From an optimization exercise on the open Yosys and OpenROAD flow, aimed at small area and few clock cycles; shortcuts taken in it are not production practice.
RTL that was checked went through simulation tests only; none was proved equivalent to the original.
The series may have gaps, and a smaller design here may also do less where the tests do not look.
For run 4, only the layout was checked, not whether the RTL still works.

Figure 1. Met1 routing (run 1).
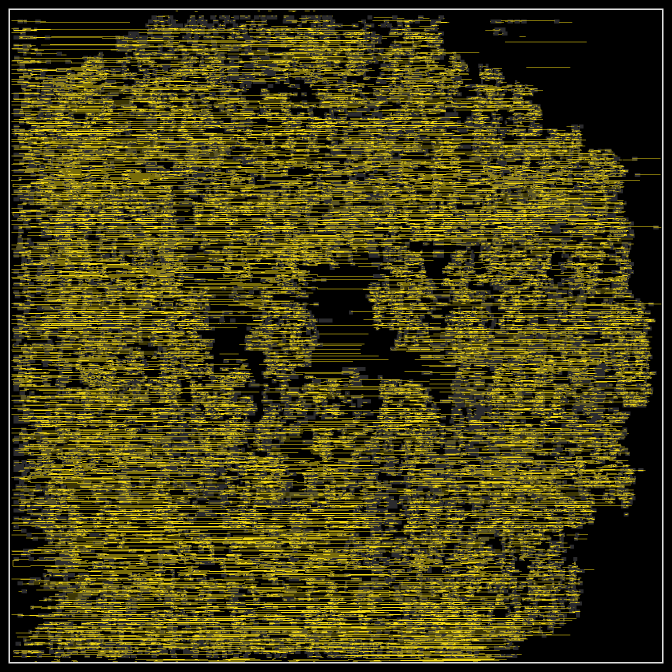
Figure 2. M2 wires (run 1).
Bar = 100 um.
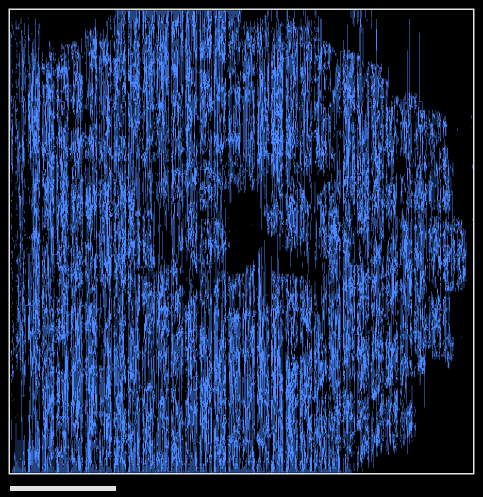
Figure 3. Metal 3 (run 1).
Bar = 100 um.
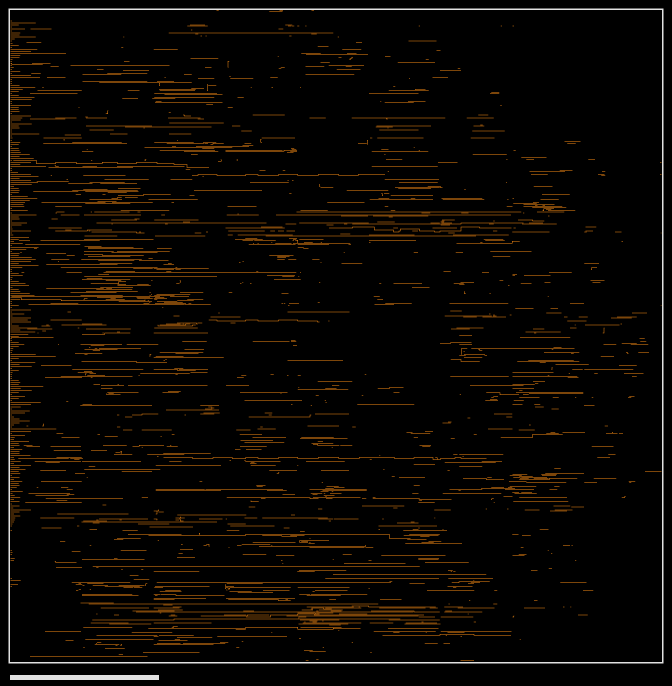
Figure 4. Metal 4 (run 1).
Bar = 100 um.
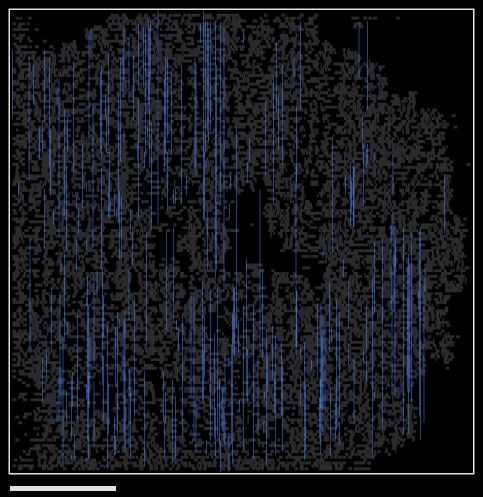
$ cat design/flow/run.sh
#!/bin/bash
# synth_recipe.tcl (not shown) runs the flow's synth.tcl, then flattens the netlist and writes it again
# the make line also repeats each setting of config.mk as NAME=value (left out here)
make -C /OpenROAD-flow-scripts/flow DESIGN_CONFIG=/design/flow/config.mk WORK_HOME=/design/flow/orfs CLKGATE_MAP_FILE= SYNTH_SCRIPT=/design/flow/synth_recipe.tcl finish
$ cat design/flow/config.mk
export PLATFORM = sky130hd
export DESIGN_NAME = lae
export DESIGN_NICKNAME = lae
export VERILOG_FILES = /design/flow/design.v
export SDC_FILE = /design/flow/constraint.sdc
export NUM_CORES = 4
export LEC_CHECK = 0
export CAP_MARGIN = 20
export CORE_MARGIN = 2
export CORE_UTILIZATION = 40
export SLEW_MARGIN = 20
$ cat design/flow/constraint.sdc
create_clock -name core_clock -period 6.0 [get_ports {ck}]
set_input_delay 1.2000 -clock core_clock [delete_from_list [all_inputs] [get_ports {ck}]]
set_output_delay 1.2000 -clock core_clock [all_outputs]
set_load 0.01 [all_outputs]
$ cat design/flow/design.v
module  mcolrow  ( a1,a2,a3, y ) ; 
input   [4:0]  a1 ;   
input   [4:0]  a2 ;   
input   [4:0]  a3 ;   
output  [4:0]  y ;   
assign y=a1^a2^a3;
endmodule
module  mcol  ( a1, a2, a3, a4, y1, y2, y3, y4 ) ;
input   [4:0]  a1 ;   
input   [4:0]  a2 ;   
input   [4:0]  a3 ;   
input   [4:0]  a4 ;   
output  [4:0]  y1 ;   
output  [4:0]  y2 ;   
output  [4:0]  y3 ;   
output  [4:0]  y4 ;   
mcolrow m1(.a1(a2), .a2(a3), .a3(a4), .y(y1));
mcolrow m2(.a1(a1), .a2(a3), .a3(a4), .y(y2));
mcolrow m3(.a1(a1), .a2(a2), .a3(a4), .y(y3));
mcolrow m4(.a1(a1), .a2(a2), .a3(a3), .y(y4));
endmodule
module  mcol_state  ( a, y ) ;
input   [159:0]  a ;   
output  [159:0]  y ;   
wire [4:0] a00 = a[159:155];
wire [4:0] a01 = a[154:150];
wire [4:0] a02 = a[149:145];
wire [4:0] a03 = a[144:140];
wire [4:0] a10 = a[139:135];
wire [4:0] a11 = a[134:130];
wire [4:0] a12 = a[129:125];
wire [4:0] a13 = a[124:120];
wire [4:0] a20 = a[119:115];
wire [4:0] a21 = a[114:110];
wire [4:0] a22 = a[109:105];
wire [4:0] a23 = a[104:100];
wire [4:0] a30 = a[99:95];
wire [4:0] a31 = a[94:90];
wire [4:0] a32 = a[89:85];
wire [4:0] a33 = a[84:80];
wire [4:0] a40 = a[79:75];
wire [4:0] a41 = a[74:70];
wire [4:0] a42 = a[69:65];
wire [4:0] a43 = a[64:60];
wire [4:0] a50 = a[59:55];
wire [4:0] a51 = a[54:50];
wire [4:0] a52 = a[49:45];
wire [4:0] a53 = a[44:40];
wire [4:0] a60 = a[39:35];
wire [4:0] a61 = a[34:30];
wire [4:0] a62 = a[29:25];
wire [4:0] a63 = a[24:20];
wire [4:0] a70 = a[19:15];
wire [4:0] a71 = a[14:10];
wire [4:0] a72 = a[9:5];
wire [4:0] a73 = a[4:0];
mcol m1(.a1(a[159:155]), .a2(a[154:150]), .a3(a[149:145]), .a4(a[144:140]), .y1(y[159:155]), .y2(y[154:150]), .y3(y[149:145]), .y4(y[144:140]) );
mcol m2(.a1(a[139:135]), .a2(a[134:130]), .a3(a[129:125]), .a4(a[124:120]), .y1(y[139:135]), .y2(y[134:130]), .y3(y[129:125]), .y4(y[124:120]) );
mcol m3(.a1(a[119:115]), .a2(a[114:110]), .a3(a[109:105]), .a4(a[104:100]), .y1(y[119:115]), .y2(y[114:110]), .y3(y[109:105]), .y4(y[104:100]) );
mcol m4(.a1(a[99:95]), .a2(a[94:90]), .a3(a[89:85]), .a4(a[84:80]), .y1(y[99:95]), .y2(y[94:90]), .y3(y[89:85]), .y4(y[84:80]) );
mcol m5(.a1(a[79:75]), .a2(a[74:70]), .a3(a[69:65]), .a4(a[64:60]), .y1(y[79:75]), .y2(y[74:70]), .y3(y[69:65]), .y4(y[64:60]) );
mcol m6(.a1(a[59:55]), .a2(a[54:50]), .a3(a[49:45]), .a4(a[44:40]), .y1(y[59:55]), .y2(y[54:50]), .y3(y[49:45]), .y4(y[44:40]) );
mcol m7(.a1(a[39:35]), .a2(a[34:30]), .a3(a[29:25]), .a4(a[24:20]), .y1(y[39:35]), .y2(y[34:30]), .y3(y[29:25]), .y4(y[24:20]) );
mcol m8(.a1(a[19:15]), .a2(a[14:10]), .a3(a[9:5]), .a4(a[4:0]), .y1(y[19:15]), .y2(y[14:10]), .y3(y[9:5]), .y4(y[4:0]) );
endmodule
 module sbox_1 ( a2, a3, a4, y); 
input [0:4] a2; 
input [0:4] a3; 
input [0:4] a4; 
output [0:4] y; 
 assign y={a2[3]^a2[2]^((a2[3]^a3[3]^a4[3])&(a2[2]^a3[2]^a4[2]))^a2[1]^((a2[4]^a3[4]^a4[4])&(a2[1]^a3[1]^a4[1]))^((a2[3]^a3[3]^a4[3])&(a2[0]^a3[0]^a4[0]))^((a2[2]^a3[2]^a4[2])&(a2[0]^a3[0]^a4[0])),a2[3]^((a2[4]^a3[4]^a4[4])&(a2[2]^a3[2]^a4[2]))^((a2[3]^a3[3]^a4[3])&(a2[2]^a3[2]^a4[2]))^((a2[3]^a3[3]^a4[3])&(a2[1]^a3[1]^a4[1]))^((a2[2]^a3[2]^a4[2])&(a2[1]^a3[1]^a4[1]))^a2[0],((a2[4]^a3[4]^a4[4])&(a2[2]^a3[2]^a4[2]))^((a2[3]^a3[3]^a4[3])&(a2[2]^a3[2]^a4[2]))^a2[1]^a2[0]^((a2[4]^a3[4]^a4[4])&(a2[0]^a3[0]^a4[0]))^((a2[1]^a3[1]^a4[1])&(a2[0]^a3[0]^a4[0])),((a2[4]^a3[4]^a4[4])&(a2[3]^a3[3]^a4[3]))^((a2[2]^a3[2]^a4[2])&(a2[1]^a3[1]^a4[1]))^a2[0]^((a2[4]^a3[4]^a4[4])&(a2[0]^a3[0]^a4[0]))^((a2[2]^a3[2]^a4[2])&(a2[0]^a3[0]^a4[0])),1'b1^a2[4]^((a2[4]^a3[4]^a4[4])&(a2[2]^a3[2]^a4[2]))^a2[1]^((a2[3]^a3[3]^a4[3])&(a2[0]^a3[0]^a4[0]))}; 
 endmodule 
 module sbox_2 ( a1, a3, a4, y); 
input [0:4] a1; 
input [0:4] a3; 
input [0:4] a4; 
output [0:4] y; 
 assign y={a3[3]^a3[2]^((a1[3]&(a3[2]^a4[2]))^(a1[2]&(a3[3]^a4[3]))^(a1[3]&a1[2]))^a3[1]^((a1[4]&(a3[1]^a4[1]))^(a1[1]&(a3[4]^a4[4]))^(a1[4]&a1[1]))^((a1[3]&(a3[0]^a4[0]))^(a1[0]&(a3[3]^a4[3]))^(a1[3]&a1[0]))^((a1[2]&(a3[0]^a4[0]))^(a1[0]&(a3[2]^a4[2]))^(a1[2]&a1[0])),a3[3]^((a1[4]&(a3[2]^a4[2]))^(a1[2]&(a3[4]^a4[4]))^(a1[4]&a1[2]))^((a1[3]&(a3[2]^a4[2]))^(a1[2]&(a3[3]^a4[3]))^(a1[3]&a1[2]))^((a1[3]&(a3[1]^a4[1]))^(a1[1]&(a3[3]^a4[3]))^(a1[3]&a1[1]))^((a1[2]&(a3[1]^a4[1]))^(a1[1]&(a3[2]^a4[2]))^(a1[2]&a1[1]))^a3[0],((a1[4]&(a3[2]^a4[2]))^(a1[2]&(a3[4]^a4[4]))^(a1[4]&a1[2]))^((a1[3]&(a3[2]^a4[2]))^(a1[2]&(a3[3]^a4[3]))^(a1[3]&a1[2]))^a3[1]^a3[0]^((a1[4]&(a3[0]^a4[0]))^(a1[0]&(a3[4]^a4[4]))^(a1[4]&a1[0]))^((a1[1]&(a3[0]^a4[0]))^(a1[0]&(a3[1]^a4[1]))^(a1[1]&a1[0])),((a1[4]&(a3[3]^a4[3]))^(a1[3]&(a3[4]^a4[4]))^(a1[4]&a1[3]))^((a1[2]&(a3[1]^a4[1]))^(a1[1]&(a3[2]^a4[2]))^(a1[2]&a1[1]))^a3[0]^((a1[4]&(a3[0]^a4[0]))^(a1[0]&(a3[4]^a4[4]))^(a1[4]&a1[0]))^((a1[2]&(a3[0]^a4[0]))^(a1[0]&(a3[2]^a4[2]))^(a1[2]&a1[0])),a3[4]^((a1[4]&(a3[2]^a4[2]))^(a1[2]&(a3[4]^a4[4]))^(a1[4]&a1[2]))^a3[1]^((a1[3]&(a3[0]^a4[0]))^(a1[0]&(a3[3]^a4[3]))^(a1[3]&a1[0]))}; 
 endmodule 
 module sbox_3 ( a1, a2, a4, y); 
input [0:4] a1; 
input [0:4] a2; 
input [0:4] a4; 
output [0:4] y; 
 assign y={a4[3]^a4[2]^(a1[3]&a2[2])^(a2[3]&a1[2])^a4[1]^(a1[4]&a2[1])^(a2[4]&a1[1])^(a1[3]&a2[0])^(a2[3]&a1[0])^(a1[2]&a2[0])^(a2[2]&a1[0]),a4[3]^(a1[4]&a2[2])^(a2[4]&a1[2])^(a1[3]&a2[2])^(a2[3]&a1[2])^(a1[3]&a2[1])^(a2[3]&a1[1])^(a1[2]&a2[1])^(a2[2]&a1[1])^a4[0],(a1[4]&a2[2])^(a2[4]&a1[2])^(a1[3]&a2[2])^(a2[3]&a1[2])^a4[1]^a4[0]^(a1[4]&a2[0])^(a2[4]&a1[0])^(a1[1]&a2[0])^(a2[1]&a1[0]),(a1[4]&a2[3])^(a2[4]&a1[3])^(a1[2]&a2[1])^(a2[2]&a1[1])^a4[0]^(a1[4]&a2[0])^(a2[4]&a1[0])^(a1[2]&a2[0])^(a2[2]&a1[0]),a4[4]^(a1[4]&a2[2])^(a2[4]&a1[2])^a4[1]^(a1[3]&a2[0])^(a2[3]&a1[0])}; 
 endmodule 
 module sbox_4 ( a1, a2, a3, y); 
input [0:4] a1; 
input [0:4] a2; 
input [0:4] a3; 
output [0:4] y; 
 assign y={a1[3]^a1[2]^a1[1],a1[3]^a1[0],a1[1]^a1[0],a1[0],a1[4]^a1[1]}; 
 endmodule 
 module sbox_state (a1,a2,a3,a4,y1,y2,y3,y4) ;
 input [159:0] a1;
 input [159:0] a2;
 input [159:0] a3;
 input [159:0] a4;
 output [159:0] y1;
 output [159:0] y2;
 output [159:0] y3;
 output [159:0] y4;
	sbox_1 sb01(.a2(a2[4:0]), .a3(a3[4:0]), .a4(a4[4:0]), .y(y1[4:0]));
	sbox_2 sb02(.a1(a1[4:0]), .a3(a3[4:0]), .a4(a4[4:0]), .y(y2[4:0]));
	sbox_3 sb03(.a1(a1[4:0]), .a2(a2[4:0]), .a4(a4[4:0]), .y(y3[4:0]));
	sbox_4 sb04(.a1(a1[4:0]), .a2(a2[4:0]), .a3(a3[4:0]), .y(y4[4:0]));
	sbox_1 sb11(.a2(a2[9:5]), .a3(a3[9:5]), .a4(a4[9:5]), .y(y1[9:5]));
	sbox_2 sb12(.a1(a1[9:5]), .a3(a3[9:5]), .a4(a4[9:5]), .y(y2[9:5]));
	sbox_3 sb13(.a1(a1[9:5]), .a2(a2[9:5]), .a4(a4[9:5]), .y(y3[9:5]));
	sbox_4 sb14(.a1(a1[9:5]), .a2(a2[9:5]), .a3(a3[9:5]), .y(y4[9:5]));
	sbox_1 sb21(.a2(a2[14:10]), .a3(a3[14:10]), .a4(a4[14:10]), .y(y1[14:10]));
	sbox_2 sb22(.a1(a1[14:10]), .a3(a3[14:10]), .a4(a4[14:10]), .y(y2[14:10]));
	sbox_3 sb23(.a1(a1[14:10]), .a2(a2[14:10]), .a4(a4[14:10]), .y(y3[14:10]));
	sbox_4 sb24(.a1(a1[14:10]), .a2(a2[14:10]), .a3(a3[14:10]), .y(y4[14:10]));
	sbox_1 sb31(.a2(a2[19:15]), .a3(a3[19:15]), .a4(a4[19:15]), .y(y1[19:15]));
	sbox_2 sb32(.a1(a1[19:15]), .a3(a3[19:15]), .a4(a4[19:15]), .y(y2[19:15]));
	sbox_3 sb33(.a1(a1[19:15]), .a2(a2[19:15]), .a4(a4[19:15]), .y(y3[19:15]));
	sbox_4 sb34(.a1(a1[19:15]), .a2(a2[19:15]), .a3(a3[19:15]), .y(y4[19:15]));
	sbox_1 sb41(.a2(a2[24:20]), .a3(a3[24:20]), .a4(a4[24:20]), .y(y1[24:20]));
	sbox_2 sb42(.a1(a1[24:20]), .a3(a3[24:20]), .a4(a4[24:20]), .y(y2[24:20]));
	sbox_3 sb43(.a1(a1[24:20]), .a2(a2[24:20]), .a4(a4[24:20]), .y(y3[24:20]));
	sbox_4 sb44(.a1(a1[24:20]), .a2(a2[24:20]), .a3(a3[24:20]), .y(y4[24:20]));
	sbox_1 sb51(.a2(a2[29:25]), .a3(a3[29:25]), .a4(a4[29:25]), .y(y1[29:25]));
	sbox_2 sb52(.a1(a1[29:25]), .a3(a3[29:25]), .a4(a4[29:25]), .y(y2[29:25]));
	sbox_3 sb53(.a1(a1[29:25]), .a2(a2[29:25]), .a4(a4[29:25]), .y(y3[29:25]));
	sbox_4 sb54(.a1(a1[29:25]), .a2(a2[29:25]), .a3(a3[29:25]), .y(y4[29:25]));
	sbox_1 sb61(.a2(a2[34:30]), .a3(a3[34:30]), .a4(a4[34:30]), .y(y1[34:30]));
	sbox_2 sb62(.a1(a1[34:30]), .a3(a3[34:30]), .a4(a4[34:30]), .y(y2[34:30]));
	sbox_3 sb63(.a1(a1[34:30]), .a2(a2[34:30]), .a4(a4[34:30]), .y(y3[34:30]));
	sbox_4 sb64(.a1(a1[34:30]), .a2(a2[34:30]), .a3(a3[34:30]), .y(y4[34:30]));
	sbox_1 sb71(.a2(a2[39:35]), .a3(a3[39:35]), .a4(a4[39:35]), .y(y1[39:35]));
	sbox_2 sb72(.a1(a1[39:35]), .a3(a3[39:35]), .a4(a4[39:35]), .y(y2[39:35]));
	sbox_3 sb73(.a1(a1[39:35]), .a2(a2[39:35]), .a4(a4[39:35]), .y(y3[39:35]));
	sbox_4 sb74(.a1(a1[39:35]), .a2(a2[39:35]), .a3(a3[39:35]), .y(y4[39:35]));
	sbox_1 sb81(.a2(a2[44:40]), .a3(a3[44:40]), .a4(a4[44:40]), .y(y1[44:40]));
	sbox_2 sb82(.a1(a1[44:40]), .a3(a3[44:40]), .a4(a4[44:40]), .y(y2[44:40]));
	sbox_3 sb83(.a1(a1[44:40]), .a2(a2[44:40]), .a4(a4[44:40]), .y(y3[44:40]));
	sbox_4 sb84(.a1(a1[44:40]), .a2(a2[44:40]), .a3(a3[44:40]), .y(y4[44:40]));
	sbox_1 sb91(.a2(a2[49:45]), .a3(a3[49:45]), .a4(a4[49:45]), .y(y1[49:45]));
	sbox_2 sb92(.a1(a1[49:45]), .a3(a3[49:45]), .a4(a4[49:45]), .y(y2[49:45]));
	sbox_3 sb93(.a1(a1[49:45]), .a2(a2[49:45]), .a4(a4[49:45]), .y(y3[49:45]));
	sbox_4 sb94(.a1(a1[49:45]), .a2(a2[49:45]), .a3(a3[49:45]), .y(y4[49:45]));
	sbox_1 sb101(.a2(a2[54:50]), .a3(a3[54:50]), .a4(a4[54:50]), .y(y1[54:50]));
	sbox_2 sb102(.a1(a1[54:50]), .a3(a3[54:50]), .a4(a4[54:50]), .y(y2[54:50]));
	sbox_3 sb103(.a1(a1[54:50]), .a2(a2[54:50]), .a4(a4[54:50]), .y(y3[54:50]));
	sbox_4 sb104(.a1(a1[54:50]), .a2(a2[54:50]), .a3(a3[54:50]), .y(y4[54:50]));
	sbox_1 sb111(.a2(a2[59:55]), .a3(a3[59:55]), .a4(a4[59:55]), .y(y1[59:55]));
	sbox_2 sb112(.a1(a1[59:55]), .a3(a3[59:55]), .a4(a4[59:55]), .y(y2[59:55]));
	sbox_3 sb113(.a1(a1[59:55]), .a2(a2[59:55]), .a4(a4[59:55]), .y(y3[59:55]));
	sbox_4 sb114(.a1(a1[59:55]), .a2(a2[59:55]), .a3(a3[59:55]), .y(y4[59:55]));
	sbox_1 sb121(.a2(a2[64:60]), .a3(a3[64:60]), .a4(a4[64:60]), .y(y1[64:60]));
	sbox_2 sb122(.a1(a1[64:60]), .a3(a3[64:60]), .a4(a4[64:60]), .y(y2[64:60]));
	sbox_3 sb123(.a1(a1[64:60]), .a2(a2[64:60]), .a4(a4[64:60]), .y(y3[64:60]));
	sbox_4 sb124(.a1(a1[64:60]), .a2(a2[64:60]), .a3(a3[64:60]), .y(y4[64:60]));
	sbox_1 sb131(.a2(a2[69:65]), .a3(a3[69:65]), .a4(a4[69:65]), .y(y1[69:65]));
	sbox_2 sb132(.a1(a1[69:65]), .a3(a3[69:65]), .a4(a4[69:65]), .y(y2[69:65]));
	sbox_3 sb133(.a1(a1[69:65]), .a2(a2[69:65]), .a4(a4[69:65]), .y(y3[69:65]));
	sbox_4 sb134(.a1(a1[69:65]), .a2(a2[69:65]), .a3(a3[69:65]), .y(y4[69:65]));
	sbox_1 sb141(.a2(a2[74:70]), .a3(a3[74:70]), .a4(a4[74:70]), .y(y1[74:70]));
	sbox_2 sb142(.a1(a1[74:70]), .a3(a3[74:70]), .a4(a4[74:70]), .y(y2[74:70]));
	sbox_3 sb143(.a1(a1[74:70]), .a2(a2[74:70]), .a4(a4[74:70]), .y(y3[74:70]));
	sbox_4 sb144(.a1(a1[74:70]), .a2(a2[74:70]), .a3(a3[74:70]), .y(y4[74:70]));
	sbox_1 sb151(.a2(a2[79:75]), .a3(a3[79:75]), .a4(a4[79:75]), .y(y1[79:75]));
	sbox_2 sb152(.a1(a1[79:75]), .a3(a3[79:75]), .a4(a4[79:75]), .y(y2[79:75]));
	sbox_3 sb153(.a1(a1[79:75]), .a2(a2[79:75]), .a4(a4[79:75]), .y(y3[79:75]));
	sbox_4 sb154(.a1(a1[79:75]), .a2(a2[79:75]), .a3(a3[79:75]), .y(y4[79:75]));
	sbox_1 sb161(.a2(a2[84:80]), .a3(a3[84:80]), .a4(a4[84:80]), .y(y1[84:80]));
	sbox_2 sb162(.a1(a1[84:80]), .a3(a3[84:80]), .a4(a4[84:80]), .y(y2[84:80]));
	sbox_3 sb163(.a1(a1[84:80]), .a2(a2[84:80]), .a4(a4[84:80]), .y(y3[84:80]));
	sbox_4 sb164(.a1(a1[84:80]), .a2(a2[84:80]), .a3(a3[84:80]), .y(y4[84:80]));
	sbox_1 sb171(.a2(a2[89:85]), .a3(a3[89:85]), .a4(a4[89:85]), .y(y1[89:85]));
	sbox_2 sb172(.a1(a1[89:85]), .a3(a3[89:85]), .a4(a4[89:85]), .y(y2[89:85]));
	sbox_3 sb173(.a1(a1[89:85]), .a2(a2[89:85]), .a4(a4[89:85]), .y(y3[89:85]));
	sbox_4 sb174(.a1(a1[89:85]), .a2(a2[89:85]), .a3(a3[89:85]), .y(y4[89:85]));
	sbox_1 sb181(.a2(a2[94:90]), .a3(a3[94:90]), .a4(a4[94:90]), .y(y1[94:90]));
	sbox_2 sb182(.a1(a1[94:90]), .a3(a3[94:90]), .a4(a4[94:90]), .y(y2[94:90]));
	sbox_3 sb183(.a1(a1[94:90]), .a2(a2[94:90]), .a4(a4[94:90]), .y(y3[94:90]));
	sbox_4 sb184(.a1(a1[94:90]), .a2(a2[94:90]), .a3(a3[94:90]), .y(y4[94:90]));
	sbox_1 sb191(.a2(a2[99:95]), .a3(a3[99:95]), .a4(a4[99:95]), .y(y1[99:95]));
	sbox_2 sb192(.a1(a1[99:95]), .a3(a3[99:95]), .a4(a4[99:95]), .y(y2[99:95]));
	sbox_3 sb193(.a1(a1[99:95]), .a2(a2[99:95]), .a4(a4[99:95]), .y(y3[99:95]));
	sbox_4 sb194(.a1(a1[99:95]), .a2(a2[99:95]), .a3(a3[99:95]), .y(y4[99:95]));
	sbox_1 sb201(.a2(a2[104:100]), .a3(a3[104:100]), .a4(a4[104:100]), .y(y1[104:100]));
	sbox_2 sb202(.a1(a1[104:100]), .a3(a3[104:100]), .a4(a4[104:100]), .y(y2[104:100]));
	sbox_3 sb203(.a1(a1[104:100]), .a2(a2[104:100]), .a4(a4[104:100]), .y(y3[104:100]));
	sbox_4 sb204(.a1(a1[104:100]), .a2(a2[104:100]), .a3(a3[104:100]), .y(y4[104:100]));
	sbox_1 sb211(.a2(a2[109:105]), .a3(a3[109:105]), .a4(a4[109:105]), .y(y1[109:105]));
	sbox_2 sb212(.a1(a1[109:105]), .a3(a3[109:105]), .a4(a4[109:105]), .y(y2[109:105]));
	sbox_3 sb213(.a1(a1[109:105]), .a2(a2[109:105]), .a4(a4[109:105]), .y(y3[109:105]));
	sbox_4 sb214(.a1(a1[109:105]), .a2(a2[109:105]), .a3(a3[109:105]), .y(y4[109:105]));
	sbox_1 sb221(.a2(a2[114:110]), .a3(a3[114:110]), .a4(a4[114:110]), .y(y1[114:110]));
	sbox_2 sb222(.a1(a1[114:110]), .a3(a3[114:110]), .a4(a4[114:110]), .y(y2[114:110]));
	sbox_3 sb223(.a1(a1[114:110]), .a2(a2[114:110]), .a4(a4[114:110]), .y(y3[114:110]));
	sbox_4 sb224(.a1(a1[114:110]), .a2(a2[114:110]), .a3(a3[114:110]), .y(y4[114:110]));
	sbox_1 sb231(.a2(a2[119:115]), .a3(a3[119:115]), .a4(a4[119:115]), .y(y1[119:115]));
	sbox_2 sb232(.a1(a1[119:115]), .a3(a3[119:115]), .a4(a4[119:115]), .y(y2[119:115]));
	sbox_3 sb233(.a1(a1[119:115]), .a2(a2[119:115]), .a4(a4[119:115]), .y(y3[119:115]));
	sbox_4 sb234(.a1(a1[119:115]), .a2(a2[119:115]), .a3(a3[119:115]), .y(y4[119:115]));
	sbox_1 sb241(.a2(a2[124:120]), .a3(a3[124:120]), .a4(a4[124:120]), .y(y1[124:120]));
	sbox_2 sb242(.a1(a1[124:120]), .a3(a3[124:120]), .a4(a4[124:120]), .y(y2[124:120]));
	sbox_3 sb243(.a1(a1[124:120]), .a2(a2[124:120]), .a4(a4[124:120]), .y(y3[124:120]));
	sbox_4 sb244(.a1(a1[124:120]), .a2(a2[124:120]), .a3(a3[124:120]), .y(y4[124:120]));
	sbox_1 sb251(.a2(a2[129:125]), .a3(a3[129:125]), .a4(a4[129:125]), .y(y1[129:125]));
	sbox_2 sb252(.a1(a1[129:125]), .a3(a3[129:125]), .a4(a4[129:125]), .y(y2[129:125]));
	sbox_3 sb253(.a1(a1[129:125]), .a2(a2[129:125]), .a4(a4[129:125]), .y(y3[129:125]));
	sbox_4 sb254(.a1(a1[129:125]), .a2(a2[129:125]), .a3(a3[129:125]), .y(y4[129:125]));
	sbox_1 sb261(.a2(a2[134:130]), .a3(a3[134:130]), .a4(a4[134:130]), .y(y1[134:130]));
	sbox_2 sb262(.a1(a1[134:130]), .a3(a3[134:130]), .a4(a4[134:130]), .y(y2[134:130]));
	sbox_3 sb263(.a1(a1[134:130]), .a2(a2[134:130]), .a4(a4[134:130]), .y(y3[134:130]));
	sbox_4 sb264(.a1(a1[134:130]), .a2(a2[134:130]), .a3(a3[134:130]), .y(y4[134:130]));
	sbox_1 sb271(.a2(a2[139:135]), .a3(a3[139:135]), .a4(a4[139:135]), .y(y1[139:135]));
	sbox_2 sb272(.a1(a1[139:135]), .a3(a3[139:135]), .a4(a4[139:135]), .y(y2[139:135]));
	sbox_3 sb273(.a1(a1[139:135]), .a2(a2[139:135]), .a4(a4[139:135]), .y(y3[139:135]));
	sbox_4 sb274(.a1(a1[139:135]), .a2(a2[139:135]), .a3(a3[139:135]), .y(y4[139:135]));
	sbox_1 sb281(.a2(a2[144:140]), .a3(a3[144:140]), .a4(a4[144:140]), .y(y1[144:140]));
	sbox_2 sb282(.a1(a1[144:140]), .a3(a3[144:140]), .a4(a4[144:140]), .y(y2[144:140]));
	sbox_3 sb283(.a1(a1[144:140]), .a2(a2[144:140]), .a4(a4[144:140]), .y(y3[144:140]));
	sbox_4 sb284(.a1(a1[144:140]), .a2(a2[144:140]), .a3(a3[144:140]), .y(y4[144:140]));
	sbox_1 sb291(.a2(a2[149:145]), .a3(a3[149:145]), .a4(a4[149:145]), .y(y1[149:145]));
	sbox_2 sb292(.a1(a1[149:145]), .a3(a3[149:145]), .a4(a4[149:145]), .y(y2[149:145]));
	sbox_3 sb293(.a1(a1[149:145]), .a2(a2[149:145]), .a4(a4[149:145]), .y(y3[149:145]));
	sbox_4 sb294(.a1(a1[149:145]), .a2(a2[149:145]), .a3(a3[149:145]), .y(y4[149:145]));
	sbox_1 sb301(.a2(a2[154:150]), .a3(a3[154:150]), .a4(a4[154:150]), .y(y1[154:150]));
	sbox_2 sb302(.a1(a1[154:150]), .a3(a3[154:150]), .a4(a4[154:150]), .y(y2[154:150]));
	sbox_3 sb303(.a1(a1[154:150]), .a2(a2[154:150]), .a4(a4[154:150]), .y(y3[154:150]));
	sbox_4 sb304(.a1(a1[154:150]), .a2(a2[154:150]), .a3(a3[154:150]), .y(y4[154:150]));
	sbox_1 sb311(.a2(a2[159:155]), .a3(a3[159:155]), .a4(a4[159:155]), .y(y1[159:155]));
	sbox_2 sb312(.a1(a1[159:155]), .a3(a3[159:155]), .a4(a4[159:155]), .y(y2[159:155]));
	sbox_3 sb313(.a1(a1[159:155]), .a2(a2[159:155]), .a4(a4[159:155]), .y(y3[159:155]));
	sbox_4 sb314(.a1(a1[159:155]), .a2(a2[159:155]), .a3(a3[159:155]), .y(y4[159:155]));
 endmodule 
module  lae_control  ( start , ck , Ain, Min, last, init, getdata, getdata0, outc, final_o, rcon ) ;
input   start ;
input   Ain ;
input   Min ;
input   last ;
input   ck ;  
output    init;
output    getdata;
output    getdata0;
output    outc;
output    final_o;
output    [4:0] rcon;
reg     [3:0]  round_ps;
reg     first;
always  @ ( posedge ck  )  round_ps  <= start ? 0 : (first || last) ? round_ps+1 : round_ps;
always  @ ( posedge ck  )  first <= start ? 1 : (round_ps==15) ? 0 : first;
assign  init   =  (first&&round_ps==0) ;
assign getdata = (~first&& round_ps==0) ? 1 : 0;
assign getdata0= first && round_ps==0&&Ain;
assign rcon={1'b0, round_ps};
assign outc=Min;
assign final_o= (last&&round_ps==15);
endmodule
module  lae_comb  (ck, inp1, inp2, inp3, inp4, key1, key2, key3, key4, nonce, init, getdata, getdata0, outc, final_o, rcon, c1, c2, c3, c4, T1, T2, T3, T4 ) ;
input ck;
input    [9:0]  inp1;
input    [9:0]  inp2;
input    [9:0]  inp3;
input    [9:0]  inp4;
input    [79:0]  key1;
input    [79:0]  key2;
input    [79:0]  key3;
input    [79:0]  key4;
input    [39:0]  nonce;
input    init;
input    getdata;
input    getdata0;
input    outc;
input    final_o;
input    [4:0] rcon;
output  [9:0]   c1;
output  [9:0]   c2;
output  [9:0]   c3;
output  [9:0]   c4;
output  [79:0]  T1;
output  [79:0]  T2;
output  [79:0]  T3;
output  [79:0]  T4;
reg   [159:0] state1;
reg   [159:0] state2;
reg   [159:0] state3;
reg   [159:0] state4;
wire  [159:0] sbin1;
wire  [159:0] sbin2;
wire  [159:0] sbin3;
wire  [159:0] sbin4;
wire  [159:0] sbout1;
wire  [159:0] sbout2;
wire  [159:0] sbout3;
wire  [159:0] sbout4;
wire  [159:0] shrow1;
wire  [159:0] shrow2;
wire  [159:0] shrow3;
wire  [159:0] shrow4;
wire  [159:0] mcout1;
wire  [159:0] mcout2;
wire  [159:0] mcout3;
wire  [159:0] mcout4;
assign sbin1 = init ? {key1, nonce, 40'd0} : getdata0 ? state1^{inp1[9:5], key1[79:65], inp1[4:0], key1[64:0], 30'd0} : getdata ? state1^{inp1[9:5], 15'd0, inp1[4:0], 134'd0} : state1;
assign sbin2 = init ? {key2, 40'd0, 40'd0} : getdata0 ? state2^{inp2[9:5], key2[79:65], inp2[4:0], key2[64:0], 30'd0} : getdata ? state2^{inp2[9:5], 15'd0, inp2[4:0], 134'd0} : state2;
assign sbin3 = init ? {key3, 40'd0, 40'd0} : getdata0 ? state3^{inp3[9:5], key3[79:65], inp3[4:0], key3[64:0], 30'd0} : getdata ? state3^{inp3[9:5], 15'd0, inp3[4:0], 134'd0} : state3;
assign sbin4 = init ? {key4, 40'd0, 40'd0} : getdata0 ? state4^{inp4[9:5], key4[79:65], inp4[4:0], key4[64:0], 30'd0} : getdata ? state4^{inp4[9:5], 15'd0, inp4[4:0], 134'd0} : state4;
sbox_state sb(.a1(sbin1), .a2(sbin2), .a3(sbin3), .a4(sbin4), .y1(sbout1), .y2(sbout2), .y3(sbout3), .y4(sbout4));
assign shrow1={sbout1[159:155], sbout1[134:130], sbout1[109:105], sbout1[4:0], sbout1[139:135], sbout1[114:110], sbout1[89:85], sbout1[144:140], sbout1[119:115], sbout1[94:90], sbout1[69:65], sbout1[124:120], sbout1[99:95], sbout1[74:70], sbout1[49:45], sbout1[104:100], sbout1[79:75], sbout1[54:50], sbout1[29:25], sbout1[84:80], sbout1[59:55], sbout1[34:30], sbout1[9:5], sbout1[64:60], sbout1[39:35], sbout1[14:10], sbout1[149:145], sbout1[44:40], sbout1[19:15], sbout1[154:150], sbout1[129:125], sbout1[24:20]};
assign shrow2={sbout2[159:155], sbout2[134:130], sbout2[109:105], sbout2[4:0], sbout2[139:135], sbout2[114:110], sbout2[89:85], sbout2[144:140], sbout2[119:115], sbout2[94:90], sbout2[69:65], sbout2[124:120], sbout2[99:95], sbout2[74:70], sbout2[49:45], sbout2[104:100], sbout2[79:75], sbout2[54:50], sbout2[29:25], sbout2[84:80], sbout2[59:55], sbout2[34:30], sbout2[9:5], sbout2[64:60], sbout2[39:35], sbout2[14:10], sbout2[149:145], sbout2[44:40], sbout2[19:15], sbout2[154:150], sbout2[129:125], sbout2[24:20]};
assign shrow3={sbout3[159:155], sbout3[134:130], sbout3[109:105], sbout3[4:0], sbout3[139:135], sbout3[114:110], sbout3[89:85], sbout3[144:140], sbout3[119:115], sbout3[94:90], sbout3[69:65], sbout3[124:120], sbout3[99:95], sbout3[74:70], sbout3[49:45], sbout3[104:100], sbout3[79:75], sbout3[54:50], sbout3[29:25], sbout3[84:80], sbout3[59:55], sbout3[34:30], sbout3[9:5], sbout3[64:60], sbout3[39:35], sbout3[14:10], sbout3[149:145], sbout3[44:40], sbout3[19:15], sbout3[154:150], sbout3[129:125], sbout3[24:20]};
assign shrow4={sbout4[159:155], sbout4[134:130], sbout4[109:105], sbout4[4:0], sbout4[139:135], sbout4[114:110], sbout4[89:85], sbout4[144:140], sbout4[119:115], sbout4[94:90], sbout4[69:65], sbout4[124:120], sbout4[99:95], sbout4[74:70], sbout4[49:45], sbout4[104:100], sbout4[79:75], sbout4[54:50], sbout4[29:25], sbout4[84:80], sbout4[59:55], sbout4[34:30], sbout4[9:5], sbout4[64:60], sbout4[39:35], sbout4[14:10], sbout4[149:145], sbout4[44:40], sbout4[19:15], sbout4[154:150], sbout4[129:125], sbout4[24:20]};
mcol_state  mc1(.a(shrow1), .y(mcout1) );
mcol_state  mc2(.a(shrow2), .y(mcout2) );
mcol_state  mc3(.a(shrow3), .y(mcout3) );
mcol_state  mc4(.a(shrow4), .y(mcout4) );
always  @ ( posedge ck ) state1  <=  mcout1^{rcon, 155'd0} ;
always  @ ( posedge ck ) state2  <=  mcout2 ;
always  @ ( posedge ck ) state3  <=  mcout3 ;
always  @ ( posedge ck ) state4  <=  mcout4 ;
assign c1=outc ? state1[159:150]^inp1 : 10'd0;
assign c2=outc ? state2[159:150]^inp2 : 10'd0;
assign c3=outc ? state3[159:150]^inp3 : 10'd0;
assign c4=outc ? state4[159:150]^inp4 : 10'd0;
assign T1=final_o ? state1[159:80] : 80'd0;
assign T2=final_o ? state2[159:80] : 80'd0;
assign T3=final_o ? state3[159:80] : 80'd0;
assign T4=final_o ? state4[159:80] : 80'd0;
endmodule
module  lae  ( start , inp1, inp2, inp3, inp4, key1, key2, key3, key4, nonce, Ain, Min, last, ck , outc, cout1, cout2, cout3, cout4, final_o, Tout1, Tout2, Tout3, Tout4, getdata) ;
input   start ;
input    [9:0]  inp1;
input    [9:0]  inp2;
input    [9:0]  inp3;
input    [9:0]  inp4;
input    [79:0]  key1;
input    [79:0]  key2;
input    [79:0]  key3;
input    [79:0]  key4;
input    [39:0]  nonce;
input    ck ;  
input    Ain ;
input    Min ;
input    last ;
output    outc ;
output    final_o;
output    [9:0] cout1 ;
output    [9:0] cout2 ;
output    [9:0] cout3 ;
output    [9:0] cout4 ;
output    [79:0] Tout1 ;   
output    [79:0] Tout2 ;
output    [79:0] Tout3 ;
output    [79:0] Tout4 ;
output    getdata;
wire    init ;
wire    getdata ;
wire    getdata0 ;
wire    outc ;
wire    final_o ;
wire    [4:0]   rcon;
lae_control  u_control  (
  .start   ( start   ) ,
  .ck      ( ck      ) ,
  .Ain     ( Ain     ) ,
  .Min     ( Min     ) ,
  .last    ( last    ) ,
  .init    ( init    ) ,
  .getdata ( getdata ) ,
  .getdata0( getdata0) ,
  .outc    ( outc    ) ,
  .final_o   ( final_o   ) ,
  .rcon    (rcon     )
) ;
lae_comb  u_comb  (
  .ck      ( ck       ), 
  .inp1    ( inp1     ), 
  .inp2    ( inp2     ), 
  .inp3    ( inp3     ), 
  .inp4    ( inp4     ), 
  .key1    ( key1     ),
  .key2    ( key2     ),
  .key3    ( key3     ),
  .key4    ( key4     ),
  .nonce   ( nonce    ), 
  .init    ( init     ) ,
  .getdata ( getdata  ) ,
  .getdata0( getdata0 ) ,
  .outc    ( outc     ) ,
  .final_o   ( final_o    ) ,
  .rcon    (rcon      ),
  .c1      (cout1     ),
  .c2      (cout2     ),
  .c3      (cout3     ),
  .c4      (cout4     ),
  .T1      (Tout1     ),
  .T2      (Tout2     ),
  .T3      (Tout3     ),
  .T4      (Tout4     )
) ;
endmodule
==> qor.yml, run 1 <==
synthDistinctLibCells: 97
drc: 0
mostFrequentLayoutCells: "xnor2_1, xor2_1, nor2_1"
crit_buf_inv: 2
max_slew_margin_pct: 24.1
drive_gt1_share_pct: 5.92
syn_area_per_cell_um2: 8.00
maxCapViolations: 0
design.seq.count: 645
yosysMostFrequentCell: "xnor2_1"
placementRows: 159
n_fill_cell: 18400
drt_pass1_iterations: 17
critPathLaunchType: "register"
synthArstFlopShare_pct: 0
hp-start: "u_control.round_ps[1]$_SDFFE_PP0P_"
die_h_um: 439
numCtsBuffers: 79
path_delay_family: "simple AND/OR/NAND/NOR gates"
grt-busiest-layer: "met2"
synth_fp_nets: 9987
num-nonclk-inverters: 167
netlist_instances: 9456
synth_top_area_share_pct: 31.1
clock-root-buffer: "clkbuf_16"
outcome: "no timing/DRC/antenna violations"
cp_num_cells: 5
buf_share_pct: 11.0
rrSetupSlack_ns: 0.84
grt.overflow.total: 0
use_met2_pct: 53.4
htree_levels: 3
fp.coreArea_um2: 188000
cp-startpoint: "u_control.round_ps[2]$_SDFFE_PP0P_"
r2r-end: "u_comb.state2[46]$_DFF_P_"
worstPathMaxFanout: 63
yosys_register_bits: 645
grt_setup_unrepaired: "false"
yosys.area_share.simple_pct: 15.6
multi_input_area_share_pct: 67.1
dr.first_iter.drc_count: 5526
synth_edf_count: 0
yosys.area.top_type: "xnor2_1"
cp_slowest_cell: "dfxtp_1"
Testbench counts for the RTL of run 1, summed over its fixed seeds: cycles 15,573.
Back to the opening pictures, Figure 1:
- main direction: horizontal
- share of all routed wire: 42%
- longest straight run: 136 um
- nets with wire on the layer: 9944

Back to the opening pictures, Figure 2:
- wire length on this layer: 151 mm
- share of all routed wire: 46%
- main direction: vertical
- nets with wire on the layer: 8696
- longest straight run: 138 um

Back to the opening pictures, Figure 3:
- share of all routed wire: 6.5%
- nets with wire on the layer: 1073
- wire length on this layer: 21.4 mm
- main direction: horizontal

Back to the opening pictures, Figure 4:
- share of all routed wire: 5.4%
- wire length on this layer: 17900 um
- longest straight run: 250 um
- nets with wire on the layer: 205

Figure 5. Routing congestion (run 1).
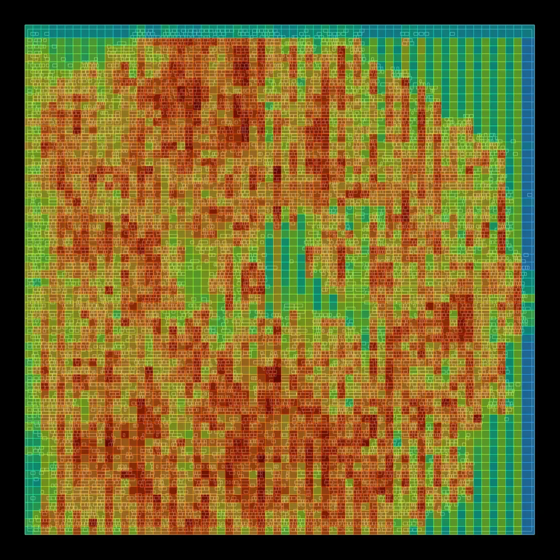

==> run 2: changes to the inputs <==
--- a/design/flow/design.v
+++ b/design/flow/design.v
@@ -241,16 +241,30 @@
 output    outc;
 output    final_o;
 output    [4:0] rcon;
-reg     [3:0]  round_ps;
-reg     first;
-always  @ ( posedge ck  )  round_ps  <= start ? 0 : (first || last) ? round_ps+1 : round_ps;
-always  @ ( posedge ck  )  first <= start ? 1 : (round_ps==15) ? 0 : first;
-assign  init   =  (first&&round_ps==0) ;
-assign getdata = (~first&& round_ps==0) ? 1 : 0;
-assign getdata0= first && round_ps==0&&Ain;
-assign rcon={1'b0, round_ps};
-assign outc=Min;
-assign final_o= (last&&round_ps==15);
+reg     [3:0]  cnt;
+reg     first;    
+reg     fin;      
+always  @ ( posedge ck  ) begin
+  if (start) begin
+    cnt   <= 4'd1;
+    first <= 1'b1;
+    fin   <= 1'b0;
+  end else if (first) begin
+    cnt   <= cnt + 4'd1;
+    if (cnt == 4'd15) first <= 1'b0;
+  end else if (fin) begin
+    if (cnt != 4'd15) cnt <= cnt + 4'd1;
+  end else if (last) begin
+    fin   <= 1'b1;
+    cnt   <= 4'd1;
+  end
+end
+assign  init    = start;
+assign  getdata = ~first & ~fin;
+assign  getdata0= 1'b0;
+assign  rcon    = {1'b0, cnt & {4{~start}}};
+assign  outc    = Min;
+assign  final_o = fin & (cnt == 4'd14);
 endmodule
 module  lae_comb  (ck, inp1, inp2, inp3, inp4, key1, key2, key3, key4, nonce, init, getdata, getdata0, outc, final_o, rcon, c1, c2, c3, c4, T1, T2, T3, T4 ) ;
 input ck;
@@ -297,10 +311,10 @@
 wire  [159:0] mcout2;
 wire  [159:0] mcout3;
 wire  [159:0] mcout4;
-assign sbin1 = init ? {key1, nonce, 40'd0} : getdata0 ? state1^{inp1[9:5], key1[79:65], inp1[4:0], key1[64:0], 30'd0} : getdata ? state1^{inp1[9:5], 15'd0, inp1[4:0], 134'd0} : state1;
-assign sbin2 = init ? {key2, 40'd0, 40'd0} : getdata0 ? state2^{inp2[9:5], key2[79:65], inp2[4:0], key2[64:0], 30'd0} : getdata ? state2^{inp2[9:5], 15'd0, inp2[4:0], 134'd0} : state2;
-assign sbin3 = init ? {key3, 40'd0, 40'd0} : getdata0 ? state3^{inp3[9:5], key3[79:65], inp3[4:0], key3[64:0], 30'd0} : getdata ? state3^{inp3[9:5], 15'd0, inp3[4:0], 134'd0} : state3;
-assign sbin4 = init ? {key4, 40'd0, 40'd0} : getdata0 ? state4^{inp4[9:5], key4[79:65], inp4[4:0], key4[64:0], 30'd0} : getdata ? state4^{inp4[9:5], 15'd0, inp4[4:0], 134'd0} : state4;
+assign sbin1 = init ? {key1, nonce, 40'd0} : getdata ? state1^{inp1[9:5], 15'd0, inp1[4:0], 134'd0} : state1;
+assign sbin2 = init ? {key2, 40'd0, 40'd0} : getdata ? state2^{inp2[9:5], 15'd0, inp2[4:0], 134'd0} : state2;
+assign sbin3 = init ? {key3, 40'd0, 40'd0} : getdata ? state3^{inp3[9:5], 15'd0, inp3[4:0], 134'd0} : state3;
+assign sbin4 = init ? {key4, 40'd0, 40'd0} : getdata ? state4^{inp4[9:5], 15'd0, inp4[4:0], 134'd0} : state4;
 sbox_state sb(.a1(sbin1), .a2(sbin2), .a3(sbin3), .a4(sbin4), .y1(sbout1), .y2(sbout2), .y3(sbout3), .y4(sbout4));
 assign shrow1={sbout1[159:155], sbout1[134:130], sbout1[109:105], sbout1[4:0], sbout1[139:135], sbout1[114:110], sbout1[89:85], sbout1[144:140], sbout1[119:115], sbout1[94:90], sbout1[69:65], sbout1[124:120], sbout1[99:95], sbout1[74:70], sbout1[49:45], sbout1[104:100], sbout1[79:75], sbout1[54:50], sbout1[29:25], sbout1[84:80], sbout1[59:55], sbout1[34:30], sbout1[9:5], sbout1[64:60], sbout1[39:35], sbout1[14:10], sbout1[149:145], sbout1[44:40], sbout1[19:15], sbout1[154:150], sbout1[129:125], sbout1[24:20]};
 assign shrow2={sbout2[159:155], sbout2[134:130], sbout2[109:105], sbout2[4:0], sbout2[139:135], sbout2[114:110], sbout2[89:85], sbout2[144:140], sbout2[119:115], sbout2[94:90], sbout2[69:65], sbout2[124:120], sbout2[99:95], sbout2[74:70], sbout2[49:45], sbout2[104:100], sbout2[79:75], sbout2[54:50], sbout2[29:25], sbout2[84:80], sbout2[59:55], sbout2[34:30], sbout2[9:5], sbout2[64:60], sbout2[39:35], sbout2[14:10], sbout2[149:145], sbout2[44:40], sbout2[19:15], sbout2[154:150], sbout2[129:125], sbout2[24:20]};
@@ -310,7 +324,8 @@
 mcol_state  mc2(.a(shrow2), .y(mcout2) );
 mcol_state  mc3(.a(shrow3), .y(mcout3) );
 mcol_state  mc4(.a(shrow4), .y(mcout4) );
-always  @ ( posedge ck ) state1  <=  mcout1^{rcon, 155'd0} ;
+wire  [159:0] next1 = mcout1^{rcon, 155'd0};
+always  @ ( posedge ck ) state1  <=  next1 ;
 always  @ ( posedge ck ) state2  <=  mcout2 ;
 always  @ ( posedge ck ) state3  <=  mcout3 ;
 always  @ ( posedge ck ) state4  <=  mcout4 ;
@@ -318,10 +333,10 @@
 assign c2=outc ? state2[159:150]^inp2 : 10'd0;
 assign c3=outc ? state3[159:150]^inp3 : 10'd0;
 assign c4=outc ? state4[159:150]^inp4 : 10'd0;
-assign T1=final_o ? state1[159:80] : 80'd0;
-assign T2=final_o ? state2[159:80] : 80'd0;
-assign T3=final_o ? state3[159:80] : 80'd0;
-assign T4=final_o ? state4[159:80] : 80'd0;
+assign T1=final_o ? next1[159:80] : 80'd0;
+assign T2=final_o ? mcout2[159:80] : 80'd0;
+assign T3=final_o ? mcout3[159:80] : 80'd0;
+assign T4=final_o ? mcout4[159:80] : 80'd0;
 endmodule
 module  lae  ( start , inp1, inp2, inp3, inp4, key1, key2, key3, key4, nonce, Ain, Min, last, ck , outc, cout1, cout2, cout3, cout4, final_o, Tout1, Tout2, Tout3, Tout4, getdata) ;
 input   start ;
Figure 6. Routing congestion (run 2).
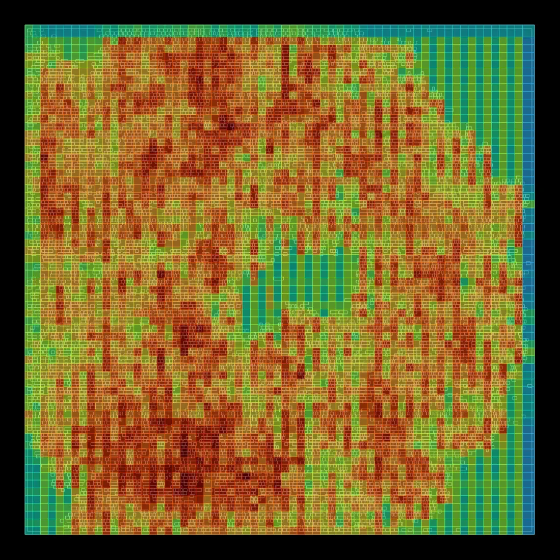
GRT busiest layer: met2
met3 Resource Use GR: 5.89%
met2 GRT Util: 53.3%
Post-Route Utilization: 55.0%
routed length per instance: 24.3 um

Figure 7. Metal 3 (run 2).
Bar = 100 um.
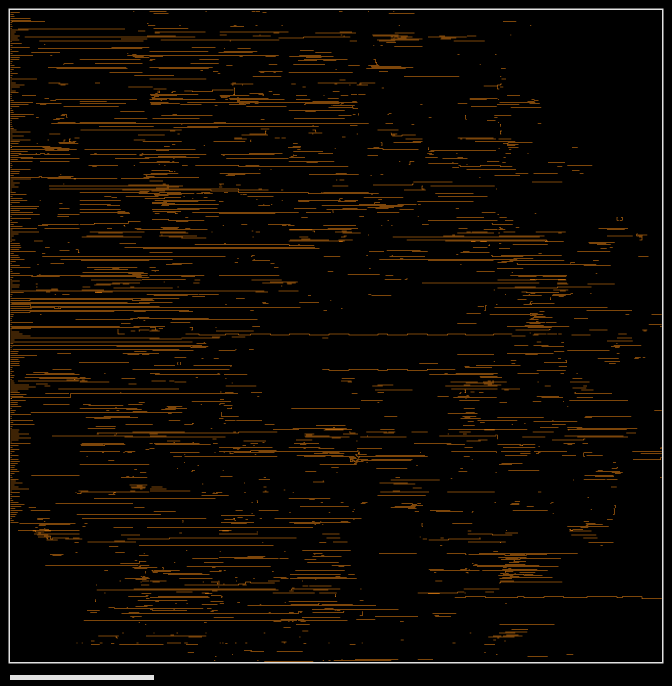
- main direction: horizontal
- wire length on this layer: 26.8 mm
- nets with wire on the layer: 1420

==> qor.yml, run 2 <==
violations: "setup timing"
fp.coreArea_um2: 200000
critPathLaunchType: "primary input"
synthArstFlopShare_pct: 0
synthDistinctLibCells: 107
drt_pass1_iterations: 6
netlist_instances: 9797
synth_flop_cell: "dfxtp_1"
mostFrequentLayoutCells: "xnor2_1, buf_4, xor2_1"
synth_compound_area_share_pct: 9.70
drive_gt1_share_pct: 22.6
yosys.area_share.simple_pct: 15.1
rrSetupSlack_ns: 1.58
n_fill_cell: 18400
drc: 0
hp-start: "u_control.cnt[1]$_SDFFE_PP0P_"
synth_edf_count: 0
setup_viol: 7
worstPathMaxFanout: 10
cp-startpoint: "start"
r2r_cells: 11
clock-root-buffer: "clkbuf_16"
setup_ws_ns: -0.142
seq_area_um2: 12900
max_slew_margin_pct: 24.1
yosysMostFrequentCell: "xnor2_1"
mostFrequentLayoutCell: "xnor2_1"
cp_num_cells: 16
outcome: "finished with violations"
num-nonclk-inverters: 177
crit_buf_inv: 8
path_delay_family: "buffers and inverters"
grt.overflow.total: 0
die_w_um: 452
dr.first_iter.drc_count: 6823
synth_fp_nets: 10300
numCtsBuffers: 82
cp_slowest_cell: "clkdlybuf4s50_1"
placementRows: 164
grt_setup_unrepaired: "true"
synth_top_area_share_pct: 29.3
multi_input_area_share_pct: 61.6
maxCapViolations: 0
yosys.area.top_type: "xnor2_1"
design.seq.count: 646
fin_crit_ns: 6.14
buf_share_pct: 20.2
via_per_inst: 5.29
yosys_register_bits: 646
syn_area_per_cell_um2: 8.20
Testbench counts for the RTL of run 2, summed over its fixed seeds: cycles 14,933.
Figure 8. M2 wires (run 2).
Bar = 100 um.
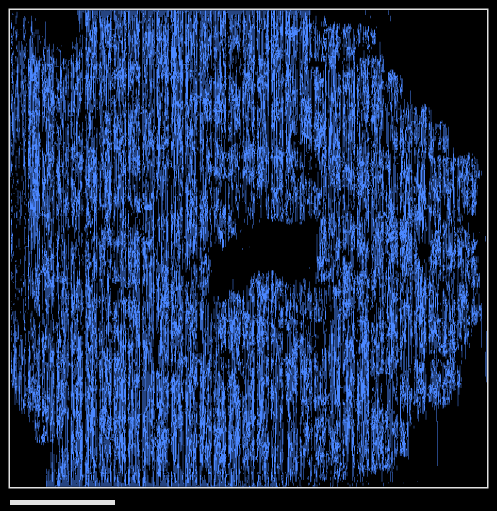
- nets with wire on the layer: 10711
- wire length on this layer: 162 mm
- share of all routed wire: 45%
- longest straight run: 114 um

Figure 9. Met1 routing (run 2).
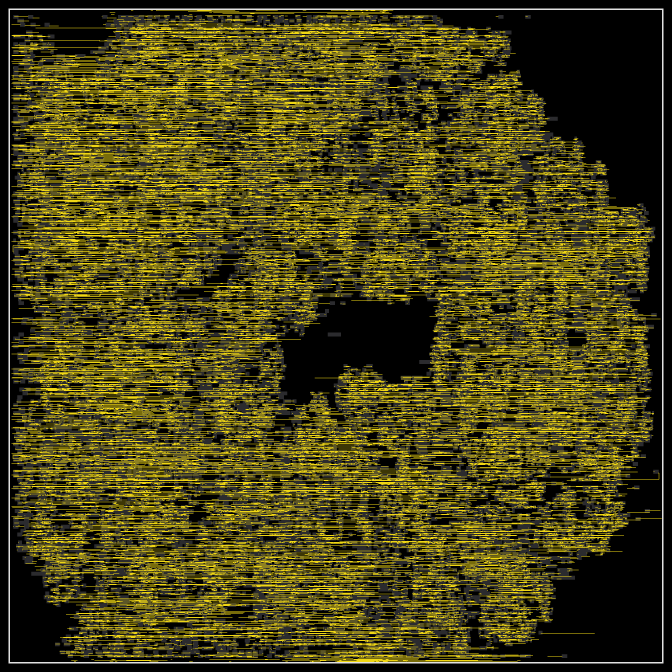
- wire length on this layer: 149 mm
- share of all routed wire: 42%

Figure 10. Metal 4 (run 2).
Bar = 100 um.
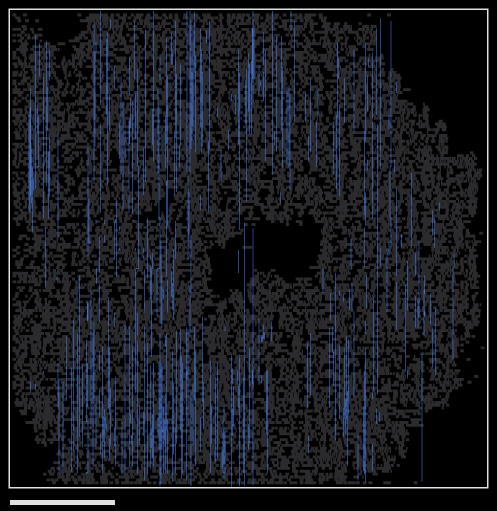

==> run 3: changes to the inputs <==
--- a/design/flow/design.v
+++ b/design/flow/design.v
@@ -6,18 +6,14 @@
 assign y=a1^a2^a3;
 endmodule
 module  mcol  ( a1, a2, a3, a4, y1, y2, y3, y4 ) ;
-input   [4:0]  a1 ;   
-input   [4:0]  a2 ;   
-input   [4:0]  a3 ;   
-input   [4:0]  a4 ;   
-output  [4:0]  y1 ;   
-output  [4:0]  y2 ;   
-output  [4:0]  y3 ;   
-output  [4:0]  y4 ;   
-mcolrow m1(.a1(a2), .a2(a3), .a3(a4), .y(y1));
-mcolrow m2(.a1(a1), .a2(a3), .a3(a4), .y(y2));
-mcolrow m3(.a1(a1), .a2(a2), .a3(a4), .y(y3));
-mcolrow m4(.a1(a1), .a2(a2), .a3(a3), .y(y4));
+input   [4:0]  a1, a2, a3, a4;
+output  [4:0]  y1, y2, y3, y4;
+wire [4:0] s12 = a1 ^ a2;
+wire [4:0] s34 = a3 ^ a4;
+assign y1 = s34 ^ a2;
+assign y2 = s34 ^ a1;
+assign y3 = s12 ^ a4;
+assign y4 = s12 ^ a3;
 endmodule
 module  mcol_state  ( a, y ) ;
 input   [159:0]  a ;   
@@ -63,34 +59,59 @@
 mcol m7(.a1(a[39:35]), .a2(a[34:30]), .a3(a[29:25]), .a4(a[24:20]), .y1(y[39:35]), .y2(y[34:30]), .y3(y[29:25]), .y4(y[24:20]) );
 mcol m8(.a1(a[19:15]), .a2(a[14:10]), .a3(a[9:5]), .a4(a[4:0]), .y1(y[19:15]), .y2(y[14:10]), .y3(y[9:5]), .y4(y[4:0]) );
 endmodule
- module sbox_1 ( a2, a3, a4, y); 
-input [0:4] a2; 
-input [0:4] a3; 
-input [0:4] a4; 
-output [0:4] y; 
- assign y={a2[3]^a2[2]^((a2[3]^a3[3]^a4[3])&(a2[2]^a3[2]^a4[2]))^a2[1]^((a2[4]^a3[4]^a4[4])&(a2[1]^a3[1]^a4[1]))^((a2[3]^a3[3]^a4[3])&(a2[0]^a3[0]^a4[0]))^((a2[2]^a3[2]^a4[2])&(a2[0]^a3[0]^a4[0])),a2[3]^((a2[4]^a3[4]^a4[4])&(a2[2]^a3[2]^a4[2]))^((a2[3]^a3[3]^a4[3])&(a2[2]^a3[2]^a4[2]))^((a2[3]^a3[3]^a4[3])&(a2[1]^a3[1]^a4[1]))^((a2[2]^a3[2]^a4[2])&(a2[1]^a3[1]^a4[1]))^a2[0],((a2[4]^a3[4]^a4[4])&(a2[2]^a3[2]^a4[2]))^((a2[3]^a3[3]^a4[3])&(a2[2]^a3[2]^a4[2]))^a2[1]^a2[0]^((a2[4]^a3[4]^a4[4])&(a2[0]^a3[0]^a4[0]))^((a2[1]^a3[1]^a4[1])&(a2[0]^a3[0]^a4[0])),((a2[4]^a3[4]^a4[4])&(a2[3]^a3[3]^a4[3]))^((a2[2]^a3[2]^a4[2])&(a2[1]^a3[1]^a4[1]))^a2[0]^((a2[4]^a3[4]^a4[4])&(a2[0]^a3[0]^a4[0]))^((a2[2]^a3[2]^a4[2])&(a2[0]^a3[0]^a4[0])),1'b1^a2[4]^((a2[4]^a3[4]^a4[4])&(a2[2]^a3[2]^a4[2]))^a2[1]^((a2[3]^a3[3]^a4[3])&(a2[0]^a3[0]^a4[0]))}; 
- endmodule 
- module sbox_2 ( a1, a3, a4, y); 
-input [0:4] a1; 
-input [0:4] a3; 
-input [0:4] a4; 
-output [0:4] y; 
- assign y={a3[3]^a3[2]^((a1[3]&(a3[2]^a4[2]))^(a1[2]&(a3[3]^a4[3]))^(a1[3]&a1[2]))^a3[1]^((a1[4]&(a3[1]^a4[1]))^(a1[1]&(a3[4]^a4[4]))^(a1[4]&a1[1]))^((a1[3]&(a3[0]^a4[0]))^(a1[0]&(a3[3]^a4[3]))^(a1[3]&a1[0]))^((a1[2]&(a3[0]^a4[0]))^(a1[0]&(a3[2]^a4[2]))^(a1[2]&a1[0])),a3[3]^((a1[4]&(a3[2]^a4[2]))^(a1[2]&(a3[4]^a4[4]))^(a1[4]&a1[2]))^((a1[3]&(a3[2]^a4[2]))^(a1[2]&(a3[3]^a4[3]))^(a1[3]&a1[2]))^((a1[3]&(a3[1]^a4[1]))^(a1[1]&(a3[3]^a4[3]))^(a1[3]&a1[1]))^((a1[2]&(a3[1]^a4[1]))^(a1[1]&(a3[2]^a4[2]))^(a1[2]&a1[1]))^a3[0],((a1[4]&(a3[2]^a4[2]))^(a1[2]&(a3[4]^a4[4]))^(a1[4]&a1[2]))^((a1[3]&(a3[2]^a4[2]))^(a1[2]&(a3[3]^a4[3]))^(a1[3]&a1[2]))^a3[1]^a3[0]^((a1[4]&(a3[0]^a4[0]))^(a1[0]&(a3[4]^a4[4]))^(a1[4]&a1[0]))^((a1[1]&(a3[0]^a4[0]))^(a1[0]&(a3[1]^a4[1]))^(a1[1]&a1[0])),((a1[4]&(a3[3]^a4[3]))^(a1[3]&(a3[4]^a4[4]))^(a1[4]&a1[3]))^((a1[2]&(a3[1]^a4[1]))^(a1[1]&(a3[2]^a4[2]))^(a1[2]&a1[1]))^a3[0]^((a1[4]&(a3[0]^a4[0]))^(a1[0]&(a3[4]^a4[4]))^(a1[4]&a1[0]))^((a1[2]&(a3[0]^a4[0]))^(a1[0]&(a3[2]^a4[2]))^(a1[2]&a1[0])),a3[4]^((a1[4]&(a3[2]^a4[2]))^(a1[2]&(a3[4]^a4[4]))^(a1[4]&a1[2]))^a3[1]^((a1[3]&(a3[0]^a4[0]))^(a1[0]&(a3[3]^a4[3]))^(a1[3]&a1[0]))}; 
- endmodule 
- module sbox_3 ( a1, a2, a4, y); 
-input [0:4] a1; 
-input [0:4] a2; 
-input [0:4] a4; 
-output [0:4] y; 
- assign y={a4[3]^a4[2]^(a1[3]&a2[2])^(a2[3]&a1[2])^a4[1]^(a1[4]&a2[1])^(a2[4]&a1[1])^(a1[3]&a2[0])^(a2[3]&a1[0])^(a1[2]&a2[0])^(a2[2]&a1[0]),a4[3]^(a1[4]&a2[2])^(a2[4]&a1[2])^(a1[3]&a2[2])^(a2[3]&a1[2])^(a1[3]&a2[1])^(a2[3]&a1[1])^(a1[2]&a2[1])^(a2[2]&a1[1])^a4[0],(a1[4]&a2[2])^(a2[4]&a1[2])^(a1[3]&a2[2])^(a2[3]&a1[2])^a4[1]^a4[0]^(a1[4]&a2[0])^(a2[4]&a1[0])^(a1[1]&a2[0])^(a2[1]&a1[0]),(a1[4]&a2[3])^(a2[4]&a1[3])^(a1[2]&a2[1])^(a2[2]&a1[1])^a4[0]^(a1[4]&a2[0])^(a2[4]&a1[0])^(a1[2]&a2[0])^(a2[2]&a1[0]),a4[4]^(a1[4]&a2[2])^(a2[4]&a1[2])^a4[1]^(a1[3]&a2[0])^(a2[3]&a1[0])}; 
- endmodule 
- module sbox_4 ( a1, a2, a3, y); 
-input [0:4] a1; 
-input [0:4] a2; 
-input [0:4] a3; 
-output [0:4] y; 
- assign y={a1[3]^a1[2]^a1[1],a1[3]^a1[0],a1[1]^a1[0],a1[0],a1[4]^a1[1]}; 
- endmodule 
+module sbox_1 ( a2, a3, a4, y);
+input [0:4] a2, a3, a4;
+output [0:4] y;
+wire [0:4] b = a2 ^ a3 ^ a4;
+wire q10 = b[1] & b[0];
+wire q20 = b[2] & b[0];
+wire q21 = b[2] & b[1];
+wire q30 = b[3] & b[0];
+wire q31 = b[3] & b[1];
+wire q32 = b[3] & b[2];
+wire q40 = b[4] & b[0];
+wire q41 = b[4] & b[1];
+wire q42 = b[4] & b[2];
+wire q43 = b[4] & b[3];
+assign y = {(((q32^q41)^(q30^q20))^((a2[3]^a2[2])^a2[1])), (((q42^q32)^(q31^q21))^(a2[3]^a2[0])), (((q42^q32)^(q40^q10))^(a2[1]^a2[0])), (((q43^q21)^(q40^q20))^a2[0]), ~(((q42^q30)^(a2[4]^a2[1])))};
+endmodule
+module sbox_2 ( a1, a3, a4, y);
+input [0:4] a1, a3, a4;
+output [0:4] y;
+wire [0:4] c = a3 ^ a4;
+wire [0:4] d = a1 ^ c;
+wire t10 = (a1[1] & d[0]) ^ (a1[0] & c[1]);
+wire t20 = (a1[2] & d[0]) ^ (a1[0] & c[2]);
+wire t21 = (a1[2] & d[1]) ^ (a1[1] & c[2]);
+wire t30 = (a1[3] & d[0]) ^ (a1[0] & c[3]);
+wire t31 = (a1[3] & d[1]) ^ (a1[1] & c[3]);
+wire t32 = (a1[3] & d[2]) ^ (a1[2] & c[3]);
+wire t40 = (a1[4] & d[0]) ^ (a1[0] & c[4]);
+wire t41 = (a1[4] & d[1]) ^ (a1[1] & c[4]);
+wire t42 = (a1[4] & d[2]) ^ (a1[2] & c[4]);
+wire t43 = (a1[4] & d[3]) ^ (a1[3] & c[4]);
+assign y = {(((t32^t41)^(t30^t20))^((a3[3]^a3[2])^a3[1])), (((t42^t32)^(t31^t21))^(a3[3]^a3[0])), (((t42^t32)^(t40^t10))^(a3[1]^a3[0])), (((t43^t21)^(t40^t20))^a3[0]), ((t42^t30)^(a3[4]^a3[1]))};
+endmodule
+module sbox_3 ( a1, a2, a4, y);
+input [0:4] a1, a2, a4;
+output [0:4] y;
+wire u10 = (a1[1] & a2[0]) ^ (a1[0] & a2[1]);
+wire u20 = (a1[2] & a2[0]) ^ (a1[0] & a2[2]);
+wire u21 = (a1[2] & a2[1]) ^ (a1[1] & a2[2]);
+wire u30 = (a1[3] & a2[0]) ^ (a1[0] & a2[3]);
+wire u31 = (a1[3] & a2[1]) ^ (a1[1] & a2[3]);
+wire u32 = (a1[3] & a2[2]) ^ (a1[2] & a2[3]);
+wire u40 = (a1[4] & a2[0]) ^ (a1[0] & a2[4]);
+wire u41 = (a1[4] & a2[1]) ^ (a1[1] & a2[4]);
+wire u42 = (a1[4] & a2[2]) ^ (a1[2] & a2[4]);
+wire u43 = (a1[4] & a2[3]) ^ (a1[3] & a2[4]);
+assign y = {(((u32^u41)^(u30^u20))^((a4[3]^a4[2])^a4[1])), (((u42^u32)^(u31^u21))^(a4[3]^a4[0])), (((u42^u32)^(u40^u10))^(a4[1]^a4[0])), (((u43^u21)^(u40^u20))^a4[0]), ((u42^u30)^(a4[4]^a4[1]))};
+endmodule
+module sbox_4 ( a1, a2, a3, y);
+input [0:4] a1, a2, a3;
+output [0:4] y;
+assign y = {((a1[3]^a1[2])^a1[1]), (a1[3]^a1[0]), (a1[1]^a1[0]), a1[0], (a1[4]^a1[1])};
+endmodule
  module sbox_state (a1,a2,a3,a4,y1,y2,y3,y4) ;
  input [159:0] a1;
  input [159:0] a2;
@@ -253,7 +274,8 @@
     cnt   <= cnt + 4'd1;
     if (cnt == 4'd15) first <= 1'b0;
   end else if (fin) begin
-    if (cnt != 4'd15) cnt <= cnt + 4'd1;
+    cnt <= cnt + 4'd1;
+    if (cnt == 4'd15) fin <= 1'b0;
   end else if (last) begin
     fin   <= 1'b1;
     cnt   <= 4'd1;
@@ -264,7 +286,7 @@
 assign  getdata0= 1'b0;
 assign  rcon    = {1'b0, cnt & {4{~start}}};
 assign  outc    = Min;
-assign  final_o = fin & (cnt == 4'd14);
+assign  final_o = fin & (cnt == 4'd15);
 endmodule
 module  lae_comb  (ck, inp1, inp2, inp3, inp4, key1, key2, key3, key4, nonce, init, getdata, getdata0, outc, final_o, rcon, c1, c2, c3, c4, T1, T2, T3, T4 ) ;
 input ck;
@@ -333,10 +355,10 @@
 assign c2=outc ? state2[159:150]^inp2 : 10'd0;
 assign c3=outc ? state3[159:150]^inp3 : 10'd0;
 assign c4=outc ? state4[159:150]^inp4 : 10'd0;
-assign T1=final_o ? next1[159:80] : 80'd0;
-assign T2=final_o ? mcout2[159:80] : 80'd0;
-assign T3=final_o ? mcout3[159:80] : 80'd0;
-assign T4=final_o ? mcout4[159:80] : 80'd0;
+assign T1=final_o ? state1[159:80] : 80'd0;
+assign T2=final_o ? state2[159:80] : 80'd0;
+assign T3=final_o ? state3[159:80] : 80'd0;
+assign T4=final_o ? state4[159:80] : 80'd0;
 endmodule
 module  lae  ( start , inp1, inp2, inp3, inp4, key1, key2, key3, key4, nonce, Ain, Min, last, ck , outc, cout1, cout2, cout3, cout4, final_o, Tout1, Tout2, Tout3, Tout4, getdata) ;
 input   start ;
==> design/flow/flow/run.sh (new file) <==
#!/bin/bash
# Own layout flow: the standard flow (standard.sh), with
#  - synthesis: the standard synthesis script, but with an area-oriented abc
#    script (flow/area.abc) for the technology mapping;
#  - port buffers: the smallest buffer (buf_1) instead of clkdlybuf4s50_1;
#  - CTS: no dummy loads.
# Each tool's log is under orfs/logs/; make's output goes to flow_make.log.
set -euo pipefail
W=$(pwd)
sed "s#@ABC@#$W/flow/area.abc#" flow/abc_proc.tcl > "$W/own_synth.tcl"
cat synth_recipe.tcl >> "$W/own_synth.tcl"
sed "s#SYNTH_SCRIPT=[^ ]*#SYNTH_SCRIPT=$W/own_synth.tcl#" standard.sh > "$W/own_standard.sh"
grep -q "SYNTH_SCRIPT=$W/own_synth.tcl" "$W/own_standard.sh"
export BUFFER_PORTS_ARGS="-buffer_cell sky130_fd_sc_hd__buf_1"
export CTS_ARGS="-sink_clustering_enable -repair_clock_nets -dont_use_dummy_load"
bash "$W/own_standard.sh" > "$W/flow_make.log" 2>&1
==> design/flow/flow/abc_proc.tcl (new file) <==
# Area-oriented technology mapping: every abc call of the standard synthesis
# script runs flow/area.abc in place of the ORFS script it names.
proc abc {args} {
  set i [lsearch -exact $args -script]
  if { $i >= 0 } {
    set args [lreplace $args [expr { $i + 1 }] [expr { $i + 1 }] {@ABC@}]
  }
  puts "abc (area script): $args"
  yosys abc {*}$args
}
==> design/flow/flow/area.abc (new file) <==
strash
balance; rewrite; refactor; balance; rewrite; rewrite -z; balance; refactor -z; rewrite -z; balance
balance; rewrite; refactor; balance; rewrite; rewrite -z; balance; refactor -z; rewrite -z; balance
dch
amap
==> design/flow/standard.sh (new file) <==
#!/bin/bash
# synth_recipe.tcl (not shown) runs the flow's synth.tcl, then flattens the netlist and writes it again
# the make line also repeats each setting of config.mk as NAME=value (left out here)
make -C /OpenROAD-flow-scripts/flow DESIGN_CONFIG=/design/flow/config.mk WORK_HOME=/design/flow/orfs CLKGATE_MAP_FILE= SYNTH_SCRIPT=/design/flow/synth_recipe.tcl "${@:-finish}"
removed: design/flow/run.sh
Figure 11. Metal 4 (run 3).
Bar = 100 um.
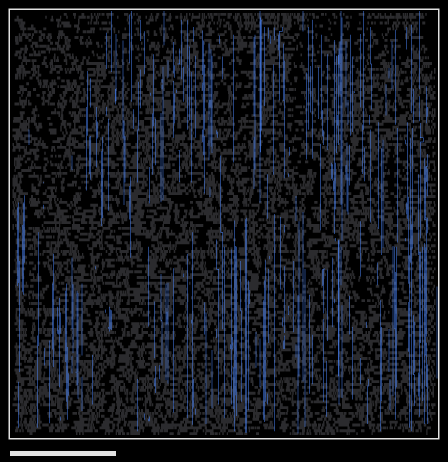
- nets with wire on the layer: 259
- share of all routed wire: 5.6%
- main direction: vertical
- longest straight run: 209 um
- wire length on this layer: 18500 um

Figure 12. Metal 3 (run 3).
Bar = 100 um.
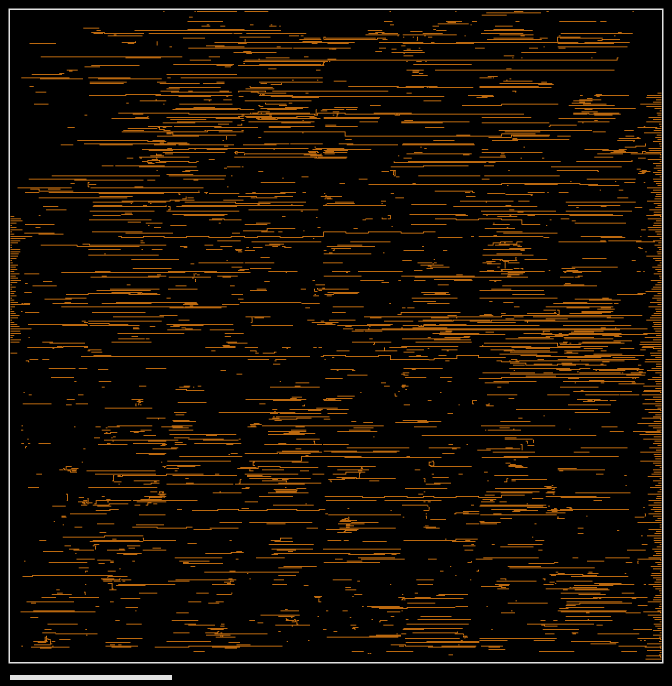
- wire length on this layer: 29.3 mm
- main direction: horizontal
- nets with wire on the layer: 1681
- longest straight run: 230 um
- share of all routed wire: 8.9%

Figure 13. Routing congestion (run 3).
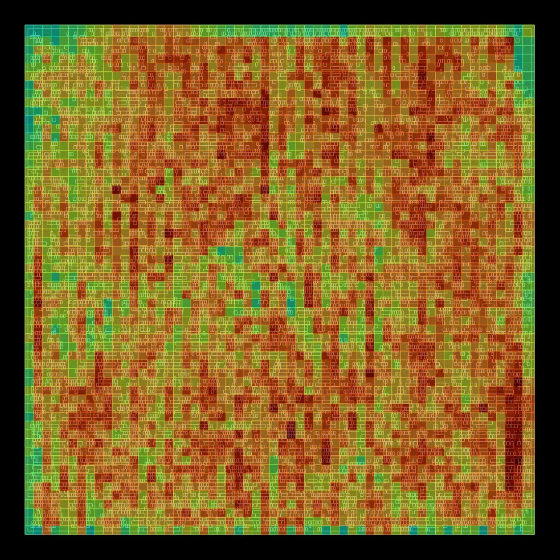
routed length per instance: 22.5 um
met1 Usage GRT: 50.2%
met2 GRT Util: 61.6%

Figure 14. Met1 routing (run 3).
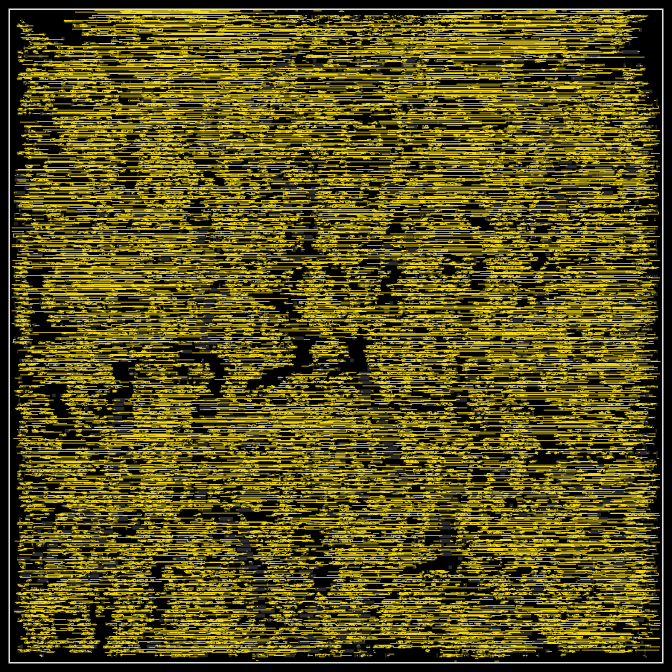
- main direction: horizontal
- nets with wire on the layer: 12427
- longest straight run: 109 um

==> qor.yml, run 3 <==
cp_num_cells: 20
worstPathMaxFanout: 27
rrSetupSlack_ns: 0.29
yosys_register_bits: 646
n_fill_cell: 16900
setup_viol: 0
hp-start: "u_control.first$_SDFF_PP1_"
drc: 0
mostFrequentLayoutCells: "nor2_1, o22ai_1, clkinv_1"
gr-usage-met3_pct: 6.19
grt.overflow.total: 0
fp.coreArea_um2: 158000
synth_fp_nets: 11600
grt-busiest-layer: "met2"
outcome: "no timing/DRC/antenna violations"
yosys.area_share.simple_pct: 23.6
die_h_um: 403
yosysMostFrequentCell: "nor2_1"
die_w_um: 403
setup_ws_ns: 0.294
critPathLaunchType: "register"
htree_levels: 3
crit_buf_inv: 6
syn_area_per_cell_um2: 5.67
yosys.area.top_type: "o22ai_1"
r2r-end: "u_comb.state2[2]$_DFF_P_"
fin_crit_ns: 5.71
cp_slowest_cell: "nor2_4"
path_delay_family: "compound AO/OA/AOI/OAI gates"
num-nonclk-inverters: 1920
multi_input_area_share_pct: 57.7
synthArstFlopShare_pct: 0
dr.first_iter.drc_count: 8899
synth_edf_count: 0
synth_compound_area_share_pct: 42.5
clock-root-buffer: "clkbuf_16"
cp-startpoint: "u_control.fin$_SDFFE_PP0N_"
synth_flop_cell: "dfxtp_1"
via_per_inst: 5.84
r2r_cells: 20
numCtsBuffers: 83
mostFrequentLayoutCell: "nor2_1"
Testbench counts for the RTL of run 3, summed over its fixed seeds: cycles 15,253.
Figure 15. M2 wires (run 3).
Bar = 100 um.
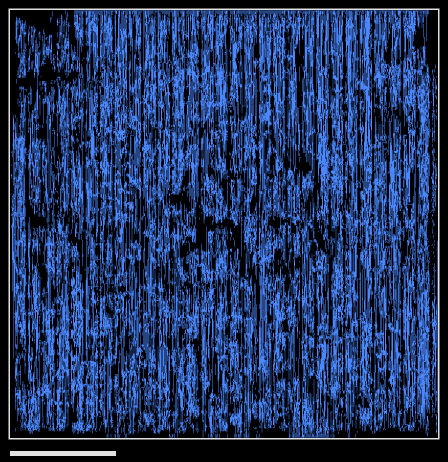

==> run 4: changes to the inputs <==
--- a/design/flow/design.v
+++ b/design/flow/design.v
@@ -73,7 +73,27 @@
 wire q41 = b[4] & b[1];
 wire q42 = b[4] & b[2];
 wire q43 = b[4] & b[3];
-assign y = {(((q32^q41)^(q30^q20))^((a2[3]^a2[2])^a2[1])), (((q42^q32)^(q31^q21))^(a2[3]^a2[0])), (((q42^q32)^(q40^q10))^(a2[1]^a2[0])), (((q43^q21)^(q40^q20))^a2[0]), ~(((q42^q30)^(a2[4]^a2[1])))};
+wire s15 = q30 ^ a2[1];
+wire s16 = q41 ^ a2[2];
+wire s17 = q32 ^ q42;
+wire s18 = q21 ^ q43;
+wire s19 = a2[0] ^ s17;
+wire s20 = q20 ^ s18;
+wire s21 = a2[3] ^ s16;
+wire s22 = q10 ^ q40;
+wire s23 = q42 ^ a2[4];
+wire s24 = q20 ^ s15;
+wire s25 = a2[3] ^ s19;
+wire s26 = q32 ^ s21;
+wire s27 = q31 ^ s25;
+wire s28 = s24 ^ s26;
+wire s29 = a2[1] ^ s22;
+wire s30 = q40 ^ a2[0];
+wire s31 = s19 ^ s29;
+wire s32 = s15 ^ s23;
+wire s33 = q21 ^ s27;
+wire s34 = s20 ^ s30;
+assign y = {s28, s33, s31, s34, ~s32};
 endmodule
 module sbox_2 ( a1, a3, a4, y);
 input [0:4] a1, a3, a4;
@@ -90,7 +110,27 @@
 wire t41 = (a1[4] & d[1]) ^ (a1[1] & c[4]);
 wire t42 = (a1[4] & d[2]) ^ (a1[2] & c[4]);
 wire t43 = (a1[4] & d[3]) ^ (a1[3] & c[4]);
-assign y = {(((t32^t41)^(t30^t20))^((a3[3]^a3[2])^a3[1])), (((t42^t32)^(t31^t21))^(a3[3]^a3[0])), (((t42^t32)^(t40^t10))^(a3[1]^a3[0])), (((t43^t21)^(t40^t20))^a3[0]), ((t42^t30)^(a3[4]^a3[1]))};
+wire s15 = t30 ^ a3[1];
+wire s16 = t41 ^ a3[2];
+wire s17 = t32 ^ t42;
+wire s18 = t21 ^ t43;
+wire s19 = a3[0] ^ s17;
+wire s20 = t20 ^ s18;
+wire s21 = a3[3] ^ s16;
+wire s22 = t10 ^ t40;
+wire s23 = t42 ^ a3[4];
+wire s24 = t20 ^ s15;
+wire s25 = a3[3] ^ s19;
+wire s26 = t32 ^ s21;
+wire s27 = t31 ^ s25;
+wire s28 = s24 ^ s26;
+wire s29 = a3[1] ^ s22;
+wire s30 = t40 ^ a3[0];
+wire s31 = s19 ^ s29;
+wire s32 = s15 ^ s23;
+wire s33 = t21 ^ s27;
+wire s34 = s20 ^ s30;
+assign y = {s28, s33, s31, s34, s32};
 endmodule
 module sbox_3 ( a1, a2, a4, y);
 input [0:4] a1, a2, a4;
@@ -105,7 +145,27 @@
 wire u41 = (a1[4] & a2[1]) ^ (a1[1] & a2[4]);
 wire u42 = (a1[4] & a2[2]) ^ (a1[2] & a2[4]);
 wire u43 = (a1[4] & a2[3]) ^ (a1[3] & a2[4]);
-assign y = {(((u32^u41)^(u30^u20))^((a4[3]^a4[2])^a4[1])), (((u42^u32)^(u31^u21))^(a4[3]^a4[0])), (((u42^u32)^(u40^u10))^(a4[1]^a4[0])), (((u43^u21)^(u40^u20))^a4[0]), ((u42^u30)^(a4[4]^a4[1]))};
+wire s15 = u30 ^ a4[1];
+wire s16 = u41 ^ a4[2];
+wire s17 = u32 ^ u42;
+wire s18 = u21 ^ u43;
+wire s19 = a4[0] ^ s17;
+wire s20 = u20 ^ s18;
+wire s21 = a4[3] ^ s16;
+wire s22 = u10 ^ u40;
+wire s23 = u42 ^ a4[4];
+wire s24 = u20 ^ s15;
+wire s25 = a4[3] ^ s19;
+wire s26 = u32 ^ s21;
+wire s27 = u31 ^ s25;
+wire s28 = s24 ^ s26;
+wire s29 = a4[1] ^ s22;
+wire s30 = u40 ^ a4[0];
+wire s31 = s19 ^ s29;
+wire s32 = s15 ^ s23;
+wire s33 = u21 ^ s27;
+wire s34 = s20 ^ s30;
+assign y = {s28, s33, s31, s34, s32};
 endmodule
 module sbox_4 ( a1, a2, a3, y);
 input [0:4] a1, a2, a3;
--- a/design/flow/config.mk
+++ b/design/flow/config.mk
@@ -8,4 +8,5 @@
 export CAP_MARGIN = 20
 export CORE_MARGIN = 2
 export CORE_UTILIZATION = 40
+export GPL_TIMING_DRIVEN = 0
 export SLEW_MARGIN = 20
Figure 16. M2 wires (run 4).
Bar = 100 um.
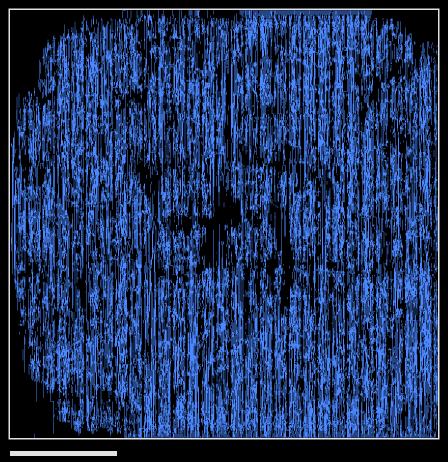
- wire length on this layer: 139 mm
- main direction: vertical

Figure 17. Metal 4 (run 4).
Bar = 100 um.
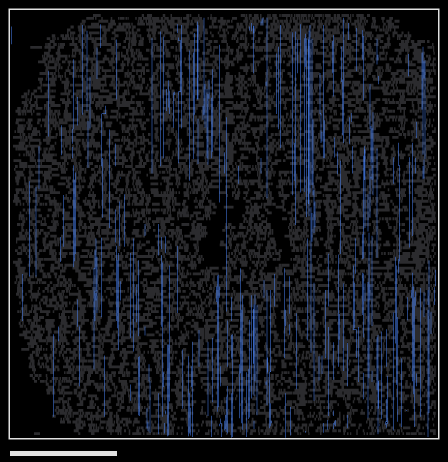
- share of all routed wire: 5.0%
- wire length on this layer: 15900 um

Figure 18. Met1 routing (run 4).
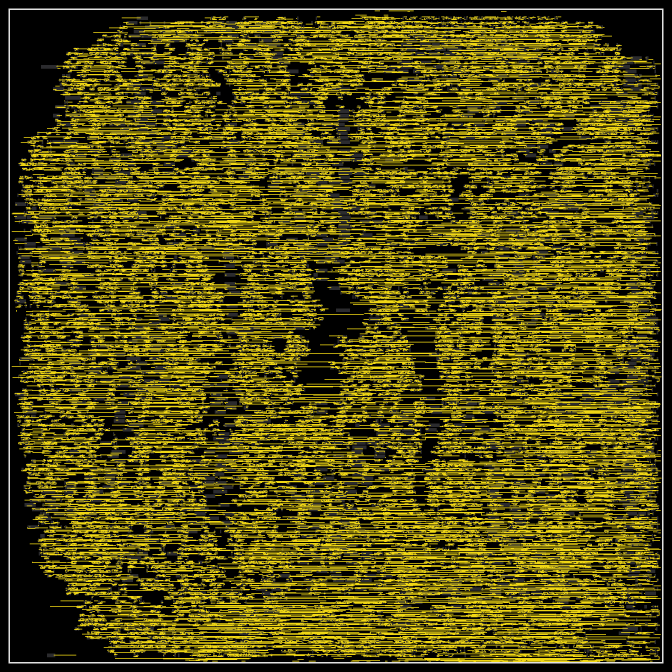
- share of all routed wire: 42%
- wire length on this layer: 134 mm
- main direction: horizontal
- longest straight run: 104 um
- nets with wire on the layer: 12017

Figure 19. Routing congestion (run 4).
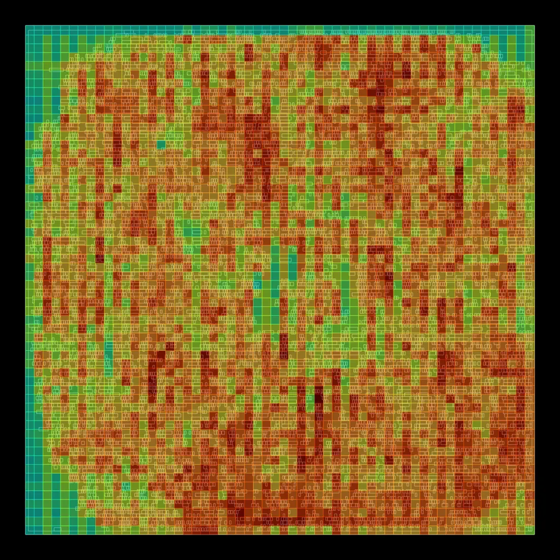
Post-Route Utilization: 47.4%
routed length per instance: 22.6 um
GR Util All Layers: 37.0%
met3 Resource Use GR: 6.17%
met2 GRT Util: 58.0%

==> qor.yml, run 4 <==
grt.overflow.total: 0
multi_input_area_share_pct: 60.7
setup_viol: 3
synth_compound_area_share_pct: 41.5
fin_crit_ns: 6.06
synthArstFlopShare_pct: 0
drt_pass1_iterations: 8
yosys.area_share.simple_pct: 24.1
setup_ws_ns: -0.0565
path_delay_family: "compound AO/OA/AOI/OAI gates"
cp_slowest_cell: "o22ai_2"
hp-start: "u_control.cnt[0]$_SDFFE_PP1P_"
synth_fp_nets: 11600
die_h_um: 401
yosys_register_bits: 646
dr.first_iter.drc_count: 9637
synth_edf_count: 0
drc: 0
maxCapViolations: 0
grt_setup_unrepaired: "true"
seq_area_um2: 12900
drive_gt1_share_pct: 4.19
fp.coreArea_um2: 156000
via_per_inst: 5.86
violations: "setup timing"
design.seq.count: 646
mostFrequentLayoutCells: "nor2_1, clkinv_1, o22ai_1"
use_met1_pct: 50.2
clock-root-buffer: "clkbuf_16"
cp-startpoint: "start"
buf_share_pct: 5.56
netlist_instances: 11200
outcome: "finished with violations"
r2r-end: "u_comb.state1[126]$_DFF_P_"
cp_num_cells: 21
htree_levels: 3
Figure 20. Metal 3 (run 4).
Bar = 100 um.
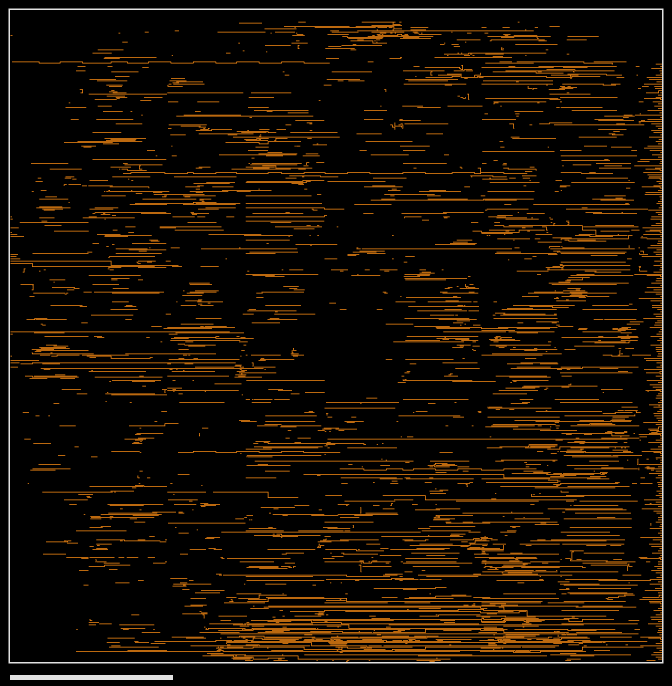

==> run 5: changes to the inputs <==
--- a/design/flow/design.v
+++ b/design/flow/design.v
@@ -62,7 +62,7 @@
 module sbox_1 ( a2, a3, a4, y);
 input [0:4] a2, a3, a4;
 output [0:4] y;
-wire [0:4] b = a2 ^ a3 ^ a4;
+wire [0:4] b = a2 ^ (a3 ^ a4);
 wire q10 = b[1] & b[0];
 wire q20 = b[2] & b[0];
 wire q21 = b[2] & b[1];
==> design/flow/flow/run.sh (replaced) <==
#!/bin/bash
# Own layout flow: the standard flow (standard.sh), with
#  - synthesis: the standard synthesis script, but with an area-oriented abc
#    script (flow/area.abc) for the technology mapping;
#  - port buffers: the smallest buffer (buf_1) instead of clkdlybuf4s50_1;
#  - CTS: no dummy loads, small clock buffers.
# Each tool's log is under orfs/logs/; make's output goes to flow_make.log.
set -euo pipefail
W=$(pwd)
sed "s#@ABC@#$W/flow/area.abc#" flow/abc_proc.tcl > "$W/own_synth.tcl"
cat synth_recipe.tcl >> "$W/own_synth.tcl"
sed "s#SYNTH_SCRIPT=[^ ]*#SYNTH_SCRIPT=$W/own_synth.tcl#" standard.sh > "$W/own_standard.sh"
grep -q "SYNTH_SCRIPT=$W/own_synth.tcl" "$W/own_standard.sh"
export BUFFER_PORTS_ARGS="-buffer_cell sky130_fd_sc_hd__buf_1"
export CTS_ARGS="-sink_clustering_enable -repair_clock_nets -dont_use_dummy_load -buf_list {sky130_fd_sc_hd__clkbuf_4}"
bash "$W/own_standard.sh" > "$W/flow_make.log" 2>&1
==> design/flow/flow/area.abc (replaced) <==
strash
balance; rewrite; refactor; balance; rewrite; rewrite -z; balance; refactor -z; rewrite -z; balance
balance; rewrite; refactor; balance; rewrite; rewrite -z; balance; refactor -z; rewrite -z; balance
dch
amap -F 4 -A 8
==> design/flow/config.mk (replaced) <==
export PLATFORM = sky130hd
export DESIGN_NAME = lae
export DESIGN_NICKNAME = lae
export VERILOG_FILES = /design/flow/design.v
export SDC_FILE = /design/flow/constraint.sdc
export NUM_CORES = 4
export LEC_CHECK = 0
export CAP_MARGIN = 10
export CORE_MARGIN = 2
export CORE_UTILIZATION = 55
export SLEW_MARGIN = 10
Figure 21. Metal 3 (run 5).
Bar = 100 um.
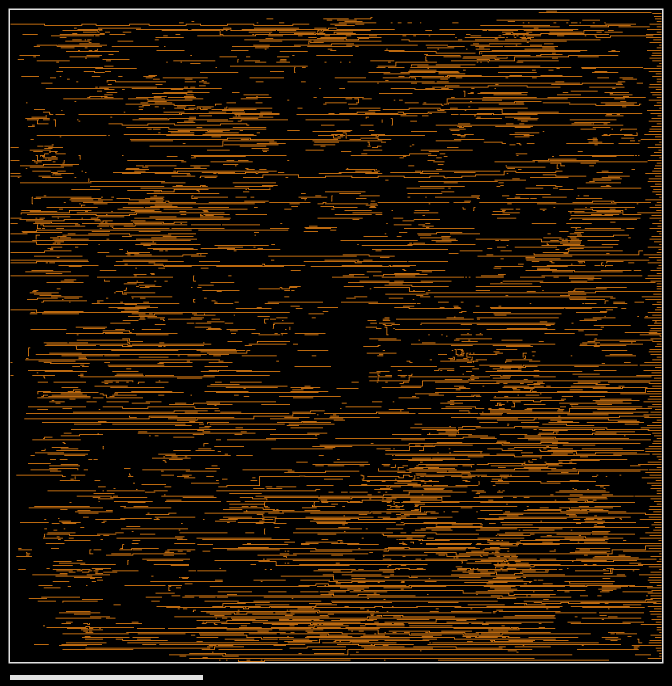
- longest straight run: 179 um
- wire length on this layer: 42.0 mm
- main direction: horizontal
- share of all routed wire: 14%
- nets with wire on the layer: 2229

Figure 22. Metal 4 (run 5).
Bar = 100 um.
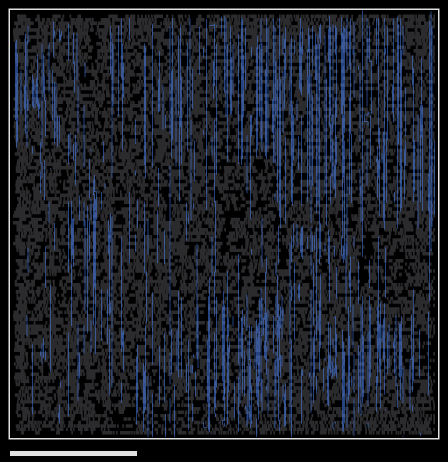
- nets with wire on the layer: 434
- share of all routed wire: 7.9%
- longest straight run: 222 um
- main direction: vertical
- wire length on this layer: 22.8 mm

Figure 23. Routing congestion (run 5).
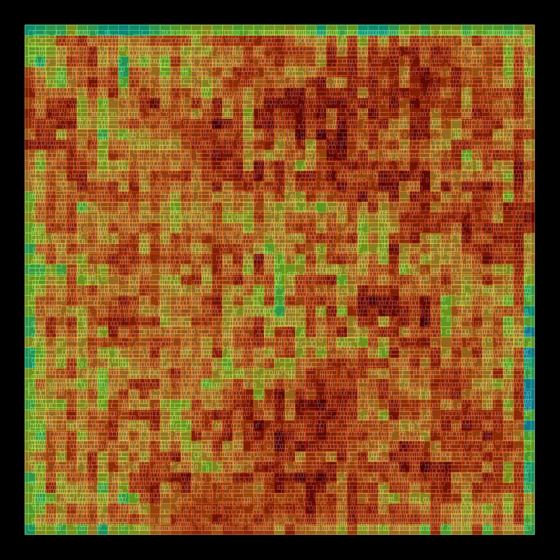
met1 Usage GRT: 61.1%
met3 Resource Use GR: 15.0%

Figure 24. Met1 routing (run 5).
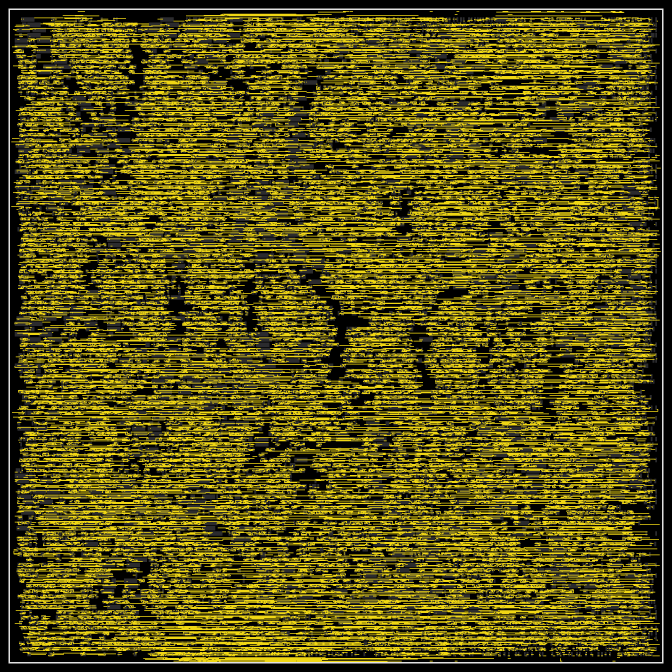
- longest straight run: 124 um
- nets with wire on the layer: 11667

==> qor.yml, run 5 <==
worstPathMaxFanout: 44
start_util_pct: 55.5
r2r-end: "u_comb.state1[147]$_DFF_P_"
synthDistinctLibCells: 28
dr.first_iter.drc_count: 11900
max_slew_margin_pct: 8.30
whs_endpoint: "u_control.fin$_SDFFE_PP0N_"
mostFrequentLayoutCell: "nor2_1"
syn_area_per_cell_um2: 5.80
setup_ws_ns: 0.545
multi_input_area_share_pct: 62.7
critPathLaunchType: "register"
hp-start: "u_control.first$_SDFF_PP1_"
synth_top_area_share_pct: 21.1
path_delay_family: "compound AO/OA/AOI/OAI gates"
yosys.area_share.simple_pct: 23.8
synth_flop_cell: "dfxtp_1"
die_h_um: 338
synth_compound_area_share_pct: 44.7
cp-startpoint: "u_control.fin$_SDFFE_PP0N_"
fin_util_pct: 63.4
htree_levels: 4
r2r_cells: 22
drt_pass1_iterations: 7
grt.overflow.total: 0
use_met2_pct: 67.9
buf_share_pct: 7.72
grt-busiest-layer: "met2"
routedWlPerCell_um: 21.7
cp_slowest_cell: "a21oi_1"
yosys_register_bits: 646
synthArstFlopShare_pct: 0
fin_crit_ns: 5.46
num-nonclk-inverters: 1203
rrSetupSlack_ns: 0.54
endpoint: "u_comb.state1[147]$_DFF_P_"
drc: 0
synth_fp_nets: 11000
outcome: "no timing/DRC/antenna violations"
crit_buf_inv: 6
mostFrequentLayoutCells: "nor2_1, a21oi_1, o22ai_1"
numCtsBuffers: 181
seq_area_um2: 12900
yosysMostFrequentCell: "nor2_1"
track_usage_pct: 47.7
yosys.area.top_type: "dfxtp_1"
maxCapViolations: 0
drive_gt1_share_pct: 4.20
synth_edf_count: 0
design.seq.count: 646
placementRows: 122
max_freq_ghz: 0.183
die_w_um: 338
grt_setup_unrepaired: "false"
n_fill_cell: 11100
Testbench counts for the RTL of run 5, summed over its fixed seeds: cycles 15,253.
Figure 25. M2 wires (run 5).
Bar = 100 um.
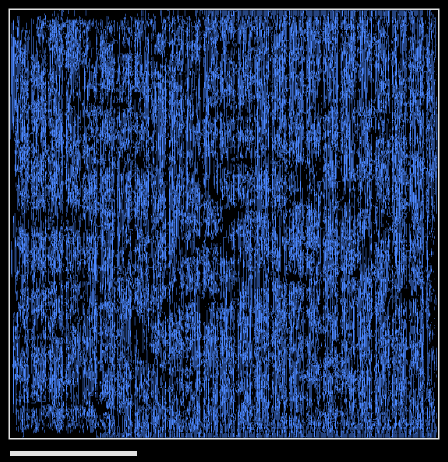

==> run 6: changes to the inputs <==
--- a/design/flow/config.mk
+++ b/design/flow/config.mk
@@ -7,5 +7,6 @@
 export LEC_CHECK = 0
 export CAP_MARGIN = 10
 export CORE_MARGIN = 2
-export CORE_UTILIZATION = 55
+export CORE_UTILIZATION = 60
+export PLACE_DENSITY = 0.66
 export SLEW_MARGIN = 10
Figure 26. M2 wires (run 6).
Bar = 100 um.
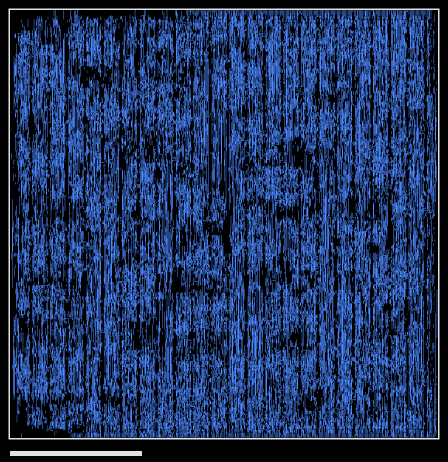
- share of all routed wire: 39%
- wire length on this layer: 109 mm
- nets with wire on the layer: 9991

Figure 27. Metal 4 (run 6).
Bar = 100 um.
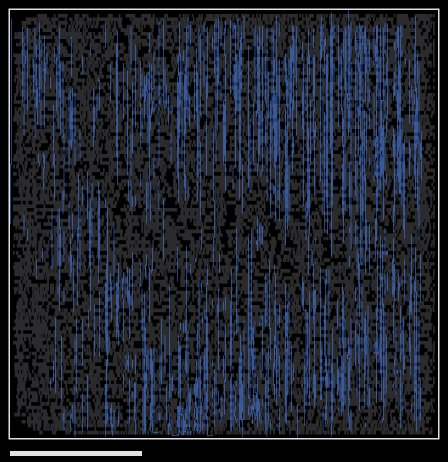
- wire length on this layer: 25.9 mm
- share of all routed wire: 9.1%
- longest straight run: 184 um
- nets with wire on the layer: 641

Figure 28. Routing congestion (run 6).
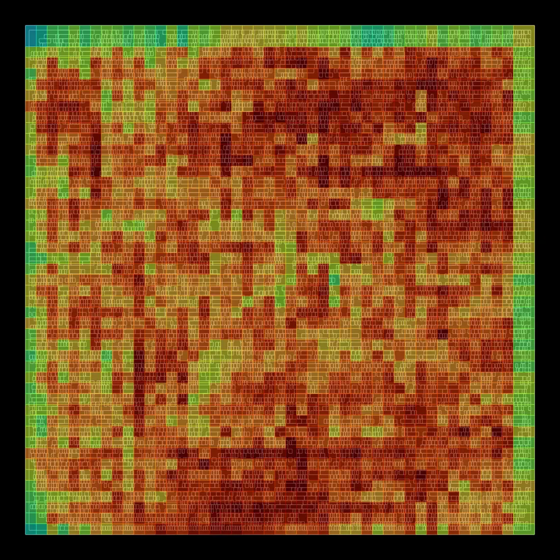
met3 Resource Use GR: 21.5%
met2 GRT Util: 70.7%
Post-Route Utilization: 68.7%

Figure 29. Metal 3 (run 6).
Bar = 100 um.
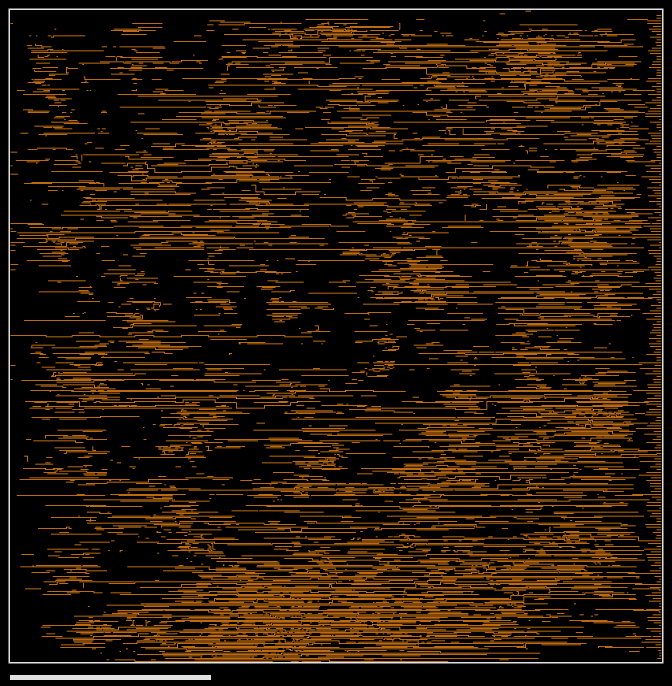
- nets with wire on the layer: 2367
- wire length on this layer: 45.8 mm
- share of all routed wire: 16%

==> qor.yml, run 6 <==
grt.overflow.total: 0
num-multi-input-gates: 8732
yosys.area.top_type: "dfxtp_1"
buf_share_pct: 7.39
synthDistinctLibCells: 28
routedWlPerCell_um: 21.4
die_w_um: 324
buffers: 1045
syn_area_um2: 61400
drive_gt1_share_pct: 3.88
cp-startpoint: "u_control.cnt[0]$_SDFFE_PP1P_"
numCtsBuffers: 176
syn_area_per_cell_um2: 5.80
fp.coreArea_um2: 102000
synth_top_family_by_area: "compound AO/OA/AOI/OAI gates"
seq_area_um2: 12900
max_slew_margin_pct: 9.47
synth_flop_cell: "dfxtp_1"
multi_input_area_share_pct: 63.0
yosys-top-cells-count: "nor2_1, a21oi_1, o22ai_1"
synth_warnings: 2
track_usage_pct: 50.8
mostFrequentLayoutCell: "nor2_1"
synth_xor_area_share_pct: 3.04
via_per_inst: 6.46
die_h_um: 324
synthArstFlopShare_pct: 0
synth_edf_count: 0
netlist_instances: 10600
n_fill_cell: 9515
path_delay_family: "simple AND/OR/NAND/NOR gates"
start_util_pct: 60.5
grt-busiest-layer: "met2"
grt_setup_unrepaired: "false"
placementRows: 117
drv_slew: 0
worstPathMaxFanout: 141
placedCellCount: 13000
fin_cells: 13200
outcome: "no timing/DRC/antenna violations"
cp_num_cells: 7
crit_buf_inv: 3
yosysMostFrequentCell: "nor2_1"
endpoint: "Tout3[39]"
multi_input_comb_area_um2: 44000
setup_viol: 0
htree_levels: 4
yosys_register_bits: 646
synth_area_leaders: "dfxtp_1, o22ai_1, nor2_1, a21oi_1, o21ai_0"
met3_length_um: 45800
mostFrequentLayoutCells: "nor2_1, a21oi_1, o22ai_1"
critPathLaunchType: "register"
r2r-end: "u_comb.state2[4]$_DFF_P_"
holdPathStages: 3
clock-root-buffer: "clkbuf_4"
synth_compound_area_share_pct: 44.7
yosys.area_share.simple_pct: 23.8
drt_pass1_iterations: 17
io_pins: 768
dr.first_iter.drc_count: 13400
use_met1_pct: 61.7
r2r_start: "u_control.fin$_SDFFE_PP0N_"
hold_slack_ns: 0.381
crit_required_ns: 4.80
r2r_cells: 22
synthAdderAreaFrac_pct: 0.0204
synth_fp_nets: 11000
synth_top_area_share_pct: 21.1
setup_ws_ns: 0.554
num-nonclk-inverters: 1203
max_freq_ghz: 0.184
drc: 0
design.seq.count: 646
fin_crit_ns: 5.45
cp_slowest_cell: "nor2b_1"
rrSetupSlack_ns: 0.61
maxCapViolations: 0
place.gp.congestion: 1.46
hp-start: "last"
tap_cells: 1368
whs_endpoint: "u_control.fin$_SDFFE_PP0N_"

[what the ideal ports hide]
How much do the figures lean on ideal ports? The routed layouts below were timed once more, with nothing changed but the port constraints.
Step 1: set_driving_cell puts a clkbuf_16 on ck and a buf_2 on each other input, an assumption about the parent block.
Step 2 also shifts input and output timing later by t, the mid clock arrival at the registers, as if the neighbouring blocks saw the same clock.
Slacks: no drivers / after step 1 / after step 2; pairs: no drivers / after step 1.
run | t (ns) | slack for setup (ns) | hold WS [ns]
run 1 | 0.798 | 0.638 / 0.551 / 0.844 | 0.532 / 0.532 / 0.532
run 2 | 0.826 | -0.142 / -0.241 / -0.305 | 0.536 / 0.536 / 0.536
run 3 | 0.778 | 0.294 / 0.294 / -0.295 | 0.521 / 0.521 / 0.521
run 4 | 0.759 | -0.057 / -0.016 / -0.775 | 0.529 / 0.529 / 0.529
run 5 | 1.221 | 0.545 / 0.478 / -0.387 | 0.496 / 0.496 / 0.496
run 6 | 1.208 | 0.554 / 0.483 / -0.394 | 0.381 / 0.486 / 0.505
With both steps, setup timing fails in run 3, run 5 and run 6, where it was met with ideal ports. The setup slack of run 6, which loses most, moves by -0.071 ns with the drivers and by -0.948 ns with both steps.
